Background: an optimization exercise with open tools, aiming at small area, a short achievable clock period and few clock cycles. Do not read the settings as production practice. RTL that was checked went through simulation tests only; none was proved equivalent to the original. The series may have gaps, and a smaller design here may also do less where the tests do not look. Only the layout flow was run in run 10; the RTL was not checked for function there.

==> flow/config.mk <==
export PLATFORM = sky130hd
export DESIGN_NAME = day02_core
export DESIGN_NICKNAME = day02_core
export VERILOG_FILES = /design/flow/design.v
export SDC_FILE = /design/flow/constraint.sdc
export NUM_CORES = 8
export LEC_CHECK = 0
export CAP_MARGIN = 20
export CORE_MARGIN = 2
export CORE_UTILIZATION = 40
export SLEW_MARGIN = 20
==> flow/constraint.sdc <==
create_clock -name core_clock -period 60.0 [get_ports {clk}]
set_input_delay 12.0000 -clock core_clock [delete_from_list [all_inputs] [get_ports {clk}]]
set_output_delay 12.0000 -clock core_clock [all_outputs]
set_load 0.01 [all_outputs]
==> flow/design.v <==
module period_summer (
    input wire clk,
    input wire rst,
    input wire start,
    input wire [63:0] limit_lower,
    input wire [63:0] limit_upper,
    input wire [71:0] parsed_lower_bcd,
    input wire [71:0] parsed_upper_bcd,
    input wire [4:0] D,
    input wire [4:0] L,
    output reg done,
    output reg [63:0] sum
);
    parameter S_IDLE = 0;
    parameter S_CALC_M = 1;
    parameter S_CALC_MIN = 2;
    parameter S_CALC_MAX = 3;
    parameter S_CALC_SUM = 4;
    reg [2:0] state;
    reg [63:0] M;
    reg [63:0] s_min;
    reg [63:0] s_max;
    reg [63:0] count;
    reg [63:0] sum_ab;
    reg [63:0] temp_M;
    reg [63:0] seed;
    integer k;
    function [63:0] extract_seed;  
        input [71:0] bcd;
        input [4:0] D_in;
        input [4:0] L_in;
        integer i;
        begin
            extract_seed = 0;
            for (i = 0; i < 9; i = i+1) begin
                if (i < L_in) begin
                    extract_seed = extract_seed * 10 + bcd[(D_in - 1 - i)*4 +: 4];
                end
            end
        end
    endfunction
    function [63:0] pow10;  
        input [5:0] p;
        begin
            case (p)
                0: pow10 = 64'd1;
                1: pow10 = 64'd10;
                2: pow10 = 64'd100;
                3: pow10 = 64'd1000;
                4: pow10 = 64'd10000;
                5: pow10 = 64'd100000;
                6: pow10 = 64'd1000000;
                7: pow10 = 64'd10000000;
                8: pow10 = 64'd100000000;
                9: pow10 = 64'd1000000000;
                10: pow10 = 64'd10000000000;
                11: pow10 = 64'd100000000000;
                12: pow10 = 64'd1000000000000;
                13: pow10 = 64'd10000000000000;
                14: pow10 = 64'd100000000000000;
                15: pow10 = 64'd1000000000000000;
                16: pow10 = 64'd10000000000000000;
                17: pow10 = 64'd100000000000000000;
                18: pow10 = 64'd1000000000000000000;
                default: pow10 = 0;
            endcase
        end
    endfunction
    always @(posedge clk) begin
        if (rst) begin
            state <= S_IDLE;
            done <= 0;
        end 
        else begin
            case (state)
                S_IDLE: begin
                    done <= 0;
                    if (start) begin
                        M <= 0;
                        state <= S_CALC_M;
                    end
                end
                S_CALC_M: begin
                    temp_M = 0;
                    for (k = 0; k < 18; k = k + 1) begin
                        if ((k+1)*L <= D) begin
                            temp_M = temp_M + pow10(k*L);
                        end
                    end
                    M <= temp_M;
                    state <= S_CALC_MIN;
                end
                S_CALC_MIN: begin
                    if (limit_lower == 0) begin
                        s_min <= pow10(L-1);
                    end else begin
                        seed = extract_seed(parsed_lower_bcd, D, L);
                        if (seed < pow10(L-1)) begin
                            seed = pow10(L-1);
                        end
                        if (seed * M < limit_lower) begin
                            s_min <= seed+1;
                        end else begin
                            s_min <= seed;
                        end
                    end
                    state <= S_CALC_MAX;
                end
                S_CALC_MAX: begin
                    if (limit_upper > 64'hF000000000000000) begin
                        s_max <= pow10(L)-1;
                    end else begin
                        seed = extract_seed(parsed_upper_bcd, D, L);
                        if (seed * M > limit_upper) begin
                            s_max <= seed-1;
                        end else begin
                            s_max <= seed;
                        end
                    end
                    state <= S_CALC_SUM;
                end
                S_CALC_SUM: begin
                    if (s_max < s_min) begin
                        sum <= 0;
                    end else begin
                        count = s_max - s_min + 1;
                        sum_ab = s_max + s_min;
                        if (count[0] == 0) begin
                            count = count >> 1;
                        end else begin
                            sum_ab = sum_ab >> 1;
                        end
                        sum <= M * sum_ab * count;
                    end
                    state <= S_IDLE;
                    done <= 1;
                end
            endcase
        end
    end
endmodule
module range_summer (
    input wire clk,
    input wire rst,
    input wire start,
    input wire [4:0] D,
    input wire [63:0] range_start,
    input wire [63:0] range_end,
    input wire [71:0] parsed_lower_bcd,
    input wire [71:0] parsed_upper_bcd,
    output reg [63:0] sum_out,
    output reg [63:0] part1_sum_out,
    output reg done
);
    reg [3:0] state;
    localparam S_IDLE = 0;
    localparam S_PROCESS_PERIODS = 1;
    localparam S_WAIT_SUMMER_START = 2;
    localparam S_WAIT_RESULT = 3;
    reg [4:0] period_L;
    reg [1:0] period_idx;
    reg [4:0] p1, p2, p3;
    reg [1:0] op1, op2, op3;  
    reg [63:0] term_sum;
    wire [63:0] period_result;
    reg [4:0] next_L;
    reg [1:0] next_op;
    reg [1:0] cur_op;
    reg period_go;
    wire period_done;
    period_summer u_summer_0 (
        .clk(clk),
        .rst(rst),
        .start(period_go),
        .limit_lower(range_start),
        .limit_upper(range_end),
        .parsed_lower_bcd(parsed_lower_bcd),
        .parsed_upper_bcd(parsed_upper_bcd),
        .D(D),
        .L(period_L),
        .done(period_done),
        .sum(period_result)
    );
    always @(posedge clk) begin
        if (rst) begin
            state <= S_IDLE;
            done <= 0;
            period_go <= 0;
            part1_sum_out <= 0;
            sum_out <= 0;
        end else begin
            case (state)
                S_IDLE: begin
                    done <= 0;
                    if (start) begin
                        part1_sum_out <= 0;
                        sum_out <= 0;
                        p1 = 0;
                        p2 = 0;
                        p3 = 0;
                        op1 = 2;
                        op2 = 2;
                        op3 = 2;
                        case (D)
                            4: begin
                                p1 = 2;
                                p2 = 1;
                                op1 = 0;
                                op2 = 2;
                            end
                            6: begin
                                p1 = 3;
                                p2 = 2;
                                p3 = 1;
                                op1 = 0;
                                op2 = 0;
                                op3 = 1;
                            end
                            8: begin
                                p1 = 4;
                                p2 = 0;
                                op1 = 0;
                                op2 = 2;
                            end
                            9: begin
                                p1 = 3;
                                p2 = 0;
                                op1 = 0;
                                op2 = 2;
                            end
                            10: begin
                                p1 = 5;
                                p2 = 2;
                                p3 = 1;
                                op1 = 0;
                                op2 = 0;
                                op3 = 1;
                            end
                            12: begin
                                p1 = 6;
                                p2 = 4;
                                p3 = 2;
                                op1 = 0;
                                op2 = 0;
                                op3 = 1;
                            end
                            14: begin
                                p1 = 7;
                                p2 = 2;
                                p3 = 1;
                                op1 = 0;
                                op2 = 0;
                                op3 = 1;
                            end
                            15: begin
                                p1 = 5;
                                p2 = 3;
                                p3 = 1;
                                op1 = 0;
                                op2 = 0;
                                op3 = 1;
                            end
                            16: begin
                                p1 = 8;
                                p2 = 0;
                                op1 = 0;
                                op2 = 2;
                            end
                            18: begin
                                p1 = 9;
                                p2 = 6;
                                p3 = 3;
                                op1 = 0;
                                op2 = 0;
                                op3 = 1;
                            end
                            default: begin
                                if (D > 1) begin
                                    p1 = 1;
                                    p2 = 0;
                                    op1 = 0;
                                    op2 = 2;
                                end else begin
                                    p1 = 0;
                                    op1 = 2;
                                end
                            end
                        endcase
                        period_idx <= 0;
                        state <= S_PROCESS_PERIODS;
                    end
                end
                S_PROCESS_PERIODS: begin
                    if (period_idx == 0) begin
                        next_L = p1;
                        next_op = op1;
                    end else if (period_idx == 1) begin
                        next_L = p2;
                        next_op = op2;
                    end else if (period_idx == 2) begin
                        next_L = p3;
                        next_op = op3;
                    end else begin
                        next_L = 0;
                        next_op = 2;
                    end
                    if (next_op == 2 || next_L == 0) begin
                        done <= 1;
                        state <= S_IDLE;
                    end 
                    else begin
                        period_L <= next_L;
                        period_go <= 1;
                        state <= S_WAIT_SUMMER_START;
                    end
                end
                S_WAIT_SUMMER_START: begin
                    period_go <= 0;
                    if (!period_done) begin
                        state <= S_WAIT_RESULT;
                    end
                end
                S_WAIT_RESULT: begin
                    if (period_done) begin
                        if (period_idx == 0) begin
                            cur_op = op1;
                        end else if (period_idx == 1) begin
                            cur_op = op2;
                        end else begin
                            cur_op = op3;
                        end
                        if (period_idx == 0 && D[0] == 0) begin
                            part1_sum_out <= period_result;
                        end
                        if (cur_op == 0) begin
                            sum_out <= sum_out + period_result;
                        end else begin
                            sum_out <= sum_out - period_result;
                        end
                        period_idx <= period_idx + 2'd1;
                        state <= S_PROCESS_PERIODS;
                    end
                end
            endcase
        end
    end
endmodule
module day02_core # (
    parameter N_ADDR_BITS = 16
) (
    input wire clk,
    input wire rst,
    input wire [7:0] rom_data,
    input wire rom_valid,
    output reg [N_ADDR_BITS:0] rom_addr,
    output reg [63:0] part1_result,
    output reg [63:0] part2_result,
    output reg done
);
    reg [2:0] state;
    localparam S_WAIT_ROM = 0;
    localparam S_PARSE_LOWER = 1;
    localparam S_PARSE_UPPER = 2;
    localparam S_SETUP_CALC = 3;
    localparam S_CALC_LOOP = 4;
    localparam S_WAIT_SUMMERS = 5;
    localparam S_DONE = 6;
    wire [3:0] digit_val;
    assign digit_val = rom_data - "0";
    wire is_digit;
    assign is_digit = (rom_data >= "0" && rom_data <= "9");
    reg [2:0] next_state_after_wait;  
    reg [63:0] parsed_lower_bin, parsed_upper_bin;
    reg [71:0] parsed_lower_bcd, parsed_upper_bcd;
    reg [5:0] lower_digits, upper_digits; 
    reg [63:0] current_range_start, current_range_end;
    reg [5:0] current_D;
    reg calc_start;  
    wire done_summer;
    wire [63:0] chunk_sum_part1, chunk_sum_part2;
    reg [4:0] calc_D;
    reg [63:0] calc_range_start, calc_range_end;
    reg [71:0] calc_lower_bcd, calc_upper_bcd;
    range_summer u_range_summer_0 (
        .clk(clk),
        .rst(rst),
        .start(calc_start),
        .D(calc_D),
        .range_start(calc_range_start),
        .range_end(calc_range_end),
        .parsed_lower_bcd(calc_lower_bcd),
        .parsed_upper_bcd(calc_upper_bcd),
        .done(done_summer),
        .part1_sum_out(chunk_sum_part1),
        .sum_out(chunk_sum_part2)
    );
    function [63:0] pow10;  
        input [5:0] p;
        begin
            case (p)
                0: pow10 = 64'd1;
                1: pow10 = 64'd10;
                2: pow10 = 64'd100;
                3: pow10 = 64'd1000;
                4: pow10 = 64'd10000;
                5: pow10 = 64'd100000;
                6: pow10 = 64'd1000000;
                7: pow10 = 64'd10000000;
                8: pow10 = 64'd100000000;
                9: pow10 = 64'd1000000000;
                10: pow10 = 64'd10000000000;
                11: pow10 = 64'd100000000000;
                12: pow10 = 64'd1000000000000;
                13: pow10 = 64'd10000000000000;
                14: pow10 = 64'd100000000000000;
                15: pow10 = 64'd1000000000000000;
                16: pow10 = 64'd10000000000000000;
                17: pow10 = 64'd100000000000000000;
                18: pow10 = 64'd1000000000000000000;
                default: pow10 = 0;
            endcase
        end
    endfunction
    reg done_r;
    always @(posedge clk) begin
        if (rst) begin
            state <= S_WAIT_ROM;
            next_state_after_wait <= S_PARSE_LOWER;
            rom_addr <= 0;
            part1_result <= 0;
            part2_result <= 0;
            parsed_lower_bin <= 0;
            parsed_lower_bcd <= 0;
            parsed_upper_bin <= 0;
            parsed_upper_bcd <= 0;
            lower_digits <= 0;
            upper_digits <= 0;
            done <= 0;
            calc_start <= 0;
            done_r <= 0;
        end else begin
            case (state)
                S_WAIT_ROM: begin
                    state <= next_state_after_wait;
                end
                S_PARSE_LOWER: begin
                    if (is_digit) begin
                        if (parsed_lower_bin == 0 && digit_val == 0 && lower_digits == 0) begin
                        end else begin
                            parsed_lower_bin <= (parsed_lower_bin<<3) + (parsed_lower_bin<<1) + digit_val;
                            parsed_lower_bcd <= {parsed_lower_bcd[67:0], digit_val};
                            lower_digits <= lower_digits + 6'd1;
                        end
                        next_state_after_wait <= S_PARSE_LOWER;
                    end else if (rom_data == "-") begin
                        parsed_upper_bcd <= 0;
                        parsed_upper_bin <= 0;
                        upper_digits <= 0;
                        next_state_after_wait <= S_PARSE_UPPER;
                    end
                    state <= S_WAIT_ROM;
                    rom_addr <= rom_addr + 1'b1;
                end
                S_PARSE_UPPER: begin
                    if (is_digit) begin
                        parsed_upper_bin <= (parsed_upper_bin<<3) + (parsed_upper_bin<<1) + digit_val;
                        parsed_upper_bcd <= {parsed_upper_bcd[67:0], digit_val};
                        upper_digits <= upper_digits + 6'd1;
                        rom_addr <= rom_addr + 1'b1;
                        state <= S_WAIT_ROM;
                        next_state_after_wait <= S_PARSE_UPPER;
                    end else begin
                        state <= S_SETUP_CALC;
                        current_range_start <= parsed_lower_bin;
                        current_range_end <= parsed_upper_bin;
                        current_D <= lower_digits;
                        if (rom_data == ",") begin
                            rom_addr <= rom_addr + 1'b1;
                            next_state_after_wait <= S_PARSE_LOWER;
                        end 
                        else begin
                            next_state_after_wait <= S_DONE;
                        end
                    end
                end
                S_SETUP_CALC: begin
                    if (current_range_start > current_range_end) begin
                        parsed_lower_bin <= 0; 
                        parsed_lower_bcd <= 0; 
                        parsed_upper_bin <= 0; 
                        parsed_upper_bcd <= 0; 
                        lower_digits <= 0;
                        upper_digits <= 0;
                        if (next_state_after_wait == S_DONE) begin
                            state <= S_DONE;
                        end else begin
                            state <= S_WAIT_ROM;
                        end
                    end else begin
                        calc_D <= current_D;
                        calc_range_start <= current_range_start;
                        if (upper_digits > current_D) begin
                            calc_range_end <= 64'hFFFFFFFFFFFFFFFF;
                        end else begin
                            calc_range_end <= current_range_end;
                        end
                        if (current_D > lower_digits) begin
                            calc_lower_bcd <= 0;
                        end else begin
                            calc_lower_bcd <= parsed_lower_bcd;
                        end
                        calc_upper_bcd <= parsed_upper_bcd;
                        calc_start <= 1;
                        done_r <= 0;
                        state <= S_WAIT_SUMMERS;
                    end
                end
                S_CALC_LOOP: begin
                    current_D <= current_D + 6'd1;
                    state <= S_SETUP_CALC;
                    if (current_D < 19) begin
                        current_range_start <= pow10(current_D);
                    end else begin
                        current_range_start <= 64'hFFFFFFFFFFFFFFFF;  
                    end
                end
                S_WAIT_SUMMERS: begin
                    calc_start <= 0;
                    if (done_summer) begin
                        part1_result <= part1_result + chunk_sum_part1;
                        part2_result <= part2_result + chunk_sum_part2;
                        state <= S_CALC_LOOP;
                    end
                end
                S_DONE: begin
                    done <= 1;
                end
            endcase
        end
    end
endmodule
==> flow/run.sh <==
#!/bin/bash
# synth_recipe.tcl (not shown) runs the flow's synth.tcl, then flattens the netlist and writes it again
# the make line also repeats each setting of config.mk as NAME=value (left out here)
make -C /OpenROAD-flow-scripts/flow DESIGN_CONFIG=/design/flow/config.mk WORK_HOME=/design/flow/orfs CLKGATE_MAP_FILE= SYNTH_SCRIPT=/design/flow/synth_recipe.tcl finish
Fig. 1: run 1, cell area per tile
The die is cut into 26 by 26 equal tiles; white is low, dark blue is high, 0 to 100% covered.
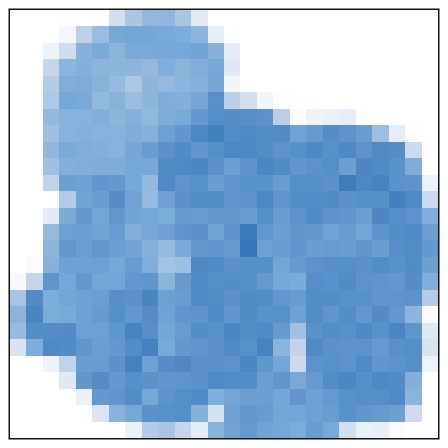
mean over tiles	41%
emptiest ninth of the die	north-east
fullest tile	72%
nearly empty tiles	22%

Fig. 2: run 1, metal 3
Cells faint in the background.
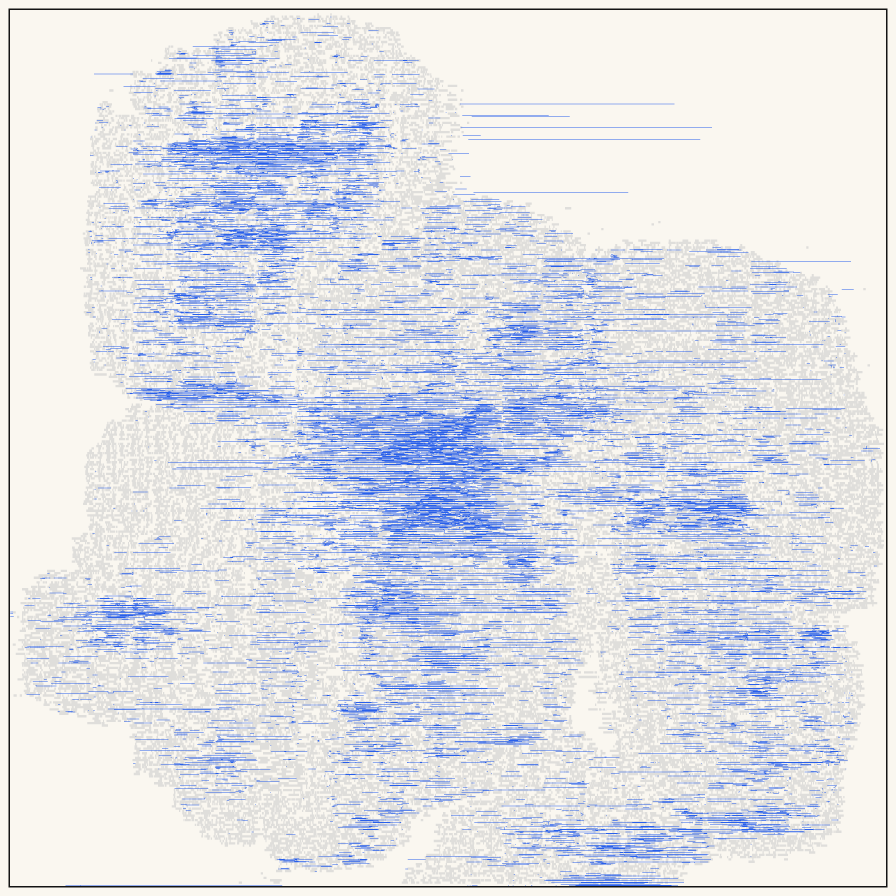
longest straight run	352 µm
share of all routed wire	10%

Fig. 3: run 1, the clock network
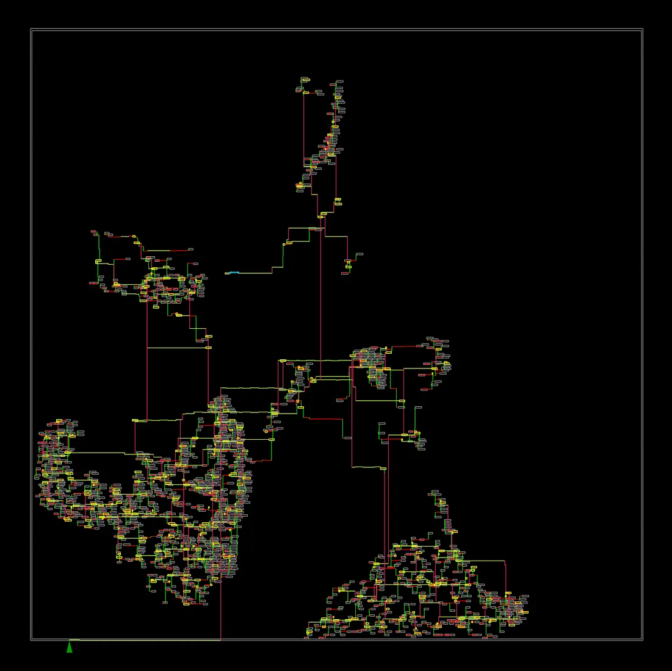
# clock sinks: 1393
FFs & Latches: 1393
clock buffers: 211

Fig. 4: run 1, signal wires by layer
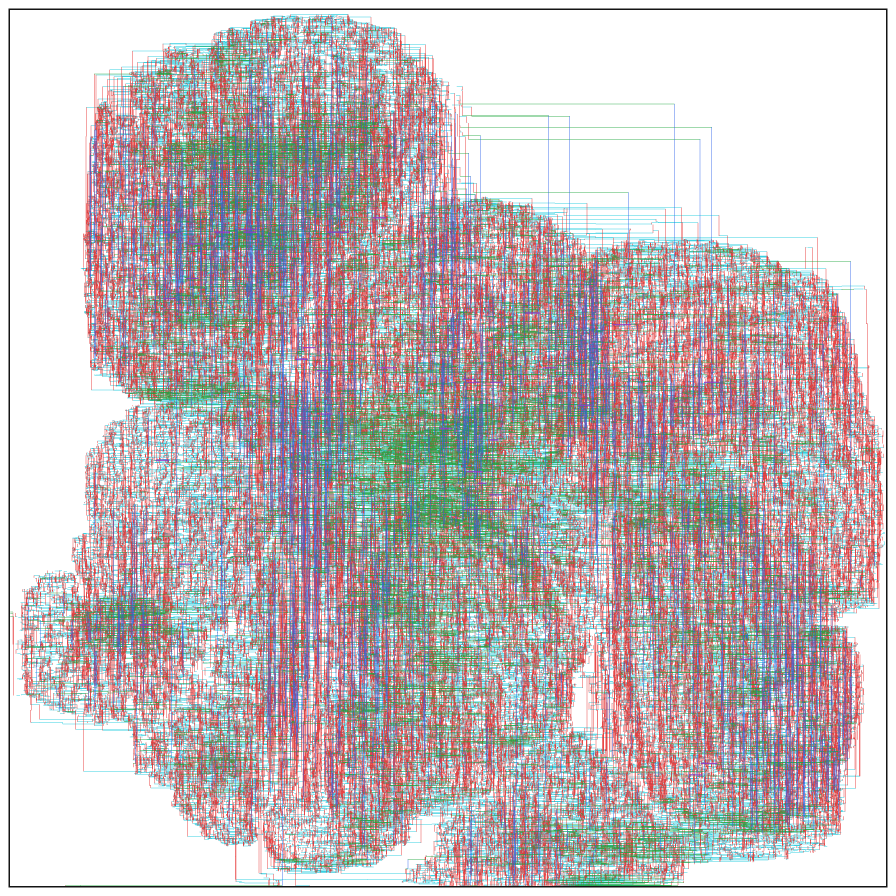
color	layer	wire length
blue	M4	105 mm
cyan	M1	622 mm
red	M2	674 mm
purple	M5	579 µm
green	M3	159 mm

[run 1: kinds of logic after synthesis]
kind of cell | synth area share (%)
other | 0.00178
buffers and inverters | 9.76
AOI/OAI and AO/OA | 10.8
xor gates and xnor gates | 5.42
adders and majority gates | 45.3
DFF | 8.20
and+or+nand+nor | 19.1
muxes | 1.45
[run 1: critical path: cells and delay by family (launching register included)]
family | cells | cell delay (ns)
AND/OR/NAND/NOR | 37 | 10.38
adder cells (fa/ha/maj) | 30 | 11.08
XOR/XNOR | 38 | 8.22
AO/OA/AOI/OAI | 33 | 9.15
flip-flops | 1 | 0.53
buffers and inverters | 11 | 2.53
[run 1: how the worst max path moves through the flow]
stage / startpoint / end / slack [ns] / cells past startpoint
2_1_floorplan: calc_D[0] / u_range_summer_0.u_summer_0.s_max[49] / 20.77 / 168
3_3_place_gp: calc_D[1] / u_range_summer_0.u_summer_0.s_max[49] / 18.71 / 152
3_5_place_dp: calc_D[1] / u_range_summer_0.u_summer_0.s_max[47] / 18.51 / 151
4_1_cts: calc_D[1] / u_range_summer_0.u_summer_0.s_max[49] / 18.33 / 150
5_1_grt: calc_D[1] / u_range_summer_0.u_summer_0.s_max[47] / 15.40 / 149
6_report: calc_D[1] / u_range_summer_0.u_summer_0.s_max[49] / 17.83 / 149
[run 1: cell type report]
cell class | count | area, µm²
diodes | 99 | 248
clock buffers | 211 | 4600
clock inverters | 107 | 1470
fillers | 106000 | 604000
inverters | 8419 | 31600
multi-input cells | 38400 | 349000
flip-flops and latches | 1393 | 34600
well taps | 14000 | 17500
repair buffers | 1188 | 9620
[run 1: cells in the mapped netlist, types with 55 or more instances]
cell type and instances:
or4_1 55, a22oi_1 207, fa_1 7192, a21boi_0 202, o211ai_1 121, or3_1 237, and3_1 354, a31oi_1 260
a211o_1 70, o21ai_1 68, nor2_1 3070, o21ai_0 1516, nor3b_1 79, mux2i_1 256, nor4_1 152, mux2_2 221
a211oi_1 236, a21oi_1 2463, a41oi_1 71, clkbuf_1 2310, nor2b_1 431, nand3_1 732, nor3_1 617, nand4_1 191
nand2_1 7022, o31a_1 72, o22ai_1 69, a21o_1 567, xor2_1 790, buf_1 229, xnor2_1 1745, inv_1 8403
o22a_1 68, or2_2 149, o31ai_1 128, and2_1 3422, nand2b_1 362, dfxtp_1 718, o21a_1 225, a31o_2 73
ha_1 3783, o21bai_1 199, edfxtp_1 675
==> flow_summary.json, run 1 <==
{
  "boundaryPins": 157,
  "ys_seq_area_share_pct": 8.20,
  "clkTransAtPathRegs_ns": 0.06,
  "hold_viol_final": 0,
  "fin_skew_ns": 0.117,
  "period_needed_ns": 42.17,
  "cts-root-buf": "clkbuf_16",
  "cts_htree_levels": 4,
  "core_um2": 1050000,
  "layout_commonest_cell": "inv_1",
  "status": "complete, no violations",
  "initial_core_util_pct": 40.1,
  "drt-wirelength-per-cell_um": 24.4,
  "synth_area_leaders": "fa_1 (34%), ha_1 (11%), inv_1 (7.5%), nand2_1 (6.2%), and2_1 (5.1%)",
  "required_ns": 60.84,
  "met1_usage_pct": 37.6,
  "rsz0062_at_grt": "false",
  "drc": 0,
  "fp-row-count": 377,
  "reg2reg_depth": 149,
  "hp-start": "parsed_lower_bcd[25]",
  "critPathMaxStageDelay_ns": 0.98,
  "holdPathStages": 2,
  "crit_path_end_kind": "register",
  "clk_latency_ns": 1.00,
  "gp_congestion": 1.03,
  "r2r-end": "u_range_summer_0.u_summer_0.s_max[49]",
  "critPathMostFrequentCell": "xnor2_1",
  "portBuffers": 155,
  "fin_crit_sh_pct": 70.3,
  "synth_area_per_cell_um2": 8.32,
  "wl_met3_um": 159000,
  "synthCells": 50800,
  "maxUsedRoutingLayer": "met5",
  "max_slew.worst_pin.slew_ns": 1.33,
  "nets": 60600,
  "grt_busiest_layer": "met2",
  "ys_types": 136,
  "setup_ws_ns": 17.83,
  "grt_usage_pct": 29.0,
  "holdWs_ns": 0.415,
  "cts-resized-gates": 0,
  "slew_headroom_pct": 11.1,
  "pre_cts_ws_ns": 18.51,
  "fin_setup_tns_ns": 0,
  "use_met3_pct": 7.42,
  "synth_top_area_share_pct": 34.1
}
Testbench counts for the RTL of run 1, summed over its fixed seeds: cycles 150,387.
--- run 2 (changed files replaced; the others as in run 1) ---
==> flow/design.v <==
module period_summer (
    input  wire [4:0]  d,
    input  wire [1:0]  t,
    output reg  [64:0] k1,
    output reg  [64:0] k21,
    output reg  [56:0] m
);
    always @(*) begin
        case (d)
            5'd1: begin k1 = 65'h0; k21 = 65'h0; end
            5'd2: begin k1 = 65'h0; k21 = 65'h0; end
            5'd3: begin k1 = 65'h3de; k21 = 65'h0; end
            5'd4: begin k1 = 65'h1ffffffffffffe05c; k21 = 65'h2706; end
            5'd5: begin k1 = 65'hf2238; k21 = 65'h2706; end
            5'd6: begin k1 = 65'h1ffffffffff77ebac; k21 = 65'h18a1a; end
            5'd7: begin k1 = 65'h3b12b1c4; k21 = 65'h55ed440; end
            5'd8: begin k1 = 65'h1fffffffde79025ec; k21 = 65'hb54b536; end
            5'd9: begin k1 = 65'he6bc350edc; k21 = 65'h1fffffffdbca77baa; end
            5'd10: begin k1 = 65'h1fffff7cea3677eec; k21 = 65'he473704420; end
            5'd11: begin k1 = 65'h3854d482c784c; k21 = 65'h1b5ff9e6bc6; end
            5'd12: begin k1 = 65'h1ffdffe6fccd802ec; k21 = 65'h1ffffa89462c80386; end
            5'd13: begin k1 = 65'hdc0b523742cc0ac; k21 = 65'h22d493c20e9cda; end
            5'd14: begin k1 = 65'h182f99a4e642192ec; k21 = 65'h22dcd86676d12e; end
            5'd15: begin k1 = 65'h1b8c348144228fc6c; k21 = 65'h1f23f3c70cdca4f58; end
            5'd16: begin k1 = 65'h19ee5b0e524cdd2ec; k21 = 65'h16bc3ca5f687bc4da; end
            5'd17: begin k1 = 65'h1bab47dd2bfd7f1ec; k21 = 65'h16bc3ca5f687bc4da; end
            5'd18: begin k1 = 65'ha5e03b106996d2ec; k21 = 65'h1ea8a8882202300fc; end
            default: begin k1 = 65'd0; k21 = 65'd0; end
        endcase
        case ({d, t})
            {5'd2, 2'd0}: m = 57'd11;
            {5'd3, 2'd0}: m = 57'd111;
            {5'd4, 2'd0}: m = 57'd101;
            {5'd5, 2'd0}: m = 57'd11111;
            {5'd6, 2'd0}: m = 57'd1001;
            {5'd6, 2'd1}: m = 57'd10101;
            {5'd6, 2'd2}: m = 57'd111111;
            {5'd7, 2'd0}: m = 57'd1111111;
            {5'd8, 2'd0}: m = 57'd10001;
            {5'd9, 2'd0}: m = 57'd1001001;
            {5'd10, 2'd0}: m = 57'd100001;
            {5'd10, 2'd1}: m = 57'd101010101;
            {5'd10, 2'd2}: m = 57'd1111111111;
            {5'd11, 2'd0}: m = 57'd11111111111;
            {5'd12, 2'd0}: m = 57'd1000001;
            {5'd12, 2'd1}: m = 57'd100010001;
            {5'd12, 2'd2}: m = 57'd10101010101;
            {5'd13, 2'd0}: m = 57'd1111111111111;
            {5'd14, 2'd0}: m = 57'd10000001;
            {5'd14, 2'd1}: m = 57'd1010101010101;
            {5'd14, 2'd2}: m = 57'd11111111111111;
            {5'd15, 2'd0}: m = 57'd10000100001;
            {5'd15, 2'd1}: m = 57'd1001001001001;
            {5'd15, 2'd2}: m = 57'd111111111111111;
            {5'd16, 2'd0}: m = 57'd100000001;
            {5'd17, 2'd0}: m = 57'd11111111111111111;
            {5'd18, 2'd0}: m = 57'd1000000001;
            {5'd18, 2'd1}: m = 57'd1000001000001;
            {5'd18, 2'd2}: m = 57'd1001001001001001;
            default: m = 57'd0;
        endcase
    end
endmodule
module day02_core #(
    parameter N_ADDR_BITS = 16
) (
    input  wire                 clk,
    input  wire                 rst,
    input  wire [7:0]           rom_data,
    input  wire                 rom_valid,
    output reg  [N_ADDR_BITS:0] rom_addr,
    output wire [63:0]          part1_result,
    output wire [63:0]          part2_result,
    output reg                  done
);
    reg rst_q;
    reg  [5:0]  rq;         
    reg         vq;         
    reg         hold;       
    reg         in_b;       
    reg         eot;        
    reg  [4:0]  dc;         
    reg  [35:0] pdig;       
    reg  [35:0] hist;       
    reg  [9:1]  dec;        
    reg  [9:1]  gt;         
    wire        is_dig = rq[4];
    wire [3:0]  dig    = rq[3:0];
    wire        more   = rq[5];    
    reg         busy;
    reg  [4:0]  cd;         
    reg  [35:0] cp;         
    reg  [9:1]  cf;         
    reg         cb;         
    reg  [1:0]  t;          
    reg         ps;         
    reg  [3:0]  j;          
    reg         kx;         
    reg  [64:0] r;
    reg  [64:0] acc1;       
    reg  [64:0] accx;       
    assign part1_result = acc1[64:1];
    assign part2_result = accx[64:1];
    reg [3:0] tl;
    reg [1:0] nt;
    always @(*) begin
        nt = 2'd1;
        tl = 4'd1;
        case (cd)
            5'd1:  nt = 2'd0;
            5'd4:  tl = 4'd2;
            5'd6:  begin nt = 2'd3; tl = (t == 2'd0) ? 4'd3 : (t == 2'd1) ? 4'd2 : 4'd1; end
            5'd8:  tl = 4'd4;
            5'd9:  tl = 4'd3;
            5'd10: begin nt = 2'd3; tl = (t == 2'd0) ? 4'd5 : (t == 2'd1) ? 4'd2 : 4'd1; end
            5'd12: begin nt = 2'd3; tl = (t == 2'd0) ? 4'd6 : (t == 2'd1) ? 4'd4 : 4'd2; end
            5'd14: begin nt = 2'd3; tl = (t == 2'd0) ? 4'd7 : (t == 2'd1) ? 4'd2 : 4'd1; end
            5'd15: begin nt = 2'd3; tl = (t == 2'd0) ? 4'd5 : (t == 2'd1) ? 4'd3 : 4'd1; end
            5'd16: tl = 4'd8;
            5'd18: begin nt = 2'd3; tl = (t == 2'd0) ? 4'd9 : (t == 2'd1) ? 4'd6 : 4'd3; end
            default: ;
        endcase
    end
    wire [64:0] k1, k21;
    wire [56:0] mval;
    period_summer u_tab (.d(cd), .t(t), .k1(k1), .k21(k21), .m(mval));
    wire last_t  = (t == nt - 2'd1);
    wire half_t  = (t == 2'd0) && !cd[0];
    wire neg_t   = (t == 2'd2);
    wire f_t     = cf[tl];
    wire jl      = (j == tl - 4'd1);
    wire need_kx = (cd == 5'd5) || (cd == 5'd7) || (cd == 5'd11) || (cd == 5'd13) || (cd == 5'd17);
    wire last_cyc   = busy && !kx && ps && jl && last_t;
    wire second_cyc = busy && !kx && last_t &&
                      ((ps && (j == tl - 4'd2) && (tl != 4'd1)) || (!ps && jl && (tl == 4'd1)));
    wire cready      = !busy || last_cyc;
    wire cready_next = !busy || last_cyc || second_cyc;
    wire sep  = vq && !is_dig && !eot;
    wire take = !hold && sep && cready;
    wire stall = !hold && sep && !cready;
    wire [3:0] pidx = ps ? (tl - 4'd1 - j) : j;
    reg  [3:0] pd;
    always @(*) begin
        case (pidx)
            4'd0: pd = cp[3:0];
            4'd1: pd = cp[7:4];
            4'd2: pd = cp[11:8];
            4'd3: pd = cp[15:12];
            4'd4: pd = cp[19:16];
            4'd5: pd = cp[23:20];
            4'd6: pd = cp[27:24];
            4'd7: pd = cp[31:28];
            default: pd = cp[35:32];
        endcase
    end
    wire [4:0] e = {1'b0, pd} + ((ps && j == 4'd0) ? (f_t ? 5'd1 : 5'd31) : 5'd0);
    reg       a_on, a_neg, b_on, b_neg;
    reg [1:0] a_sh;
    reg       b_sh;
    always @(*) begin
        a_on = 1'b1; a_neg = 1'b0; a_sh = 2'd0;
        b_on = 1'b0; b_neg = 1'b0; b_sh = 1'b0;
        case (e)
            5'd31:  a_neg = 1'b1;
            5'd0:  a_on = 1'b0;
            5'd1:  ;
            5'd2:  a_sh = 2'd1;
            5'd3:  begin a_sh = 2'd2; b_on = 1'b1; b_neg = 1'b1; end
            5'd4:  a_sh = 2'd2;
            5'd5:  begin a_sh = 2'd2; b_on = 1'b1; end
            5'd6:  begin a_sh = 2'd2; b_on = 1'b1; b_sh = 1'b1; end
            5'd7:  begin a_sh = 2'd3; b_on = 1'b1; b_neg = 1'b1; end
            5'd8:  a_sh = 2'd3;
            5'd9:  begin a_sh = 2'd3; b_on = 1'b1; end
            5'd10: begin a_sh = 2'd3; b_on = 1'b1; b_sh = 1'b1; end
            default: a_on = 1'b0;
        endcase
    end
    wire [64:0] mx   = {8'd0, mval};
    wire [64:0] ma   = a_on ? (mx << a_sh) : 65'd0;
    wire [64:0] mb   = b_on ? (mx << b_sh) : 65'd0;
    wire        mbn  = b_on && b_neg;
    wire        r0   = !ps && (j == 4'd0);
    wire [64:0] r10  = r0 ? 65'd0 : ((r << 3) + (r << 1));
    wire [64:0] rnext = ps ? r10 : (r10 + ma + (mbn ? ~mb : mb) + {64'd0, mbn});
    wire cyc_p2   = busy && !kx && ps;
    wire cyc_k1   = busy && !kx && !ps && (t == 2'd0) && (j == 4'd0);
    wire cyc_k21  = busy && ((kx) || (!need_kx && !ps && (t == 2'd0) && (j == 4'd1)));
    wire cyc_mrg  = eot && !busy && !done;
    wire sg       = cb ^ neg_t;      
    wire to1      = cyc_k1 || (cyc_p2 && half_t);
    wire [64:0] ra  = a_on ? (r << a_sh) : 65'd0;
    wire [64:0] rb  = b_on ? (r << b_sh) : 65'd0;
    wire        ran = a_on && (a_neg ^ !sg);
    wire        rbn = b_on && (b_neg ^ !sg);
    wire [64:0] kv  = cyc_k1 ? k1 : k21;
    wire        kn  = !cb;
    reg  [64:0] op1, op2;
    reg         c1, c2;
    always @(*) begin
        op1 = 65'd0; op2 = 65'd0; c1 = 1'b0; c2 = 1'b0;
        if (cyc_p2) begin
            op1 = ran ? ~ra : ra; c1 = ran;
            op2 = rbn ? ~rb : rb; c2 = rbn;
        end else if (cyc_mrg) begin
            op1 = acc1;
        end else begin
            op1 = kn ? ~kv : kv; c1 = kn;
        end
    end
    wire [64:0] ain  = to1 ? acc1 : accx;
    wire [64:0] asum = ain + op1 + op2 + {64'd0, c1} + {64'd0, c2};
    wire        acc_we = cyc_p2 || cyc_k1 || cyc_k21 || cyc_mrg;
    integer li;
    always @(posedge clk) begin
        rst_q <= rst;
        if (rst) begin
            rom_addr <= 0;
        end else if (rst_q) begin
            rom_addr <= 1;
        end else if (hold) begin
            if (cready_next) rom_addr <= rom_addr + 1'b1;
        end else if (stall) begin
            rom_addr <= rom_addr - 1'b1;
        end else if (!eot) begin
            rom_addr <= rom_addr + 1'b1;
        end
        if (rst_q) begin
            vq   <= 1'b0;
            hold <= 1'b0;
            in_b <= 1'b0;
            eot  <= 1'b0;
            dc   <= 5'd0;
            dec  <= 9'd0;
        end else begin
            if (hold) begin
                if (cready_next) hold <= 1'b0;
            end else if (stall) begin
                hold <= 1'b1;
            end else begin
                if (!vq || (!eot && (is_dig || take))) begin
                    rq <= rom_data[5:0];
                    vq <= 1'b1;
                end
                if (vq && !eot && is_dig) begin
                    dc   <= dc + 5'd1;
                    hist <= {hist[31:0], dig};
                    if (dc < 5'd9) pdig[dc*4 +: 4] <= dig;
                    for (li = 1; li <= 9; li = li + 1) begin
                        if (!dec[li] && dc >= li && dig != hist[(li-1)*4 +: 4]) begin
                            dec[li] <= 1'b1;
                            gt[li]  <= dig > hist[(li-1)*4 +: 4];
                        end
                    end
                end
                if (take) begin
                    dc   <= 5'd0;
                    dec  <= 9'd0;
                    in_b <= !in_b;
                    if (in_b && !more) eot <= 1'b1;
                end
            end
        end
        if (rst_q) begin
            busy <= 1'b0;
            acc1 <= 65'd0;
            accx <= 65'd0;
        end else begin
            if (acc_we) begin
                if (to1) acc1 <= asum;
                else     accx <= asum;
            end
            if (busy && !kx && !(ps && jl && last_t)) r <= rnext;
            if (busy) begin
                if (kx) begin
                    kx <= 1'b0;
                end else if (!ps) begin
                    if (jl) begin ps <= 1'b1; j <= 4'd0; end
                    else j <= j + 4'd1;
                end else begin
                    if (jl) begin
                        ps <= 1'b0;
                        j  <= 4'd0;
                        t  <= t + 2'd1;
                        if (last_t) busy <= 1'b0;
                    end else begin
                        j <= j + 4'd1;
                    end
                end
            end
            if (take) begin
                busy <= (dc != 5'd1);
                cd   <= dc;
                cp   <= pdig;
                for (li = 1; li <= 9; li = li + 1)
                    cf[li] <= dec[li] ? gt[li] : in_b;
                cb   <= in_b;
                t    <= 2'd0;
                ps   <= 1'b0;
                j    <= 4'd0;
                kx   <= (dc == 5'd5) || (dc == 5'd7) || (dc == 5'd11) || (dc == 5'd13) || (dc == 5'd17);
            end
        end
        if (rst || rst_q) done <= 1'b0;
        else if (cyc_mrg) done <= 1'b1;
    end
endmodule
==> run 2 against run 1 <==
Effect of this change:
- the run now fails in 1_2_yosys
==> flow_summary.json, run 2 <==
{
  "status": "aborted with a tool error",
  "lastStage": "1_2_yosys",
  "stop_error": "ERROR: TCL interpreter returned an error: Source files actually used in the design:",
  "ys_warn_count": 2
}
Testbench counts for the RTL of run 2, summed over its fixed seeds: cycles 44,913.
==> run 3: a larger rewrite; changed files in full <==
==> flow/design.v <==
module period_summer (
    input  wire [4:0]  d,
    input  wire [1:0]  t,
    output wire [64:0] k1,
    output wire [64:0] k21,
    output wire [56:0] m
);
    assign k1 =
        ({65{d == 5'd3}} & 65'h3de) |
        ({65{d == 5'd4}} & 65'h1ffffffffffffe05c) |
        ({65{d == 5'd5}} & 65'hf2238) |
        ({65{d == 5'd6}} & 65'h1ffffffffff77ebac) |
        ({65{d == 5'd7}} & 65'h3b12b1c4) |
        ({65{d == 5'd8}} & 65'h1fffffffde79025ec) |
        ({65{d == 5'd9}} & 65'he6bc350edc) |
        ({65{d == 5'd10}} & 65'h1fffff7cea3677eec) |
        ({65{d == 5'd11}} & 65'h3854d482c784c) |
        ({65{d == 5'd12}} & 65'h1ffdffe6fccd802ec) |
        ({65{d == 5'd13}} & 65'hdc0b523742cc0ac) |
        ({65{d == 5'd14}} & 65'h182f99a4e642192ec) |
        ({65{d == 5'd15}} & 65'h1b8c348144228fc6c) |
        ({65{d == 5'd16}} & 65'h19ee5b0e524cdd2ec) |
        ({65{d == 5'd17}} & 65'h1bab47dd2bfd7f1ec) |
        ({65{d == 5'd18}} & 65'ha5e03b106996d2ec);
    assign k21 =
        ({65{d == 5'd4}} & 65'h2706) |
        ({65{d == 5'd5}} & 65'h2706) |
        ({65{d == 5'd6}} & 65'h18a1a) |
        ({65{d == 5'd7}} & 65'h55ed440) |
        ({65{d == 5'd8}} & 65'hb54b536) |
        ({65{d == 5'd9}} & 65'h1fffffffdbca77baa) |
        ({65{d == 5'd10}} & 65'he473704420) |
        ({65{d == 5'd11}} & 65'h1b5ff9e6bc6) |
        ({65{d == 5'd12}} & 65'h1ffffa89462c80386) |
        ({65{d == 5'd13}} & 65'h22d493c20e9cda) |
        ({65{d == 5'd14}} & 65'h22dcd86676d12e) |
        ({65{d == 5'd15}} & 65'h1f23f3c70cdca4f58) |
        ({65{d == 5'd16}} & 65'h16bc3ca5f687bc4da) |
        ({65{d == 5'd17}} & 65'h16bc3ca5f687bc4da) |
        ({65{d == 5'd18}} & 65'h1ea8a8882202300fc);
    assign m =
        ({57{d == 5'd2 && t == 2'd0}} & 57'hb) |
        ({57{d == 5'd3 && t == 2'd0}} & 57'h6f) |
        ({57{d == 5'd4 && t == 2'd0}} & 57'h65) |
        ({57{d == 5'd5 && t == 2'd0}} & 57'h2b67) |
        ({57{d == 5'd6 && t == 2'd0}} & 57'h3e9) |
        ({57{d == 5'd6 && t == 2'd1}} & 57'h2775) |
        ({57{d == 5'd6 && t == 2'd2}} & 57'h1b207) |
        ({57{d == 5'd7 && t == 2'd0}} & 57'h10f447) |
        ({57{d == 5'd8 && t == 2'd0}} & 57'h2711) |
        ({57{d == 5'd9 && t == 2'd0}} & 57'hf4629) |
        ({57{d == 5'd10 && t == 2'd0}} & 57'h186a1) |
        ({57{d == 5'd10 && t == 2'd1}} & 57'h6054ab5) |
        ({57{d == 5'd10 && t == 2'd2}} & 57'h423a35c7) |
        ({57{d == 5'd11 && t == 2'd0}} & 57'h2964619c7) |
        ({57{d == 5'd12 && t == 2'd0}} & 57'hf4241) |
        ({57{d == 5'd12 && t == 2'd1}} & 57'h5f60811) |
        ({57{d == 5'd12 && t == 2'd2}} & 57'h25a112eb5) |
        ({57{d == 5'd13 && t == 2'd0}} & 57'h102b36211c7) |
        ({57{d == 5'd14 && t == 2'd0}} & 57'h989681) |
        ({57{d == 5'd14 && t == 2'd1}} & 57'heb2eb63eb5) |
        ({57{d == 5'd14 && t == 2'd2}} & 57'ha1b01d4b1c7) |
        ({57{d == 5'd15 && t == 2'd0}} & 57'h2540d6aa1) |
        ({57{d == 5'd15 && t == 2'd1}} & 57'he9104f2029) |
        ({57{d == 5'd15 && t == 2'd2}} & 57'h650e124ef1c7) |
        ({57{d == 5'd16 && t == 2'd0}} & 57'h5f5e101) |
        ({57{d == 5'd17 && t == 2'd0}} & 57'h27797f26d671c7) |
        ({57{d == 5'd18 && t == 2'd0}} & 57'h3b9aca01) |
        ({57{d == 5'd18 && t == 2'd1}} & 57'he8d4b45241) |
        ({57{d == 5'd18 && t == 2'd2}} & 57'h38e67b515a029);
endmodule
module day02_core #(
    parameter N_ADDR_BITS = 16
) (
    input  wire                 clk,
    input  wire                 rst,
    input  wire [7:0]           rom_data,
    input  wire                 rom_valid,
    output reg  [N_ADDR_BITS:0] rom_addr,
    output wire [63:0]          part1_result,
    output wire [63:0]          part2_result,
    output reg                  done
);
    reg rst_q;
    reg  [5:0]  rq;         
    reg         vq;         
    reg         hold;       
    reg         in_b;       
    reg         eot;        
    reg  [4:0]  dc;         
    reg  [35:0] pdig;       
    reg  [35:0] hist;       
    reg  [9:1]  dec;        
    reg  [9:1]  gt;         
    wire        is_dig = rq[4];
    wire [3:0]  dig    = rq[3:0];
    wire        more   = rq[5];    
    reg         busy;
    reg  [4:0]  cd;         
    reg  [35:0] cp;         
    reg  [9:1]  cf;         
    reg         cb;         
    reg  [1:0]  t;          
    reg         ps;         
    reg  [3:0]  j;          
    reg         kx;         
    reg  [64:0] r;
    reg  [64:0] acc1;       
    reg  [64:0] accx;       
    assign part1_result = acc1[64:1];
    assign part2_result = accx[64:1];
    wire three = (cd == 5'd6) || (cd == 5'd10) || (cd == 5'd12) || (cd == 5'd14) ||
                 (cd == 5'd15) || (cd == 5'd18);
    wire [1:0] nt = (cd == 5'd1) ? 2'd0 : three ? 2'd3 : 2'd1;
    reg  [3:0] tl;
    always @(*) begin
        if (t == 2'd0)
            tl = (cd == 5'd4) ? 4'd2 : (cd == 5'd6 || cd == 5'd9) ? 4'd3 : (cd == 5'd8) ? 4'd4 :
                 (cd == 5'd10 || cd == 5'd15) ? 4'd5 : (cd == 5'd12) ? 4'd6 : (cd == 5'd14) ? 4'd7 :
                 (cd == 5'd16) ? 4'd8 : (cd == 5'd18) ? 4'd9 : 4'd1;
        else if (t == 2'd1)
            tl = (cd == 5'd15) ? 4'd3 : (cd == 5'd12) ? 4'd4 : (cd == 5'd18) ? 4'd6 : 4'd2;
        else
            tl = (cd == 5'd12) ? 4'd2 : (cd == 5'd18) ? 4'd3 : 4'd1;
    end
    wire [64:0] k1, k21;
    wire [56:0] mval;
    period_summer u_tab (.d(cd), .t(t), .k1(k1), .k21(k21), .m(mval));
    wire last_t  = (t == nt - 2'd1);
    wire half_t  = (t == 2'd0) && !cd[0];
    wire neg_t   = (t == 2'd2);
    wire f_t     = cf[tl];
    wire jl      = (j == tl - 4'd1);
    wire need_kx = (cd == 5'd5) || (cd == 5'd7) || (cd == 5'd11) || (cd == 5'd13) || (cd == 5'd17);
    wire last_cyc   = busy && !kx && ps && jl && last_t;
    wire second_cyc = busy && !kx && last_t &&
                      ((ps && (j == tl - 4'd2) && (tl != 4'd1)) || (!ps && jl && (tl == 4'd1)));
    wire cready      = !busy || last_cyc;
    wire cready_next = !busy || last_cyc || second_cyc;
    wire sep  = vq && !is_dig && !eot;
    wire take = !hold && sep && cready;
    wire stall = !hold && sep && !cready;
    wire [3:0] pidx = ps ? (tl - 4'd1 - j) : j;
    reg  [3:0] pd;
    always @(*) begin
        case (pidx)
            4'd0: pd = cp[3:0];
            4'd1: pd = cp[7:4];
            4'd2: pd = cp[11:8];
            4'd3: pd = cp[15:12];
            4'd4: pd = cp[19:16];
            4'd5: pd = cp[23:20];
            4'd6: pd = cp[27:24];
            4'd7: pd = cp[31:28];
            default: pd = cp[35:32];
        endcase
    end
    wire [4:0] e = {1'b0, pd} + ((ps && j == 4'd0) ? (f_t ? 5'd1 : 5'd31) : 5'd0);
    reg       a_on, a_neg, b_on, b_neg;
    reg [1:0] a_sh;
    reg       b_sh;
    always @(*) begin
        a_on = 1'b1; a_neg = 1'b0; a_sh = 2'd0;
        b_on = 1'b0; b_neg = 1'b0; b_sh = 1'b0;
        case (e)
            5'd31:  a_neg = 1'b1;
            5'd0:  a_on = 1'b0;
            5'd1:  ;
            5'd2:  a_sh = 2'd1;
            5'd3:  begin a_sh = 2'd2; b_on = 1'b1; b_neg = 1'b1; end
            5'd4:  a_sh = 2'd2;
            5'd5:  begin a_sh = 2'd2; b_on = 1'b1; end
            5'd6:  begin a_sh = 2'd2; b_on = 1'b1; b_sh = 1'b1; end
            5'd7:  begin a_sh = 2'd3; b_on = 1'b1; b_neg = 1'b1; end
            5'd8:  a_sh = 2'd3;
            5'd9:  begin a_sh = 2'd3; b_on = 1'b1; end
            5'd10: begin a_sh = 2'd3; b_on = 1'b1; b_sh = 1'b1; end
            default: a_on = 1'b0;
        endcase
    end
    wire [64:0] mx   = {8'd0, mval};
    wire [64:0] ma   = a_on ? (mx << a_sh) : 65'd0;
    wire [64:0] mb   = b_on ? (mx << b_sh) : 65'd0;
    wire        mbn  = b_on && b_neg;
    wire        r0   = !ps && (j == 4'd0);
    wire [64:0] r10  = r0 ? 65'd0 : ((r << 3) + (r << 1));
    wire [64:0] rnext = ps ? r10 : (r10 + ma + (mbn ? ~mb : mb) + {64'd0, mbn});
    wire cyc_p2   = busy && !kx && ps;
    wire cyc_k1   = busy && !kx && !ps && (t == 2'd0) && (j == 4'd0);
    wire cyc_k21  = busy && ((kx) || (!need_kx && !ps && (t == 2'd0) && (j == 4'd1)));
    wire cyc_mrg  = eot && !busy && !done;
    wire sg       = cb ^ neg_t;      
    wire to1      = cyc_k1 || (cyc_p2 && half_t);
    wire [64:0] ra  = a_on ? (r << a_sh) : 65'd0;
    wire [64:0] rb  = b_on ? (r << b_sh) : 65'd0;
    wire        ran = a_on && (a_neg ^ !sg);
    wire        rbn = b_on && (b_neg ^ !sg);
    wire [64:0] kv  = cyc_k1 ? k1 : k21;
    wire        kn  = !cb;
    reg  [64:0] op1, op2;
    reg         c1, c2;
    always @(*) begin
        op1 = 65'd0; op2 = 65'd0; c1 = 1'b0; c2 = 1'b0;
        if (cyc_p2) begin
            op1 = ran ? ~ra : ra; c1 = ran;
            op2 = rbn ? ~rb : rb; c2 = rbn;
        end else if (cyc_mrg) begin
            op1 = acc1;
        end else begin
            op1 = kn ? ~kv : kv; c1 = kn;
        end
    end
    wire [64:0] ain  = to1 ? acc1 : accx;
    wire [64:0] asum = ain + op1 + op2 + {64'd0, c1} + {64'd0, c2};
    wire        acc_we = cyc_p2 || cyc_k1 || cyc_k21 || cyc_mrg;
    integer li;
    always @(posedge clk) begin
        rst_q <= rst;
        if (rst) begin
            rom_addr <= 0;
        end else if (rst_q) begin
            rom_addr <= 1;
        end else if (hold) begin
            if (cready_next) rom_addr <= rom_addr + 1'b1;
        end else if (stall) begin
            rom_addr <= rom_addr - 1'b1;
        end else if (!eot) begin
            rom_addr <= rom_addr + 1'b1;
        end
        if (rst_q) begin
            vq   <= 1'b0;
            hold <= 1'b0;
            in_b <= 1'b0;
            eot  <= 1'b0;
            dc   <= 5'd0;
            dec  <= 9'd0;
        end else begin
            if (hold) begin
                if (cready_next) hold <= 1'b0;
            end else if (stall) begin
                hold <= 1'b1;
            end else begin
                if (!vq || (!eot && (is_dig || take))) begin
                    rq <= rom_data[5:0];
                    vq <= 1'b1;
                end
                if (vq && !eot && is_dig) begin
                    dc   <= dc + 5'd1;
                    hist <= {hist[31:0], dig};
                    if (dc < 5'd9) pdig[dc*4 +: 4] <= dig;
                    for (li = 1; li <= 9; li = li + 1) begin
                        if (!dec[li] && dc >= li && dig != hist[(li-1)*4 +: 4]) begin
                            dec[li] <= 1'b1;
                            gt[li]  <= dig > hist[(li-1)*4 +: 4];
                        end
                    end
                end
                if (take) begin
                    dc   <= 5'd0;
                    dec  <= 9'd0;
                    in_b <= !in_b;
                    if (in_b && !more) eot <= 1'b1;
                end
            end
        end
        if (rst_q) begin
            busy <= 1'b0;
            acc1 <= 65'd0;
            accx <= 65'd0;
        end else begin
            if (acc_we) begin
                if (to1) acc1 <= asum;
                else     accx <= asum;
            end
            if (busy && !kx && !(ps && jl && last_t)) r <= rnext;
            if (busy) begin
                if (kx) begin
                    kx <= 1'b0;
                end else if (!ps) begin
                    if (jl) begin ps <= 1'b1; j <= 4'd0; end
                    else j <= j + 4'd1;
                end else begin
                    if (jl) begin
                        ps <= 1'b0;
                        j  <= 4'd0;
                        t  <= t + 2'd1;
                        if (last_t) busy <= 1'b0;
                    end else begin
                        j <= j + 4'd1;
                    end
                end
            end
            if (take) begin
                busy <= (dc != 5'd1);
                cd   <= dc;
                cp   <= pdig;
                for (li = 1; li <= 9; li = li + 1)
                    cf[li] <= dec[li] ? gt[li] : in_b;
                cb   <= in_b;
                t    <= 2'd0;
                ps   <= 1'b0;
                j    <= 4'd0;
                kx   <= (dc == 5'd5) || (dc == 5'd7) || (dc == 5'd11) || (dc == 5'd13) || (dc == 5'd17);
            end
        end
        if (rst || rst_q) done <= 1'b0;
        else if (cyc_mrg) done <= 1'b1;
    end
endmodule
Fig. 5: run 3, close-up of the layout
Window x 238 to 263, y 238 to 263 µm. Cells in gray, sequential cells in the stronger gray; small squares are vias.
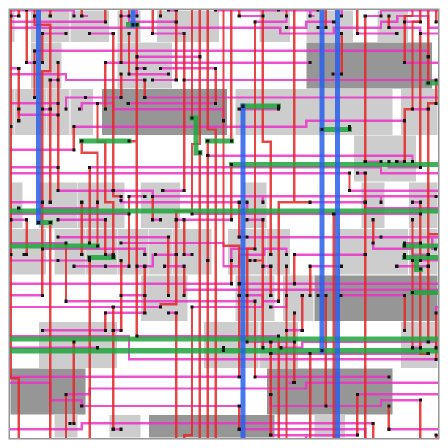
color	layer
green	M3
red	M2
blue	M4
magenta	M1
netlist names of flops here include	acc1 (4), accx (2)
cells with their middle in the window	47
sequential cells in the window	6
most frequent	dfxtp_1 (6), a21oi_1 (4)

Fig. 6: run 3, signal wires by layer
Scale: 1 px per µm.
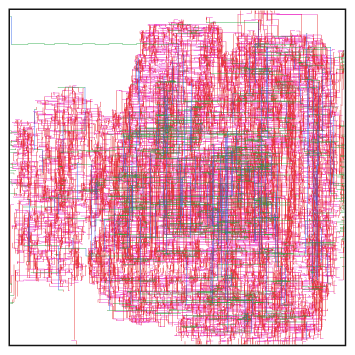
color	layer	wire length
magenta	M1	67.6 mm
red	M2	70.5 mm
green	M3	12200 µm
blue	M4	6460 µm

==> run 3 against run 2 <==
Effect of this change:
- the run now finishes clean
==> flow_summary.json, run 3 <==
{
  "cts_htree_levels": 2,
  "synth_most_common_cell": "nand2_1",
  "initial_core_util_pct": 40.2,
  "regArea_um2": 9700,
  "fin_skew_ns": 0.0452,
  "clkTransAtPathRegs_ns": 0.06,
  "status": "complete, no violations",
  "nets": 5884,
  "yosys-top-cells-count": "nand2_1 (657), a21oi_1 (625), nor2_1 (551)",
  "slew_headroom_pct": 28.3,
  "ys_seq_area_share_pct": 22.2,
  "synth_area_per_cell_um2": 7.65,
  "boundaryPins": 157,
  "layout_commonest_cell": "nand2_1",
  "rsz0062_at_grt": "false",
  "synth_area_leaders": "edfxtp_1 (14%), dfxtp_1 (7.7%), ha_1 (7.5%), a21oi_1 (7.2%), fa_1 (5.8%)",
  "num_antenna_cells": 0,
  "fin_crit_sh_pct": 25.0,
  "drc": 0,
  "required_ns": 60.61,
  "ys_warn_count": 1,
  "critPathMostFrequentCell": "buf_4",
  "grt_usage_pct": 27.3,
  "core_um2": 109000,
  "cts.sinks": 379,
  "hold_viol_final": 0,
  "cts-resized-gates": 0
}
Testbench counts for the RTL of run 3, summed over its fixed seeds: cycles 44,913.
==> run 3: kinds of logic (layout without fill, tap and decap cells) <==
kind of cell / Yosys count / in the layout / share of synthesized area, %
flip-flops: 379 / 379 / 22.2
buffers and inverters: 853 / 665 / 8.54
multiplexers: 205 / 205 / 5.11
adder cells (fa/ha/maj): 388 / 388 / 13.3
XOR/XNOR: 430 / 430 / 8.65
AND/OR/NAND/NOR: 1766 / 1766 / 18.1
AO/OA/AOI/OAI: 1695 / 1695 / 24.2
==> run 3: final timing paths <==
check             startpoint        to  slack, ns  depth (start not counted)
setup / recovery       cd[2]  acc1[59]      45.01                         46
hold / removal      pdig[23]    cp[23]       0.44                          0
setup reg to reg       cd[2]  acc1[59]      45.01                         46
hold reg to reg     pdig[23]    cp[23]       0.44                          0
==> run 3: stage by stage <==
step                      setup slack, ns  util, %  cells  hold WS [ns]
after global placement              45.49     41.7   6848         0.428
after floorplan                     47.21        -   5716         0.406
after detailed placement            45.45     41.7   6848         0.433
final                               45.01     43.3   6942         0.445
after global routing                44.41     43.3   6942         0.453
after CTS                           45.36     43.3   6942         0.448
==> run 3: area by class of cell <==
type	instances	share of cell area, %
tap	1414	3.76
inverter	339	2.71
clock buffer	64	3.03
clock inverter	30	0.638
sequential	379	20.6
multi-input combinational	4484	64.7
timing repair buffer	232	4.52
==> run 3: critical path: cells and delay by family (launching register included) <==
kind                       cells  cell delay [ns]
AOI/OAI and AO/OA             20             6.00
buffers and inverters          8             3.14
adders and majority gates      5             1.96
DFF                            1             0.32
muxes                          4             1.02
xor gates and xnor gates       1             0.16
and+or+nand+nor                8             2.11
==> run 3: per-layer routing <==
metal  track usage (%)  vias to the layer above  wire length [µm]
li1                  -                    19600                 -
met1              36.8                    19500             67600
met2              44.0                     1692             70500
met3              4.27                      309             12200
met4              10.3                        0              6460
met5                 0                        -                 0
==> run 4: a larger rewrite; changed files in full <==
==> flow/design.v <==
module period_summer (
    input  wire [4:0]  d,
    input  wire [1:0]  t,
    output wire [64:0] k1,
    output wire [64:0] k21,
    output wire [56:0] m
);
    assign k1 =
        ({65{d == 5'd3}} & 65'h3de) |
        ({65{d == 5'd4}} & 65'h1ffffffffffffe05c) |
        ({65{d == 5'd5}} & 65'hf2238) |
        ({65{d == 5'd6}} & 65'h1ffffffffff77ebac) |
        ({65{d == 5'd7}} & 65'h3b12b1c4) |
        ({65{d == 5'd8}} & 65'h1fffffffde79025ec) |
        ({65{d == 5'd9}} & 65'he6bc350edc) |
        ({65{d == 5'd10}} & 65'h1fffff7cea3677eec) |
        ({65{d == 5'd11}} & 65'h3854d482c784c) |
        ({65{d == 5'd12}} & 65'h1ffdffe6fccd802ec) |
        ({65{d == 5'd13}} & 65'hdc0b523742cc0ac) |
        ({65{d == 5'd14}} & 65'h182f99a4e642192ec) |
        ({65{d == 5'd15}} & 65'h1b8c348144228fc6c) |
        ({65{d == 5'd16}} & 65'h19ee5b0e524cdd2ec) |
        ({65{d == 5'd17}} & 65'h1bab47dd2bfd7f1ec) |
        ({65{d == 5'd18}} & 65'ha5e03b106996d2ec);
    assign k21 =
        ({65{d == 5'd4}} & 65'h2706) |
        ({65{d == 5'd5}} & 65'h2706) |
        ({65{d == 5'd6}} & 65'h18a1a) |
        ({65{d == 5'd7}} & 65'h55ed440) |
        ({65{d == 5'd8}} & 65'hb54b536) |
        ({65{d == 5'd9}} & 65'h1fffffffdbca77baa) |
        ({65{d == 5'd10}} & 65'he473704420) |
        ({65{d == 5'd11}} & 65'h1b5ff9e6bc6) |
        ({65{d == 5'd12}} & 65'h1ffffa89462c80386) |
        ({65{d == 5'd13}} & 65'h22d493c20e9cda) |
        ({65{d == 5'd14}} & 65'h22dcd86676d12e) |
        ({65{d == 5'd15}} & 65'h1f23f3c70cdca4f58) |
        ({65{d == 5'd16}} & 65'h16bc3ca5f687bc4da) |
        ({65{d == 5'd17}} & 65'h16bc3ca5f687bc4da) |
        ({65{d == 5'd18}} & 65'h1ea8a8882202300fc);
    assign m =
        ({57{d == 5'd2 && t == 2'd0}} & 57'hb) |
        ({57{d == 5'd3 && t == 2'd0}} & 57'h6f) |
        ({57{d == 5'd4 && t == 2'd0}} & 57'h65) |
        ({57{d == 5'd5 && t == 2'd0}} & 57'h2b67) |
        ({57{d == 5'd6 && t == 2'd0}} & 57'h3e9) |
        ({57{d == 5'd6 && t == 2'd1}} & 57'h2775) |
        ({57{d == 5'd6 && t == 2'd2}} & 57'h1b207) |
        ({57{d == 5'd7 && t == 2'd0}} & 57'h10f447) |
        ({57{d == 5'd8 && t == 2'd0}} & 57'h2711) |
        ({57{d == 5'd9 && t == 2'd0}} & 57'hf4629) |
        ({57{d == 5'd10 && t == 2'd0}} & 57'h186a1) |
        ({57{d == 5'd10 && t == 2'd1}} & 57'h6054ab5) |
        ({57{d == 5'd10 && t == 2'd2}} & 57'h423a35c7) |
        ({57{d == 5'd11 && t == 2'd0}} & 57'h2964619c7) |
        ({57{d == 5'd12 && t == 2'd0}} & 57'hf4241) |
        ({57{d == 5'd12 && t == 2'd1}} & 57'h5f60811) |
        ({57{d == 5'd12 && t == 2'd2}} & 57'h25a112eb5) |
        ({57{d == 5'd13 && t == 2'd0}} & 57'h102b36211c7) |
        ({57{d == 5'd14 && t == 2'd0}} & 57'h989681) |
        ({57{d == 5'd14 && t == 2'd1}} & 57'heb2eb63eb5) |
        ({57{d == 5'd14 && t == 2'd2}} & 57'ha1b01d4b1c7) |
        ({57{d == 5'd15 && t == 2'd0}} & 57'h2540d6aa1) |
        ({57{d == 5'd15 && t == 2'd1}} & 57'he9104f2029) |
        ({57{d == 5'd15 && t == 2'd2}} & 57'h650e124ef1c7) |
        ({57{d == 5'd16 && t == 2'd0}} & 57'h5f5e101) |
        ({57{d == 5'd17 && t == 2'd0}} & 57'h27797f26d671c7) |
        ({57{d == 5'd18 && t == 2'd0}} & 57'h3b9aca01) |
        ({57{d == 5'd18 && t == 2'd1}} & 57'he8d4b45241) |
        ({57{d == 5'd18 && t == 2'd2}} & 57'h38e67b515a029);
endmodule
module range_summer #(
    parameter W = 65
) (
    input  wire [W-1:0] a,
    input  wire [W-1:0] b,
    input  wire [W-1:0] c,
    input  wire [W-1:0] d,
    input  wire         ci0,
    input  wire         ci1,
    input  wire         ci2,
    output wire [W-1:0] s
);
    wire [W-1:0] s1 = a ^ b ^ c;
    wire [W-1:0] c1 = {(a[W-2:0] & b[W-2:0]) | (a[W-2:0] & c[W-2:0]) | (b[W-2:0] & c[W-2:0]), ci0};
    wire [W-1:0] s2 = s1 ^ c1 ^ d;
    wire [W-1:0] c2 = {(s1[W-2:0] & c1[W-2:0]) | (s1[W-2:0] & d[W-2:0]) | (c1[W-2:0] & d[W-2:0]), ci1};
    bk_add #(.W(W)) u_cpa (.a(s2), .b(c2), .ci(ci2), .s(s));
endmodule
module bk_add #(
    parameter W = 65
) (
    input  wire [W-1:0] a,
    input  wire [W-1:0] b,
    input  wire         ci,
    output wire [W-1:0] s
);
    reg [W-1:0] p, g;
    integer i, j;
    always @(*) begin
        p = a ^ b;
        g = a & b;
        g[0] = g[0] | (p[0] & ci);
        for (i = 1; (1 << i) <= W; i = i + 1)
            for (j = (1 << i) - 1; j < W; j = j + (1 << i)) begin
                g[j] = g[j] | (p[j] & g[j - (1 << (i - 1))]);
                p[j] = p[j] & p[j - (1 << (i - 1))];
            end
        for (i = 6; i > 0; i = i - 1)
            for (j = (1 << i) + (1 << (i - 1)) - 1; j < W; j = j + (1 << i)) begin
                g[j] = g[j] | (p[j] & g[j - (1 << (i - 1))]);
                p[j] = p[j] & p[j - (1 << (i - 1))];
            end
    end
    assign s = a ^ b ^ {g[W-2:0], ci};
endmodule
module day02_core #(
    parameter N_ADDR_BITS = 16
) (
    input  wire                 clk,
    input  wire                 rst,
    input  wire [7:0]           rom_data,
    input  wire                 rom_valid,
    output reg  [N_ADDR_BITS:0] rom_addr,
    output wire [63:0]          part1_result,
    output wire [63:0]          part2_result,
    output reg                  done
);
    reg rst_q;
    reg  [5:0]  rq;         
    reg         vq;         
    reg         hold;       
    reg  [5:0]  skid;
    reg         in_b;       
    reg         eot;        
    reg  [4:0]  dc;         
    reg  [35:0] pdig;       
    reg  [35:0] hist;       
    reg  [9:1]  dec;        
    reg  [9:1]  gt;         
    wire        is_dig = rq[4];
    wire [3:0]  dig    = rq[3:0];
    wire        more   = rq[5];    
    reg         busy;
    reg  [4:0]  cd;         
    reg  [35:0] cp;         
    reg  [2:0]  cf;         
    reg         cb;         
    reg  [1:0]  t;          
    reg         ph;         
    reg  [3:0]  i;          
    reg  [3:0]  jr;         
    reg  [3:0]  pdq;        
    reg         kp1;        
    reg         kp21;       
    reg  [64:0] r;
    reg  [30:0] pb;         
    reg         bprev;      
    reg  [64:0] acc1;       
    reg  [64:0] accx;       
    assign part1_result = acc1[64:1];
    assign part2_result = accx[64:1];
    function [3:0] tlf;
        input [4:0] d;
        input [1:0] tt;
        begin
            if (tt == 2'd0)
                tlf = (d == 5'd4) ? 4'd2 : (d == 5'd6 || d == 5'd9) ? 4'd3 : (d == 5'd8) ? 4'd4 :
                      (d == 5'd10 || d == 5'd15) ? 4'd5 : (d == 5'd12) ? 4'd6 : (d == 5'd14) ? 4'd7 :
                      (d == 5'd16) ? 4'd8 : (d == 5'd18) ? 4'd9 : 4'd1;
            else if (tt == 2'd1)
                tlf = (d == 5'd15) ? 4'd3 : (d == 5'd12) ? 4'd4 : (d == 5'd18) ? 4'd6 : 4'd2;
            else
                tlf = (d == 5'd12) ? 4'd2 : (d == 5'd18) ? 4'd3 : 4'd1;
        end
    endfunction
    function [3:0] nib;
        input [35:0] v;
        input [3:0]  k;
        begin
            case (k)
                4'd0: nib = v[3:0];
                4'd1: nib = v[7:4];
                4'd2: nib = v[11:8];
                4'd3: nib = v[15:12];
                4'd4: nib = v[19:16];
                4'd5: nib = v[23:20];
                4'd6: nib = v[27:24];
                4'd7: nib = v[31:28];
                default: nib = v[35:32];
            endcase
        end
    endfunction
    wire three  = (cd == 5'd6) || (cd == 5'd10) || (cd == 5'd12) || (cd == 5'd14) ||
                  (cd == 5'd15) || (cd == 5'd18);
    wire last_t = three ? (t == 2'd2) : (t == 2'd0);
    wire half_t = (t == 2'd0) && !cd[0];
    wire f_t    = (t == 2'd0) ? cf[0] : (t == 2'd1) ? cf[1] : cf[2];
    wire jl     = (jr == 4'd0);
    wire sg     = cb ^ (t == 2'd2);           
    wire [64:0] k1, k21;
    wire [56:0] mval;
    period_summer u_tab (.d(cd), .t(t), .k1(k1), .k21(k21), .m(mval));
    reg       c_on, c_sh, d_on, d_sh, d_neg;
    always @(*) begin
        c_on = 1'b0; c_sh = 1'b0; d_on = 1'b1; d_sh = 1'b0; d_neg = 1'b0;
        if (jl && !f_t) begin                  
            case (pdq)
                4'd0: d_neg = 1'b1;
                4'd1: d_on = 1'b0;
                4'd2: ;
                4'd3: d_sh = 1'b1;
                4'd4: begin c_on = 1'b1; d_neg = 1'b1; end
                4'd5: begin c_on = 1'b1; d_on = 1'b0; end
                4'd6: c_on = 1'b1;
                4'd7: begin c_on = 1'b1; d_sh = 1'b1; end
                4'd8: begin c_on = 1'b1; c_sh = 1'b1; d_neg = 1'b1; end
                default: begin c_on = 1'b1; c_sh = 1'b1; d_on = 1'b0; end
            endcase
        end else if (jl) begin                 
            case (pdq)
                4'd0: ;
                4'd1: d_sh = 1'b1;
                4'd2: begin c_on = 1'b1; d_neg = 1'b1; end
                4'd3: begin c_on = 1'b1; d_on = 1'b0; end
                4'd4: c_on = 1'b1;
                4'd5: begin c_on = 1'b1; d_sh = 1'b1; end
                4'd6: begin c_on = 1'b1; c_sh = 1'b1; d_neg = 1'b1; end
                4'd7: begin c_on = 1'b1; c_sh = 1'b1; d_on = 1'b0; end
                4'd8: begin c_on = 1'b1; c_sh = 1'b1; end
                default: begin c_on = 1'b1; c_sh = 1'b1; d_sh = 1'b1; end
            endcase
        end else begin                         
            case (pdq)
                4'd0: d_on = 1'b0;
                4'd1: ;
                4'd2: d_sh = 1'b1;
                4'd3: begin c_on = 1'b1; d_neg = 1'b1; end
                4'd4: begin c_on = 1'b1; d_on = 1'b0; end
                4'd5: c_on = 1'b1;
                4'd6: begin c_on = 1'b1; d_sh = 1'b1; end
                4'd7: begin c_on = 1'b1; c_sh = 1'b1; d_neg = 1'b1; end
                4'd8: begin c_on = 1'b1; c_sh = 1'b1; d_on = 1'b0; end
                default: begin c_on = 1'b1; c_sh = 1'b1; end
            endcase
        end
    end
    wire [2:0] bw0 = {pb[1:0], bprev};
    wire [2:0] bw1 = pb[3:1];
    wire b0_on  = (bw0 != 3'b000) && (bw0 != 3'b111);
    wire b0_two = (bw0 == 3'b011) || (bw0 == 3'b100);
    wire b0_neg = bw0[2];
    wire b1_on  = (bw1 != 3'b000) && (bw1 != 3'b111);
    wire b1_two = (bw1 == 3'b011) || (bw1 == 3'b100);
    wire b1_neg = bw1[2];
    wire blast  = (pb[30:3] == 28'd0);         
    wire p0     = busy && !ph && (t != 2'd3);
    wire p1     = busy && ph;
    wire kc     = busy && !ph && (t == 2'd3);  
    wire mrg    = eot && !busy && !done;
    wire fold1  = p1 && half_t && kp1;
    wire fold21 = p1 && !half_t && kp21;
    wire kc1    = kc && kp1;
    wire kc21   = kc && !kp1;
    wire kp1_n  = kp1 && !fold1 && !kc1;
    wire kp21_n = kp21 && !fold21 && !kc21;
    wire to1    = (p1 && half_t) || kc1;
    wire last_cyc = (p1 && blast && last_t && !kp1_n && !kp21_n) || (kc && !(kp1_n || kp21_n));
    wire cready   = !busy || last_cyc;
    wire sep   = vq && !is_dig && !eot;
    wire take  = sep && cready;
    wire stall = !hold && sep && !cready;
    wire [64:0] xv   = ph ? r : {8'd0, mval};
    wire        first = (i == 4'd0);
    wire        kon  = fold1 || fold21 || kc;
    wire        uc   = p0 ? c_on  : (p1 && b1_on);
    wire        ucs  = p0 ? c_sh  : b1_two;
    wire        ucn  = p1 && (b1_neg ^ !sg);
    wire        ud   = p0 ? d_on  : (p1 && b0_on);
    wire        uds  = p0 ? d_sh  : b0_two;
    wire        udn  = p0 ? d_neg : (b0_neg ^ !sg);
    wire [64:0] oa   = p0 ? (first ? 65'd0 : r << 3) : (to1 ? acc1 : accx);
    wire [64:0] kv   = (fold1 || kc1) ? k1 : k21;
    wire        ubn  = kon && !cb;
    wire [64:0] ob   = p0 ? (first ? 65'd0 : r << 1) : kon ? kv : mrg ? acc1 : 65'd0;
    wire [64:0] oc   = uc ? (ucs ? xv << 3 : xv << 2) : 65'd0;
    wire [64:0] od   = ud ? (uds ? xv << 1 : xv) : 65'd0;
    wire        ncn  = uc && ucn;
    wire        ndn  = ud && udn;
    wire [64:0] sum;
    range_summer #(.W(65)) u_add (
        .a(oa), .b(ubn ? ~ob : ob), .c(ncn ? ~oc : oc), .d(ndn ? ~od : od),
        .ci0(ubn), .ci1(ncn), .ci2(ndn), .s(sum));
    wire [30:0] pbm = first ? 31'd0 : pb;
    wire [30:0] pbn;
    range_summer #(.W(31)) u_pb (
        .a(pbm << 3), .b(pbm << 1), .c({27'd0, pdq}), .d(31'd0),
        .ci0(1'b0), .ci1(1'b0), .ci2(1'b0), .s(pbn));
    integer li;
    always @(posedge clk) begin
        rst_q <= rst;
        if (rst) begin
            rom_addr <= 0;
        end else if (rst_q) begin
            rom_addr <= 1;
        end else if (!vq || (!eot && (is_dig || take) && !(sep && !cready))) begin
            rom_addr <= rom_addr + 1'b1;
        end
        if (rst_q) begin
            vq   <= 1'b0;
            hold <= 1'b0;
            in_b <= 1'b0;
            eot  <= 1'b0;
            dc   <= 5'd0;
            dec  <= 9'd0;
        end else begin
            if (stall) begin
                hold <= 1'b1;
                skid <= rom_data[5:0];
            end
            if (!vq || (!eot && (is_dig || take))) begin
                rq   <= hold ? skid : rom_data[5:0];
                vq   <= 1'b1;
                hold <= 1'b0;
            end
            if (vq && !eot && is_dig) begin
                dc   <= dc + 5'd1;
                hist <= {hist[31:0], dig};
                if (dc < 5'd9) pdig[dc*4 +: 4] <= dig;
                for (li = 1; li <= 9; li = li + 1) begin
                    if (!dec[li] && dc >= li && dig != hist[(li-1)*4 +: 4]) begin
                        dec[li] <= 1'b1;
                        gt[li]  <= dig > hist[(li-1)*4 +: 4];
                    end
                end
            end
            if (take) begin
                dc   <= 5'd0;
                dec  <= 9'd0;
                in_b <= !in_b;
                if (in_b && !more) eot <= 1'b1;
            end
        end
        if (rst_q) begin
            busy <= 1'b0;
            acc1 <= 65'd0;
            accx <= 65'd0;
        end else begin
            if (p1 || kc || mrg) begin
                if (to1) acc1 <= sum;
                else     accx <= sum;
            end
            kp1  <= kp1_n;
            kp21 <= kp21_n;
            if (p0) begin
                r   <= sum;
                pb  <= pbn;
                i   <= i + 4'd1;
                jr  <= jr - 4'd1;
                pdq <= nib(cp, i + 4'd1);
                if (jl) begin
                    ph    <= 1'b1;
                    bprev <= 1'b0;
                end
            end
            if (p1) begin
                r     <= r << 4;
                pb    <= pb >> 4;
                bprev <= pb[3];
                if (blast) begin
                    ph  <= 1'b0;
                    i   <= 4'd0;
                    jr  <= tlf(cd, t + 2'd1) - 4'd1;
                    pdq <= cp[3:0];
                    t   <= last_t ? 2'd3 : t + 2'd1;
                end
            end
            if (last_cyc) busy <= 1'b0;
            if (take) begin
                busy <= (dc != 5'd1);
                cd   <= dc;
                cp   <= pdig;
                for (li = 0; li < 3; li = li + 1)
                    cf[li] <= dec[tlf(dc, li)] ? gt[tlf(dc, li)] : in_b;
                cb   <= in_b;
                t    <= 2'd0;
                ph   <= 1'b0;
                i    <= 4'd0;
                jr   <= tlf(dc, 2'd0) - 4'd1;
                pdq  <= pdig[3:0];
                kp1  <= (dc >= 5'd3);
                kp21 <= (dc >= 5'd4);
            end
        end
        if (rst || rst_q) done <= 1'b0;
        else if (mrg) done <= 1'b1;
    end
endmodule
Fig. 7: run 4, close-up of the layout
Window x 220 to 245, y 220 to 245 µm. Cells in gray, sequential cells in the stronger gray; small squares are vias.
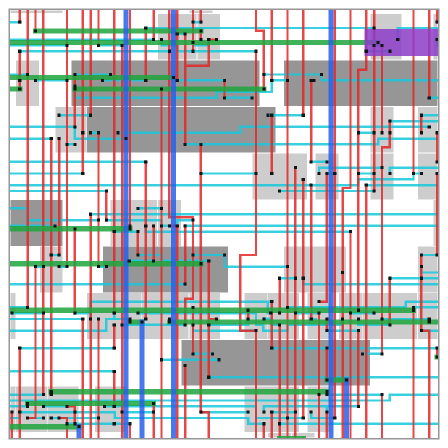
color	layer
red	M2
blue	M4
green	M3
purple	M5
cyan	M1
cells with their middle in the window	34
netlist names of flops here include	r (4), acc1 (1)
most frequent	nor2_1 (7), a21oi_1 (6), nand2_1 (6)
sequential cells in the window	5

Fig. 8: run 4, wires at chosen ports, followed through buffers
Scale: 2 px per µm.
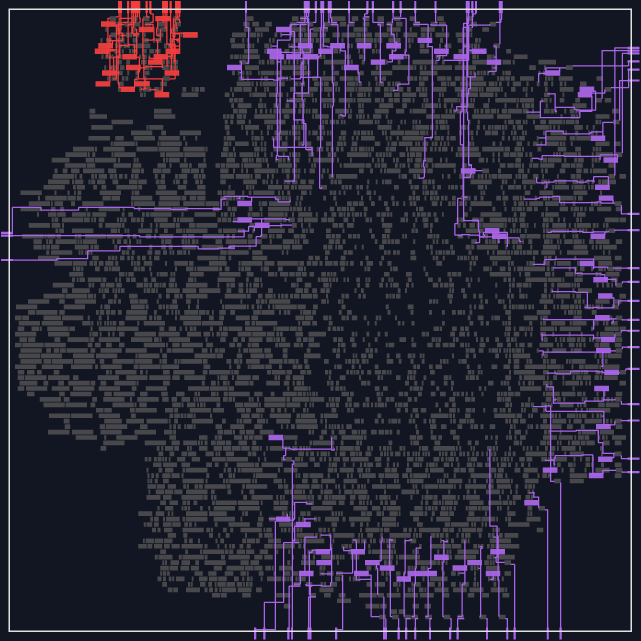
color	port	direction	edge	end cells	buffers	wire
red	rom_addr	output	north	17	17	675 µm
purple	part1_result	output	22 north, 20 south, 19 east, 3 west	64	64	4900 µm

==> run 4 against run 3 <==
Effect of this change:
- still clean
- final cell count down 17%
- sequential share of layout area up 6.6 points
- clock skew fell by 0.0091 ns
- register-to-register slack better by 5.2 ns
- wire length is 19% lower
- hold slack lost 0.00058 ns
- fmax up 8.9%
- critical endpoint is now part2_result[3]
- highest routed layer is now met5
==> flow_summary.json, run 4 <==
{
  "max_slew.worst_pin.slew_ns": 1.03,
  "clkTransAtPathRegs_ns": 0.06,
  "grt_pass1_vias": 32300,
  "crit_fanout": 3,
  "path_delay_family": "buffers and inverters",
  "boundaryPins": 157,
  "portBuffers": 153,
  "layout_commonest_cell": "nand2_1",
  "crit_path_end_kind": "output port",
  "clk_latency_ns": 0.66,
  "synthCells": 4572,
  "ys_seq_area_share_pct": 29.8,
  "drc": 0,
  "rsz0062_at_grt": "false",
  "synth_top_area_share_pct": 20.2,
  "fin_crit_sh_pct": 22.9,
  "cts-resized-gates": 0,
  "synth_area_leaders": "edfxtp_1 (20%), dfxtp_1 (9.7%), fa_1 (9.3%), nand2_1 (6.9%), ha_1 (6.8%)",
  "worstSetupPathType": "register to output port",
  "crit_buf_inv": 1,
  "yosys-top-cells-count": "nand2_1 (693), a21oi_1 (457), nor2_1 (425)",
  "num_antenna_cells": 0,
  "required_ns": 48.00,
  "synth_most_common_cell": "nand2_1",
  "fin_skew_ns": 0.0361,
  "hold_viol_final": 0,
  "nets": 4828,
  "core_um2": 93200,
  "ys_warn_count": 3,
  "fillers": 9236,
  "fp-row-count": 112,
  "cts_htree_levels": 2,
  "gp_congestion": 1.00,
  "synth_area_per_cell_um2": 8.21,
  "period_needed_ns": 13.77,
  "fin_setup_tns_ns": 0,
  "cts-root-buf": "clkbuf_16",
  "drt-wirelength-per-cell_um": 22.1,
  "critPathMaxStageDelay_ns": 0.62,
  "status": "complete, no violations",
  "ys_types": 95,
  "initial_core_util_pct": 40.3,
  "ctsHoldBuffers": 0,
  "die_area_um2": 96300,
  "slew_headroom_pct": 30.7,
  "area_growth_pct": 9.64,
  "final_area_um2": 41100,
  "cts.sinks": 433,
  "grt_usage_pct": 26.2
}
Testbench counts for the RTL of run 4, summed over its fixed seeds: cycles 44,660.
run 4: cell count changes after synthesis, moves of 64 or more:
| cell | change |
|---|---|
| nand3_1 | -64 |
| mux2i_1 | -109 |
| clkbuf_1 | -73 |
| xor2_1 | -101 |
| a21oi_1 | -168 |
| o22ai_1 | -82 |
| nor2_1 | -126 |
| o21ai_0 | -82 |
| a21o_1 | -117 |
run 4: through the flow:
stage | setup slack (ns) | util, % | hold slack, ns | std cells
after floorplan | 47.21 | - | 0.420 | 4572
after global placement | 46.84 | 42.2 | 0.429 | 5638
after detailed placement | 46.81 | 42.2 | 0.432 | 5638
after CTS | 46.21 | 44.1 | 0.447 | 5733
after global routing | 46.18 | 44.2 | 0.450 | 5734
final | 46.23 | 44.2 | 0.444 | 5734
run 4: logic make-up (layout without fill, tap and decap cells):
| kind of cell | Yosys count | in the layout | share of synthesized area, % |
|---|---|---|---|
| buffers and inverters | 789 | 697 | 9.20 |
| flip-flops | 433 | 433 | 29.8 |
| AO/OA/AOI/OAI | 1169 | 1169 | 19.4 |
| AND/OR/NAND/NOR | 1455 | 1455 | 16.7 |
| multiplexers | 77 | 77 | 2.27 |
| adder cells (fa/ha/maj) | 379 | 379 | 16.1 |
| XOR/XNOR | 270 | 270 | 6.44 |
run 4: metal layers:
metal | routed length, µm | vias up | track usage (%)
li1 | - | 15300 | -
met1 | 51900 | 15800 | 33.4
met2 | 59400 | 1326 | 43.6
met3 | 9380 | 306 | 4.22
met4 | 6260 | 4 | 12.0
met5 | 27 | - | 0
run 4: final timing paths:
| check | start | end | slack (ns) | cells after the start |
|---|---|---|---|---|
| setup / recovery | accx[4] | part2_result[3] | 46.23 | 1 |
| hold / removal | pdig[18] | cp[18] | 0.44 | 0 |
| setup reg to reg | t[0] | r[59] | 50.21 | 29 |
| hold reg to reg | pdig[18] | cp[18] | 0.44 | 0 |
run 4: area by class of cell:
class,instances,area [µm²],share of cell area [%]
multi-input combinational,3350,23000,56.0
timing repair buffer,235,2150,5.22
tap,1254,1570,3.81
clock inverter,33,452,1.10
clock buffer,62,1380,3.35
inverter,367,1380,3.35
sequential,433,11200,27.2
==> run 5: changes to the inputs <==
--- a/flow/design.v
+++ b/flow/design.v
@@ -141,6 +141,11 @@
     wire        is_dig = rq[4];
     wire [3:0]  dig    = rq[3:0];
     wire        more   = rq[5];    
+    reg         qv;         
+    reg  [4:0]  qd;
+    reg  [35:0] qp;
+    reg  [2:0]  qf;
+    reg         qb;
     reg         busy;
     reg  [4:0]  cd;         
     reg  [35:0] cp;         
@@ -257,7 +262,7 @@
     wire p0     = busy && !ph && (t != 2'd3);
     wire p1     = busy && ph;
     wire kc     = busy && !ph && (t == 2'd3);  
-    wire mrg    = eot && !busy && !done;
+    wire mrg    = eot && !busy && !qv && !done;
     wire fold1  = p1 && half_t && kp1;
     wire fold21 = p1 && !half_t && kp21;
     wire kc1    = kc && kp1;
@@ -268,8 +273,10 @@
     wire last_cyc = (p1 && blast && last_t && !kp1_n && !kp21_n) || (kc && !(kp1_n || kp21_n));
     wire cready   = !busy || last_cyc;
     wire sep   = vq && !is_dig && !eot;
-    wire take  = sep && cready;
-    wire stall = !hold && sep && !cready;
+    wire cload = qv && cready;                
+    wire qfree = !qv || cload;
+    wire take  = sep && qfree;
+    wire stall = !hold && sep && !qfree;
     wire [64:0] xv   = ph ? r : {8'd0, mval};
     wire        first = (i == 4'd0);
     wire        kon  = fold1 || fold21 || kc;
@@ -299,11 +306,15 @@
     integer li;
     always @(posedge clk) begin
         rst_q <= rst;
+        hist  <= {hist[31:0], dig};
+        r     <= p1 ? (r << 4) : sum;
+        pb    <= p1 ? (pb >> 4) : pbn;
+        bprev <= p1 && pb[3];
         if (rst) begin
             rom_addr <= 0;
         end else if (rst_q) begin
             rom_addr <= 1;
-        end else if (!vq || (!eot && (is_dig || take) && !(sep && !cready))) begin
+        end else if (!vq || (!eot && (is_dig || take))) begin
             rom_addr <= rom_addr + 1'b1;
         end
         if (rst_q) begin
@@ -325,7 +336,6 @@
             end
             if (vq && !eot && is_dig) begin
                 dc   <= dc + 5'd1;
-                hist <= {hist[31:0], dig};
                 if (dc < 5'd9) pdig[dc*4 +: 4] <= dig;
                 for (li = 1; li <= 9; li = li + 1) begin
                     if (!dec[li] && dc >= li && dig != hist[(li-1)*4 +: 4]) begin
@@ -342,6 +352,19 @@
             end
         end
         if (rst_q) begin
+            qv <= 1'b0;
+        end else begin
+            if (cload) qv <= 1'b0;
+            if (take && dc != 5'd1) begin
+                qv <= 1'b1;
+                qd <= dc;
+                qp <= pdig;
+                for (li = 0; li < 3; li = li + 1)
+                    qf[li] <= dec[tlf(dc, li)] ? gt[tlf(dc, li)] : in_b;
+                qb <= in_b;
+            end
+        end
+        if (rst_q) begin
             busy <= 1'b0;
             acc1 <= 65'd0;
             accx <= 65'd0;
@@ -353,20 +376,12 @@
             kp1  <= kp1_n;
             kp21 <= kp21_n;
             if (p0) begin
-                r   <= sum;
-                pb  <= pbn;
                 i   <= i + 4'd1;
                 jr  <= jr - 4'd1;
                 pdq <= nib(cp, i + 4'd1);
-                if (jl) begin
-                    ph    <= 1'b1;
-                    bprev <= 1'b0;
-                end
+                if (jl) ph <= 1'b1;
             end
             if (p1) begin
-                r     <= r << 4;
-                pb    <= pb >> 4;
-                bprev <= pb[3];
                 if (blast) begin
                     ph  <= 1'b0;
                     i   <= 4'd0;
@@ -376,20 +391,19 @@
                 end
             end
             if (last_cyc) busy <= 1'b0;
-            if (take) begin
-                busy <= (dc != 5'd1);
-                cd   <= dc;
-                cp   <= pdig;
-                for (li = 0; li < 3; li = li + 1)
-                    cf[li] <= dec[tlf(dc, li)] ? gt[tlf(dc, li)] : in_b;
-                cb   <= in_b;
+            if (cload) begin
+                busy <= 1'b1;
+                cd   <= qd;
+                cp   <= qp;
+                cf   <= qf;
+                cb   <= qb;
                 t    <= 2'd0;
                 ph   <= 1'b0;
                 i    <= 4'd0;
-                jr   <= tlf(dc, 2'd0) - 4'd1;
-                pdq  <= pdig[3:0];
-                kp1  <= (dc >= 5'd3);
-                kp21 <= (dc >= 5'd4);
+                jr   <= tlf(qd, 2'd0) - 4'd1;
+                pdq  <= qp[3:0];
+                kp1  <= (qd >= 5'd3);
+                kp21 <= (qd >= 5'd4);
             end
         end
         if (rst || rst_q) done <= 1'b0;
--- a/flow/config.mk
+++ b/flow/config.mk
@@ -5,7 +5,9 @@
 export SDC_FILE = /design/flow/constraint.sdc
 export NUM_CORES = 8
 export LEC_CHECK = 0
+export ABC_AREA = 1
 export CAP_MARGIN = 20
 export CORE_MARGIN = 2
 export CORE_UTILIZATION = 40
+export GPL_TIMING_DRIVEN = 1
 export SLEW_MARGIN = 20
Fig. 9: run 5, cell area per tile
Scale: 1 px per µm. The die is cut into 30 by 30 equal tiles; white is low, dark blue is high, 0 to 100% covered.
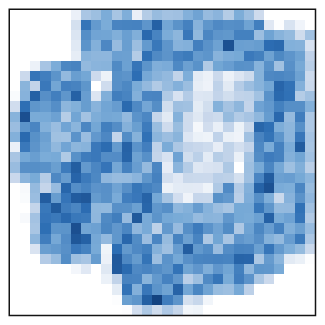
tiles over 75% full	5.4%
emptiest ninth of the die	south-west
fullest tile	92%
mean over tiles	41%

Fig. 10: run 5, signal wires by layer
Scale: 1 px per µm.
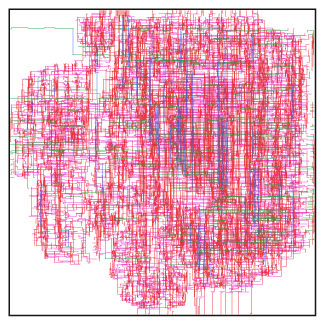
color	layer	wire length
magenta	M1	51.5 mm
blue	M4	3620 µm
green	M3	7280 µm
red	M2	54.5 mm

==> run 5 against run 4 <==
Effect of this change:
- setup slack improved by 0.0056 ns
- hold slack got worse by 0.10 ns
- critical path type unchanged
- clock skew fell by 0.0034 ns
- critical endpoint is now part1_result[59]
- count of clock-buffer cells in the layout rose by 9
- still clean
- fmax barely moved
- flip-flop and latch count rose by 46
==> flow_summary.json, run 5 <==
{
  "status": "complete, no violations",
  "hold_viol_final": 0,
  "setup_ws_ns": 46.24,
  "cts_htree_levels": 2,
  "reg2reg_depth": 35,
  "rsz0062_at_grt": "false",
  "clkTransAtPathRegs_ns": 0.06,
  "reg2reg_slack_ns": 50.21,
  "boundaryPins": 157,
  "grt_pass1_vias": 30600,
  "cts-root-buf": "clkbuf_16",
  "clk_latency_ns": 0.64,
  "gp_congestion": 0.984,
  "ys_seq_area_share_pct": 31.0,
  "worstSetupPathType": "register to output port",
  "max_slew.worst_pin.slew_ns": 1.14,
  "hp-start": "hist[26]",
  "layout_commonest_cell": "nand2_1",
  "die_area_um2": 92900,
  "crit_fanout": 4,
  "r2r_start": "busy",
  "num_antenna_cells": 0,
  "synth_area_per_cell_um2": 7.65,
  "drt-wirelength-per-cell_um": 19.9,
  "core_um2": 89900,
  "cts-resized-gates": 0,
  "portBuffers": 153,
  "synth_area_leaders": "dfxtp_1 (17%), edfxtp_1 (14%), fa_1 (9.7%), nand2_1 (8.6%), ha_1 (7.1%)",
  "nets": 5039,
  "ys_warn_count": 3,
  "grt_usage_pct": 24.8,
  "final_area_um2": 39600,
  "ys_types": 58,
  "fin_setup_tns_ns": 0,
  "holdPathStages": 0,
  "cts.sinks": 479,
  "path_delay_family": "buffers and inverters",
  "slew_headroom_pct": 23.0,
  "synth_most_common_cell": "nand2_1"
}
Testbench counts for the RTL of run 5, summed over its fixed seeds: cycles 40,788.
==> run 5: cell types whose count changed in the layout (fill, tap and decap cells not counted), sizes merged, moves of 113 or more <==
cell / before / now
dfxtp: 181 / 315
xnor2: 215 / 13
nand2: 693 / 839
xor2: 52 / 247
o21ai: 208 / 372
inv: 371 / 667
o22ai: 31 / 144
a21oi: 458 / 259
==> run 5: layer usage <==
layer  GRT usage [%]  vias up  part of all wire (%)
met2            41.2     1013                    47
met3            3.09      200                   6.2
met5               0        -                     0
li1                -    15300                     -
met4            7.54        0                   3.1
met1            33.7    15000                    44
==> run 5: how the worst max path moves through the flow <==
| stage | endpoint | start |
|---|---|---|
| 5_1_grt | done | done |
| 3_5_place_dp | rom_addr[6] | rst |
| 2_1_floorplan | rom_addr[11] | rst |
| 3_3_place_gp | rom_addr[6] | rst |
| 4_1_cts | part1_result[48] | acc1[49] |
| 6_report | part1_result[59] | acc1[60] |
==> run 5: final cells by class <==
cell class	instances	area, µm²
clock inverters	31	325
inverters	672	2530
clock buffers	71	1460
fillers	9160	50300
repair buffers	193	1840
flip-flops and latches	479	11200
multi-input cells	3248	20700
well taps	1176	1470
==> run 5: through the flow <==
| step | instances | hold WS, ns | utilization, % |
|---|---|---|---|
| detailed placement | 5768 | 0.338 | 42.1 |
| floorplan | 4732 | 0.331 | - |
| finish | 5870 | 0.344 | 44.1 |
| global route | 5870 | 0.353 | 44.1 |
| global placement | 5768 | 0.338 | 42.1 |
| CTS | 5870 | 0.345 | 44.1 |
==> run 5: logic make-up (layout without fill, tap and decap cells) <==
family	count (synthesis)	count (layout)	share of synthesized area (%)
xor gates and xnor gates	260	260	6.29
DFF	479	479	31.0
buffers and inverters	1005	967	11.9
adders and majority gates	380	380	16.8
AOI/OAI and AO/OA	985	985	15.4
and+or+nand+nor	1622	1622	18.6
muxes	1	1	0.0276
==> run 6: changes to the inputs <==
--- a/flow/config.mk
+++ b/flow/config.mk
@@ -9,5 +9,4 @@
 export CAP_MARGIN = 20
 export CORE_MARGIN = 2
 export CORE_UTILIZATION = 40
-export GPL_TIMING_DRIVEN = 1
 export SLEW_MARGIN = 20
Fig. 11: run 6, wires at chosen ports, followed through buffers
Scale: 2 px per µm.
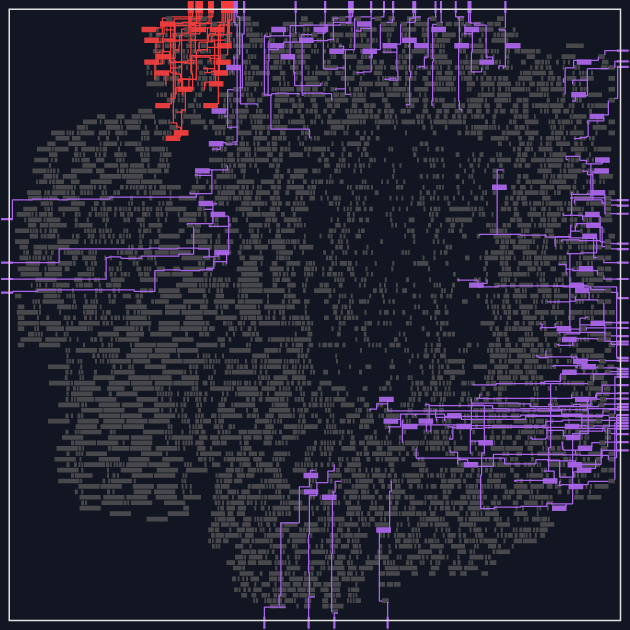
color	port	direction	edge	end cells	buffers	wire
purple	part1_result	output	37 east, 19 north, 4 west, 4 south	64	64	5000 µm
red	rom_addr	output	north	17	17	961 µm

Fig. 12: run 6, close-up of the layout
Window x 216 to 241, y 216 to 241 µm. Cells in gray, sequential cells in the stronger gray; small squares are vias.
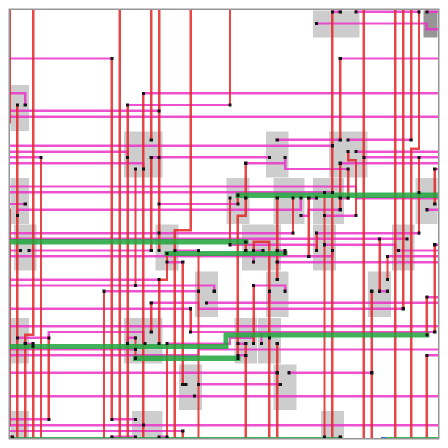
color	layer
blue	M4
green	M3
red	M2
magenta	M1
cells with their middle in the window	26
sequential cells in the window	0
most frequent	nand2_1 (6), inv_1 (5), nor2_1 (5)

==> run 6 against run 5 <==
Effect of this change:
- still clean
- synthesized area stayed put
- count of clock-buffer cells in the layout stayed put
- critical path depth stayed put
- setup slack stayed put
- flip-flop and latch count stayed put
- non-clock buffer count stayed put
- core utilization stayed put
- synthesized cell count stayed put
- critical path type unchanged
==> flow_summary.json, run 6 <==
{
  "die_area_um2": 92900,
  "synth_most_common_cell": "nand2_1",
  "portBuffers": 153,
  "holdWs_ns": 0.344,
  "ys_seq_area_share_pct": 31.0,
  "grt_usage_pct": 24.8,
  "r2r_start": "busy",
  "hold_viol_final": 0,
  "ys_warn_count": 3,
  "status": "complete, no violations",
  "crit_path_end_kind": "output port",
  "cts.sinks": 479,
  "r2r-end": "acc1[55]",
  "nets": 5039,
  "synth_top_area_share_pct": 17.4,
  "clk_latency_ns": 0.64,
  "crit_buf_inv": 1,
  "slew_headroom_pct": 23.0,
  "cp.depth": 1,
  "worstSetupPathType": "register to output port",
  "num_antenna_cells": 0,
  "setup_ws_ns": 46.24,
  "crit_path_end": "part1_result[59]",
  "cts-resized-gates": 0,
  "hp-start": "hist[26]",
  "required_ns": 48.00,
  "cts_htree_levels": 2
}
-- run 6: layout make-up --
cell class	count	area (µm²)
Clock buffer	71	1460
Clock inverter	31	325
Inverter	672	2530
Multi-Input combinational cell	3248	20700
Tap cell	1176	1470
Sequential cell	479	11200
Timing Repair Buffer	193	1840
Fill cell	9160	50300
-- run 6: layer usage --
| layer | vias to the layer above | share of wire, % | track usage, % |
|---|---|---|---|
| li1 | 15300 | - | - |
| met1 | 15000 | 44 | 33.7 |
| met2 | 1013 | 47 | 41.2 |
| met3 | 200 | 6.2 | 3.09 |
| met4 | 0 | 3.1 | 7.54 |
| met5 | - | 0 | 0 |
-- run 6: kinds of logic after synthesis --
family / after synthesis / synth area share (%)
compound gates: 985 / 15.4
xor+xnor: 260 / 6.29
fa+ha+maj: 380 / 16.8
buf+inv: 1005 / 11.9
flops: 479 / 31.0
mux: 1 / 0.0276
simple gates: 1622 / 18.6
-- run 6: how the worst min path moves through the flow --
stage                     depth (start not counted)       end  slack (ns)
after floorplan                                   0  hist[10]        0.33
after global placement                            0  hist[35]        0.34
after detailed placement                          0  hist[27]        0.34
after CTS                                         0  hist[30]        0.35
after global routing                              0  hist[11]        0.35
final                                             0  hist[30]        0.34
-- run 6: through the flow --
stage | cell area (µm²) | utilization [%]
floorplan | 36200 | -
global placement | 37800 | 42.1
detailed placement | 37800 | 42.1
CTS | 39600 | 44.1
global route | 39600 | 44.1
finish | 39600 | 44.1
==> run 7: changes to the inputs <==
--- a/flow/config.mk
+++ b/flow/config.mk
@@ -5,7 +5,6 @@
 export SDC_FILE = /design/flow/constraint.sdc
 export NUM_CORES = 8
 export LEC_CHECK = 0
-export ABC_AREA = 1
 export CAP_MARGIN = 20
 export CORE_MARGIN = 2
 export CORE_UTILIZATION = 40
Fig. 13: run 7, wires at chosen ports, followed through buffers
Scale: 2 px per µm.
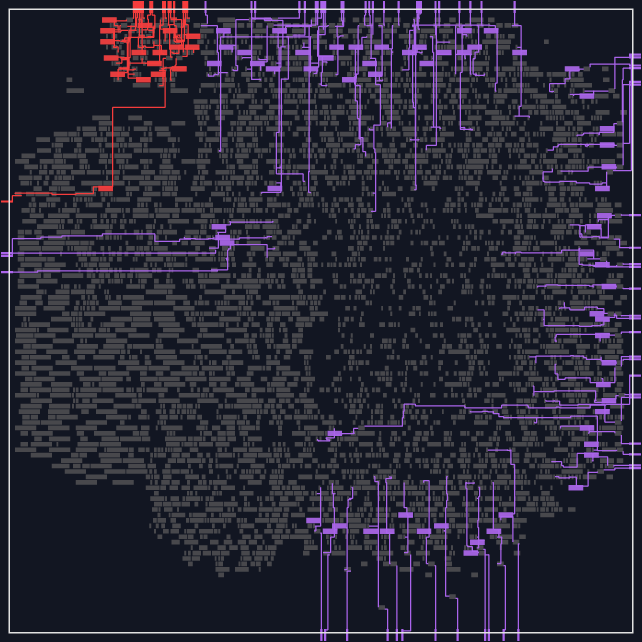
color	port	direction	edge	end cells	buffers	wire
purple	part1_result	output	26 north, 23 east, 12 south, 3 west	64	64	5000 µm
red	rom_addr	output	16 north, 1 west	17	17	797 µm

Fig. 14: run 7, cell area per tile
Scale: 1 px per µm. The die is cut into 31 by 31 equal tiles; white is low, dark blue is high, 0 to 100% covered.
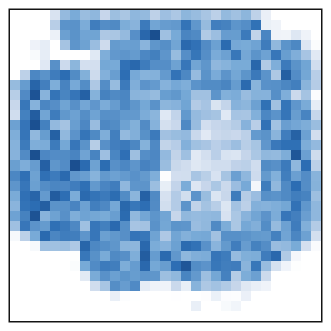
nearly empty tiles	18%
emptiest ninth of the die	south-west
fullest tile	88%
mean over tiles	41%
tiles over 75% full	4.9%
densest ninth of the die	west

==> run 7 against run 6 <==
Effect of this change:
- still clean
- global-route usage increased by 0.75 points
- register-to-register slack improved by 0.03 ns
- critical path depth unchanged
- synthesized area increased by 4.1%
- core utilization increased by 0.23 points
- first-iteration DRC count increased by 19%
- wire length increased by 7.7%
==> flow_summary.json, run 7 <==
{
  "status": "complete, no violations",
  "critPathMaxStageDelay_ns": 0.62,
  "cts-resized-gates": 0,
  "pre_cts_ws_ns": 46.78,
  "grt_pass1_vias": 31900,
  "worstSetupPathType": "register to output port",
  "period_needed_ns": 13.82,
  "num_antenna_cells": 0,
  "gp_congestion": 1.02,
  "boundaryPins": 157,
  "ys_warn_count": 3,
  "portBuffers": 153,
  "required_ns": 48.00,
  "fin_crit_sh_pct": 23.0,
  "initial_core_util_pct": 40.4,
  "synth_area_leaders": "dfxtp_1 (17%), edfxtp_1 (13%), fa_1 (9.3%), ha_1 (6.8%), nand2_1 (6.4%)",
  "core_um2": 93300,
  "yosys-top-cells-count": "nand2_1 (646), nor2_1 (430), a21oi_1 (427)",
  "ys_seq_area_share_pct": 29.8,
  "crit_buf_inv": 1,
  "fin_setup_tns_ns": 0,
  "max_slew.worst_pin.slew_ns": 1.14,
  "fp-row-count": 112,
  "clkTransAtPathRegs_ns": 0.06,
  "rsz0062_at_grt": "false",
  "drt-wirelength-per-cell_um": 21.8,
  "die_area_um2": 96700,
  "cts.sinks": 479,
  "reg2reg_slack_ns": 50.24,
  "nets": 4873,
  "crit_fanout": 4,
  "cts_htree_levels": 2,
  "setup_ws_ns": 46.18,
  "drc": 0,
  "layout_commonest_cell": "nand2_1",
  "clk_latency_ns": 0.66,
  "crit_path_end_kind": "output port",
  "fin_skew_ns": 0.0255,
  "synthCells": 4612,
  "synth_top_area_share_pct": 16.7
}
==> run 7: metrics by stage <==
| step | instance area (µm²) | util, % | hold slack (ns) | instances |
|---|---|---|---|---|
| after floorplan | 37700 | - | 0.331 | 4612 |
| after global placement | 39500 | 42.3 | 0.335 | 5679 |
| after detailed placement | 39500 | 42.3 | 0.336 | 5679 |
| after CTS | 41300 | 44.3 | 0.345 | 5781 |
| after global routing | 41300 | 44.3 | 0.351 | 5781 |
| final | 41300 | 44.3 | 0.345 | 5781 |
==> run 7: cell families (layout without fill, tap and decap cells) <==
family,after synthesis,in the layout,share of synthesized area [%]
xor gates and xnor gates,249,249,5.83
muxes,147,147,4.18
and+or+nand+nor,1427,1427,16.4
buffers and inverters,794,709,9.21
adders and majority gates,380,380,16.1
AOI/OAI and AO/OA,1136,1136,18.5
DFF,479,479,29.8
==> run 7: path summary, 6_finish.rpt <==
check | start | endpoint | cells after the start
worst min register to register | hist[31] | hist[35] | 0
worst max-delay path | acc1[60] | part1_result[59] | 1
worst max register to register | cd[4] | acc1[63] | 29
worst min-delay path | hist[31] | hist[35] | 0
==> run 7: layout make-up <==
type,instances,area (µm²)
fill,9417,52000
multi-input combinational,3339,23200
tap,1254,1570
clock buffer,67,1450
inverter,378,1420
sequential,479,11200
timing repair buffer,229,2100
clock inverter,35,415
==> run 7: layer usage <==
| layer | track usage, % | wire length [µm] | up-vias |
|---|---|---|---|
| met4 | 11.3 | 6100 | 0 |
| met2 | 41.9 | 58100 | 1323 |
| met5 | 0 | 0 | - |
| met1 | 33.2 | 52200 | 15700 |
| li1 | - | - | 15400 |
| met3 | 4.09 | 9370 | 307 |
==> run 8: changes to the inputs <==
==> flow/flow/run.sh (new file) <==
#!/bin/bash
set -o pipefail
export BUFFER_PORTS_ARGS="-buffer_cell sky130_fd_sc_hd__buf_2"
bash standard.sh > standard.log 2>&1
==> flow/standard.sh (new file) <==
#!/bin/bash
# synth_recipe.tcl (not shown) runs the flow's synth.tcl, then flattens the netlist and writes it again
# the make line also repeats each setting of config.mk as NAME=value (left out here)
make -C /OpenROAD-flow-scripts/flow DESIGN_CONFIG=/design/flow/config.mk WORK_HOME=/design/flow/orfs CLKGATE_MAP_FILE= SYNTH_SCRIPT=/design/flow/synth_recipe.tcl "${@:-finish}"
--- a/flow/config.mk
+++ b/flow/config.mk
@@ -5,6 +5,7 @@
 export SDC_FILE = /design/flow/constraint.sdc
 export NUM_CORES = 8
 export LEC_CHECK = 0
+export ABC_AREA = 1
 export CAP_MARGIN = 20
 export CORE_MARGIN = 2
 export CORE_UTILIZATION = 40
removed: flow/run.sh
Fig. 15: run 8, the clock network
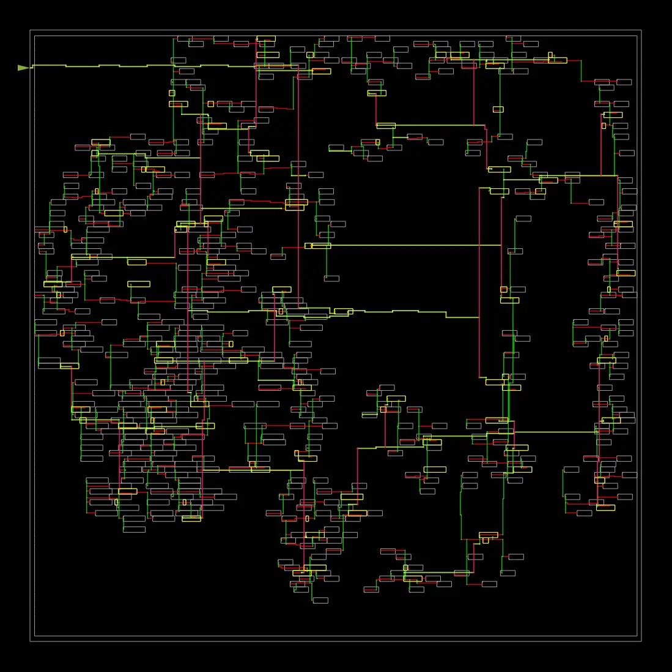
FFs & Latches: 479
clk_skew: 0.0213 ns
cts bufs inserted: 57
# clock sinks: 479

Fig. 16: run 8, signal wires by layer
Scale: 1 px per µm.
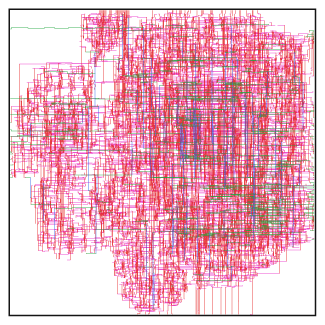
color	layer	wire length
green	M3	8190 µm
magenta	M1	50.7 mm
red	M2	53.6 mm
blue	M4	3680 µm

==> run 8 against run 7 <==
Effect of this change:
- core utilization fell by 0.91 points
- highest routed layer unchanged
- largest cell class unchanged
- clock skew fell by 0.0042 ns
- critical endpoint is now part1_result[48]
- critical path depth did not move
- global-route usage fell by 0.90 points
- setup slack improved by 0.45 ns
- count of clock-buffer cells in the layout rose by 1
- non-clock buffer count fell by 40
==> flow_summary.json, run 8 <==
{
  "status": "complete, no violations",
  "maxUsedRoutingLayer": "met4",
  "fin_setup_tns_ns": 0,
  "required_ns": 48.00,
  "max_slew.worst_pin.slew_ns": 1.14,
  "rsz0062_at_grt": "false",
  "placed_area_um2": 37000,
  "fp-row-count": 110,
  "initial_core_util_pct": 40.3,
  "core_um2": 89900,
  "drt-wirelength-per-cell_um": 19.8,
  "period_needed_ns": 13.37,
  "portBuffers": 153,
  "num_antenna_cells": 0,
  "yosys-top-cells-count": "nand2_1 (830), inv_1 (643), nor2_1 (453)",
  "cts-root-buf": "clkbuf_16",
  "drc": 0,
  "area_growth_pct": 7.72,
  "dr_wl_met2_um": 53600,
  "synth_compound_area_share_pct": 15.4,
  "worstSetupPathType": "register to output port",
  "synth_most_common_cell": "nand2_1",
  "ctsHoldBuffers": 0,
  "hold_viol_final": 0
}
-- run 8: area by class of cell --
cell class	instances	area [µm²]
Clock inverter	37	479
Timing Repair Buffer	189	1040
Clock buffer	68	1510
Tap cell	1176	1470
Sequential cell	479	11200
Fill cell	9277	50900
Inverter	672	2530
Multi-Input combinational cell	3248	20700
-- run 8: cells by family after synthesis --
logic type	count (synthesis)
buf+inv	1005
fa+ha+maj	380
mux	1
simple gates	1622
compound gates	985
xor+xnor	260
flops	479
-- run 8: per-layer routing --
layer  up-vias  track usage, %
li1      15300               -
met1     15100            32.8
met2      1053            40.4
met3       199            4.28
met4         0            8.24
met5         -               0
-- run 8: final timing paths --
path	from	endpoint	slack [ns]	cells past startpoint
setup / recovery	acc1[49]	part1_result[48]	46.63	1
hold reg to reg	hist[18]	hist[22]	0.35	0
hold / removal	hist[18]	hist[22]	0.35	0
setup reg to reg	ph	r[55]	50.77	33
-- run 8: stage by stage --
stage               hold slack (ns)  setup WS, ns  utilization [%]
global placement              0.338         47.00             41.2
finish                        0.347         46.63             43.4
CTS                           0.348         46.60             43.4
detailed placement            0.338         47.00             41.2
global route                  0.354         46.57             43.4
floorplan                     0.331         47.35                -
==> run 9: changes to the inputs <==
==> flow/flow/run.sh (replaced) <==
#!/bin/bash
# The standard layout, with buf_2 cells as the port buffers.
set -o pipefail
export BUFFER_PORTS_ARGS="-buffer_cell sky130_fd_sc_hd__buf_2"
bash standard.sh > standard.log 2>&1
--- a/flow/config.mk
+++ b/flow/config.mk
@@ -9,4 +9,5 @@
 export CAP_MARGIN = 20
 export CORE_MARGIN = 2
 export CORE_UTILIZATION = 40
+export GPL_TIMING_DRIVEN = 1
 export SLEW_MARGIN = 20
Fig. 17: run 9, wires at chosen ports, followed through buffers
Scale: 2 px per µm.
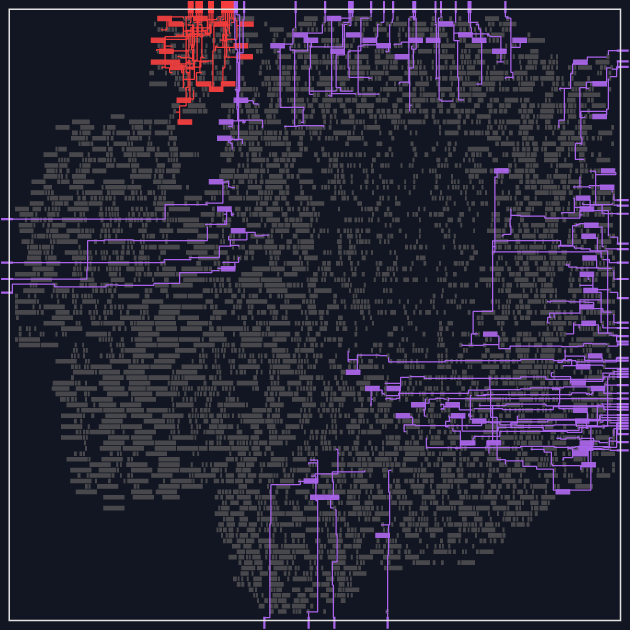
color	port	direction	edge	end cells	buffers	wire
purple	part1_result	output	37 east, 19 north, 4 west, 4 south	64	64	5220 µm
red	rom_addr	output	north	17	17	804 µm

Fig. 18: run 9, cell area per tile
Scale: 1 px per µm. The die is cut into 30 by 30 equal tiles; white is low, dark blue is high, 0 to 100% covered.
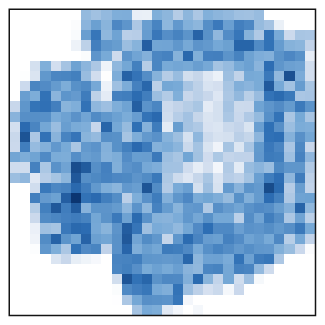
emptiest ninth of the die	south-west
tiles over 75% full	5.1%
nearly empty tiles	18%

==> run 9 against run 8 <==
Effect of this change:
- core utilization stayed put
- fmax stayed put
- die area stayed put
- synthesized area stayed put
- register-to-register slack hardly changed
- critical path depth stayed put
- wire length stayed put
- non-clock buffer count stayed put
- synthesized cell count stayed put
- largest cell class unchanged
==> flow_summary.json, run 9 <==
{
  "status": "complete, no violations",
  "synthCells": 4732,
  "synth_top_area_share_pct": 17.4,
  "ctsHoldBuffers": 0,
  "critPathMaxStageDelay_ns": 0.52,
  "die_area_um2": 92900,
  "cts.sinks": 479,
  "ys_seq_area_share_pct": 31.0,
  "synth_area_leaders": "dfxtp_1 (17%), edfxtp_1 (14%), fa_1 (9.7%), nand2_1 (8.6%), ha_1 (7.1%)",
  "dr_wl_met2_um": 53600,
  "dp_cells": 5764,
  "clk_latency_ns": 0.66,
  "initial_core_util_pct": 40.3,
  "holdWs_ns": 0.347,
  "synth_xor_area_share_pct": 6.29,
  "hold_viol_final": 0,
  "cts-root-buf": "clkbuf_16",
  "wl_met3_um": 8190,
  "fin_setup_tns_ns": 0,
  "yosys-top-cells-count": "nand2_1 (830), inv_1 (643), nor2_1 (453)",
  "setup_ws_ns": 46.63,
  "num_antenna_cells": 0,
  "final_area_um2": 39000,
  "ys_types": 58,
  "cts_htree_levels": 2,
  "clkTransAtPathRegs_ns": 0.06,
  "synth_area_per_cell_um2": 7.65,
  "slew_headroom_pct": 23.2,
  "area_growth_pct": 7.72,
  "period_needed_ns": 13.37,
  "drt-wirelength-per-cell_um": 19.8,
  "gp_congestion": 1.03,
  "synth_most_common_cell": "nand2_1",
  "layout_commonest_cell": "nand2_1",
  "crit_path_end_kind": "output port",
  "synth_compound_area_share_pct": 15.4
}
## run 9: cell counts after synthesis
Identical to the previous run, type by type.
## run 9: per-layer routing
layer | vias up | track usage, %
li1 | 15300 | -
met1 | 15100 | 32.8
met2 | 1053 | 40.4
met3 | 199 | 4.28
met4 | 0 | 8.24
met5 | - | 0
## run 9: cells by family (layout without fill, tap and decap cells)
logic type / Yosys count / in the layout
and+or+nand+nor: 1622 / 1622
buffers and inverters: 1005 / 966
AOI/OAI and AO/OA: 985 / 985
DFF: 479 / 479
adders and majority gates: 380 / 380
xor gates and xnor gates: 260 / 260
muxes: 1 / 1
## run 9: path summary, 6_finish.rpt
| check | startpoint | to | slack [ns] | depth (start not counted) |
|---|---|---|---|---|
| setup / recovery | acc1[49] | part1_result[48] | 46.63 | 1 |
| hold / removal | hist[18] | hist[22] | 0.35 | 0 |
| hold reg to reg | hist[18] | hist[22] | 0.35 | 0 |
| setup reg to reg | ph | r[55] | 50.77 | 33 |
## run 9: area by class of cell
type	instances	area [µm²]
Sequential cell	479	11200
Tap cell	1176	1470
Inverter	672	2530
Timing Repair Buffer	189	1040
Fill cell	9277	50900
Multi-Input combinational cell	3248	20700
Clock inverter	37	479
Clock buffer	68	1510
==> run 10: changes to the inputs <==
--- a/flow/design.v
+++ b/flow/design.v
@@ -258,13 +258,17 @@
     wire b1_on  = (bw1 != 3'b000) && (bw1 != 3'b111);
     wire b1_two = (bw1 == 3'b011) || (bw1 == 3'b100);
     wire b1_neg = bw1[2];
-    wire blast  = (pb[30:3] == 28'd0);         
+    wire [2:0] bw2 = pb[5:3];
+    wire b2_on  = (bw2 != 3'b000) && (bw2 != 3'b111);
+    wire b2_two = (bw2 == 3'b011) || (bw2 == 3'b100);
+    wire b2_neg = bw2[2];
+    wire blast  = (pb[30:5] == 26'd0);         
     wire p0     = busy && !ph && (t != 2'd3);
     wire p1     = busy && ph;
     wire kc     = busy && !ph && (t == 2'd3);  
     wire mrg    = eot && !busy && !qv && !done;
-    wire fold1  = p1 && half_t && kp1;
-    wire fold21 = p1 && !half_t && kp21;
+    wire fold1  = p1 && !b2_on && half_t && kp1;
+    wire fold21 = p1 && !b2_on && !half_t && kp21;
     wire kc1    = kc && kp1;
     wire kc21   = kc && !kp1;
     wire kp1_n  = kp1 && !fold1 && !kc1;
@@ -288,8 +292,10 @@
     wire        udn  = p0 ? d_neg : (b0_neg ^ !sg);
     wire [64:0] oa   = p0 ? (first ? 65'd0 : r << 3) : (to1 ? acc1 : accx);
     wire [64:0] kv   = (fold1 || kc1) ? k1 : k21;
-    wire        ubn  = kon && !cb;
-    wire [64:0] ob   = p0 ? (first ? 65'd0 : r << 1) : kon ? kv : mrg ? acc1 : 65'd0;
+    wire        ub2  = p1 && b2_on;
+    wire        ubn  = kon ? !cb : (ub2 && (b2_neg ^ !sg));
+    wire [64:0] ob   = p0 ? (first ? 65'd0 : r << 1) : ub2 ? (b2_two ? r << 5 : r << 4) :
+                       kon ? kv : mrg ? acc1 : 65'd0;
     wire [64:0] oc   = uc ? (ucs ? xv << 3 : xv << 2) : 65'd0;
     wire [64:0] od   = ud ? (uds ? xv << 1 : xv) : 65'd0;
     wire        ncn  = uc && ucn;
@@ -307,9 +313,9 @@
     always @(posedge clk) begin
         rst_q <= rst;
         hist  <= {hist[31:0], dig};
-        r     <= p1 ? (r << 4) : sum;
-        pb    <= p1 ? (pb >> 4) : pbn;
-        bprev <= p1 && pb[3];
+        r     <= p1 ? (r << 6) : sum;
+        pb    <= p1 ? (pb >> 6) : pbn;
+        bprev <= p1 && pb[5];
         if (rst) begin
             rom_addr <= 0;
         end else if (rst_q) begin
==> flow/flow/run.sh (replaced) <==
#!/bin/bash
set -o pipefail
export BUFFER_PORTS_ARGS="-buffer_cell sky130_fd_sc_hd__buf_2"
bash standard.sh > standard.log 2>&1
--- a/flow/config.mk
+++ b/flow/config.mk
@@ -9,5 +9,4 @@
 export CAP_MARGIN = 20
 export CORE_MARGIN = 2
 export CORE_UTILIZATION = 40
-export GPL_TIMING_DRIVEN = 1
 export SLEW_MARGIN = 20
Fig. 19: run 10, the clock network
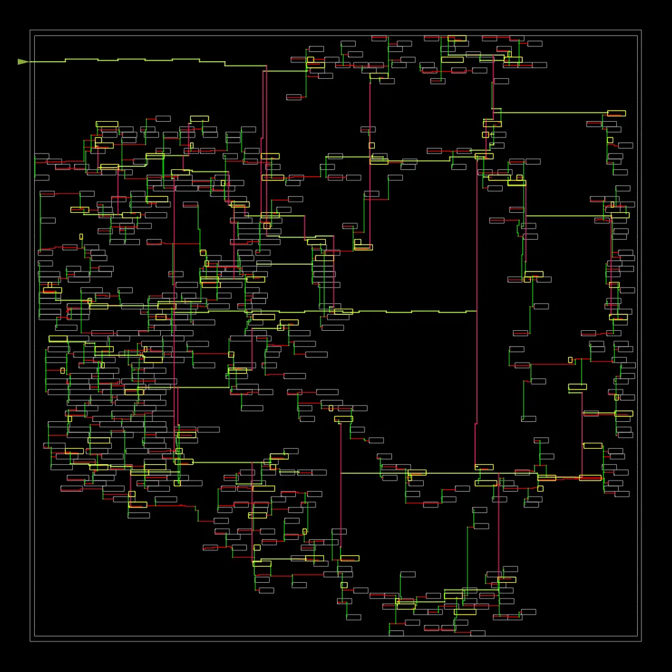
cts bufs inserted: 58
clk_skew: 0.0329 ns
Skew-Pair Late Insertion Delay: 0.68 ns
clock buffers: 62

Fig. 20: run 10, wires at chosen ports, followed through buffers
Scale: 2 px per µm.
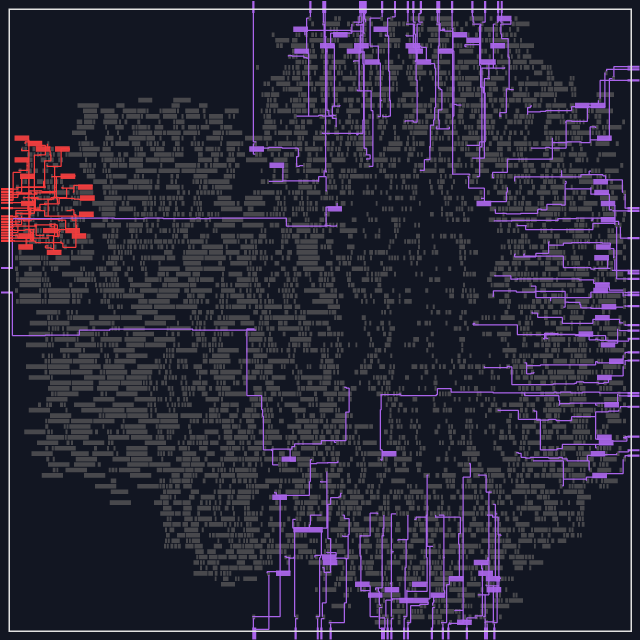
color	port	direction	edge	end cells	buffers	wire
red	rom_addr	output	west	17	17	838 µm
purple	part1_result	output	23 east, 20 north, 19 south, 2 west	64	64	5750 µm

==> run 10 against run 9 <==
Effect of this change:
- setup slack worse by 0.10 ns
- largest cell class unchanged
- critical path depth unchanged
- critical endpoint is now part1_result[3]
- count of clock-buffer cells in the layout fell by 6
==> flow_summary.json, run 10 <==
{
  "status": "complete, no violations",
  "slew_headroom_pct": 21.8,
  "boundaryPins": 157,
  "grt_pass1_vias": 33100,
  "startpoint": "acc1[4]",
  "path_delay_family": "flip-flops",
  "r2r-end": "acc1[63]",
  "crit_buf_inv": 1,
  "yosys-top-cells-count": "nand2_1 (796), inv_1 (689), o21ai_0 (437)",
  "reg2reg_slack_ns": 50.15,
  "crit_fanout": 4,
  "grt_usage_pct": 25.9,
  "layout_commonest_cell": "nand2_1",
  "critPathMaxStageDelay_ns": 0.52,
  "max_slew.worst_pin.slew_ns": 1.16,
  "rsz0062_at_grt": "false",
  "synth_top_area_share_pct": 16.8,
  "period_needed_ns": 13.47,
  "ctsHoldBuffers": 0,
  "num_antenna_cells": 0,
  "cts-root-buf": "clkbuf_16",
  "initial_core_util_pct": 40.3,
  "worstSetupPathType": "register to output port",
  "fin_setup_tns_ns": 0,
  "synth_area_leaders": "dfxtp_1 (17%), edfxtp_1 (13%), fa_1 (9.3%), nand2_1 (8.0%), inv_1 (6.9%)",
  "ys_warn_count": 3,
  "fp-row-count": 112,
  "cp.depth": 1,
  "fin_crit_sh_pct": 22.5
}
-- run 10: layer usage --
layer / global-route usage (%) / part of all wire [%]
met5: 0 / 0.016
met4: 10.4 / 4.2
met3: 3.24 / 5.9
met2: 44.6 / 48
met1: 32.8 / 42
-- run 10: kinds of logic after synthesis --
kind of cell / after synthesis / share of synthesized area (%)
mux: 1 / 0.0267
compound gates: 1184 / 17.5
fa+ha+maj: 380 / 16.2
simple gates: 1613 / 18.3
xor+xnor: 255 / 5.95
flops: 479 / 29.9
buf+inv: 1065 / 12.1
-- run 10: final cells by class --
| class | count | area (µm²) | share of cell area (%) |
|---|---|---|---|
| clock buffers | 62 | 1510 | 3.72 |
| clock inverters | 48 | 598 | 1.48 |
| inverters | 708 | 2670 | 6.59 |
| multi-input cells | 3433 | 21800 | 53.9 |
| flip-flops and latches | 479 | 11200 | 27.7 |
| well taps | 1254 | 1570 | 3.88 |
| repair buffers | 197 | 1100 | 2.71 |
-- run 10: worst min path at each step --
stage | from | endpoint | slack [ns] | depth (start not counted)
after floorplan | hist[6] | hist[10] | 0.33 | 0
after global placement | hist[5] | hist[9] | 0.34 | 0
after detailed placement | hist[1] | hist[5] | 0.34 | 0
after CTS | hist[10] | hist[14] | 0.35 | 0
after global routing | hist[1] | hist[5] | 0.35 | 0
final | hist[5] | hist[9] | 0.35 | 0
-- run 10: per-stage QoR --
step	worst slack, ns	area [µm²]
after floorplan	47.37	37500
after detailed placement	47.09	38400
after CTS	46.51	40500
after global routing	46.52	40500
final	46.53	40500
after global placement	47.09	38400

==> notes/layouts.md <==
Pictures saved along the way, in no particular order.

Cell area per tile.
picture 1
Scale: 1 px per µm. The die is cut into 31 by 31 equal tiles; white is low, dark blue is high, 0 to 100% covered.
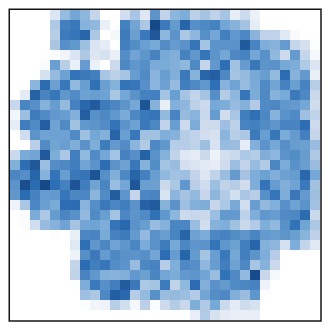
picture 2
Scale: 1 px per µm. The die is cut into 33 by 33 equal tiles; white is low, dark blue is high, 0 to 100% covered.
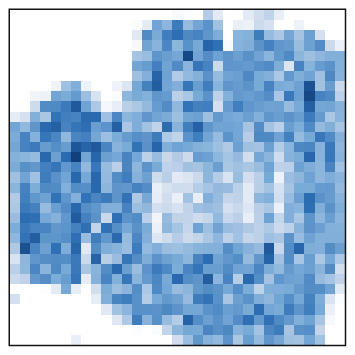
run 3 -> picture 2
run 4 -> picture 1
Of these, largest die: picture 2

Key to picture 1:
densest ninth of the die	west
emptiest ninth of the die	south-west
mean over tiles	41%
fullest tile	90%
tiles over 75% full	5.0%
nearly empty tiles	17%

[separate check: timing with driven ports]
The flow's constraints put no driver on any port. The routed layouts listed below were extracted and timed again, unchanged, in two steps. Step 1: set_driving_cell puts a clkbuf_16 on clk and a buf_2 on each other input, an assumption about the parent block. Step 2 also shifts input and output timing later by t, the mid clock arrival at the registers, as if the neighbouring blocks saw the same clock. Slacks: no drivers / after step 1 / after step 2; pairs: no drivers / after step 1.
run	t, ns	setup WS [ns]	worst hold slack (ns)
run 1	1.095	17.829 / 17.829 / 17.829	0.415 / 0.415 / 0.415
run 3	0.725	45.009 / 45.009 / 45.009	0.445 / 0.445 / 0.445
run 4	0.705	46.232 / 46.165 / 46.789	0.444 / 0.444 / 0.444
run 5	0.690	46.237 / 46.169 / 46.594	0.344 / 0.344 / 0.344
run 6	0.690	46.237 / 46.169 / 46.594	0.344 / 0.344 / 0.344
run 7	0.722	46.177 / 46.108 / 46.763	0.345 / 0.345 / 0.345
run 8	0.718	46.631 / 46.562 / 47.012	0.347 / 0.347 / 0.347
run 9	0.718	46.631 / 46.562 / 47.012	0.347 / 0.347 / 0.347
run 10	0.732	46.528 / 46.464 / 47.068	0.347 / 0.347 / 0.347
After both steps every run listed still meets setup and hold.
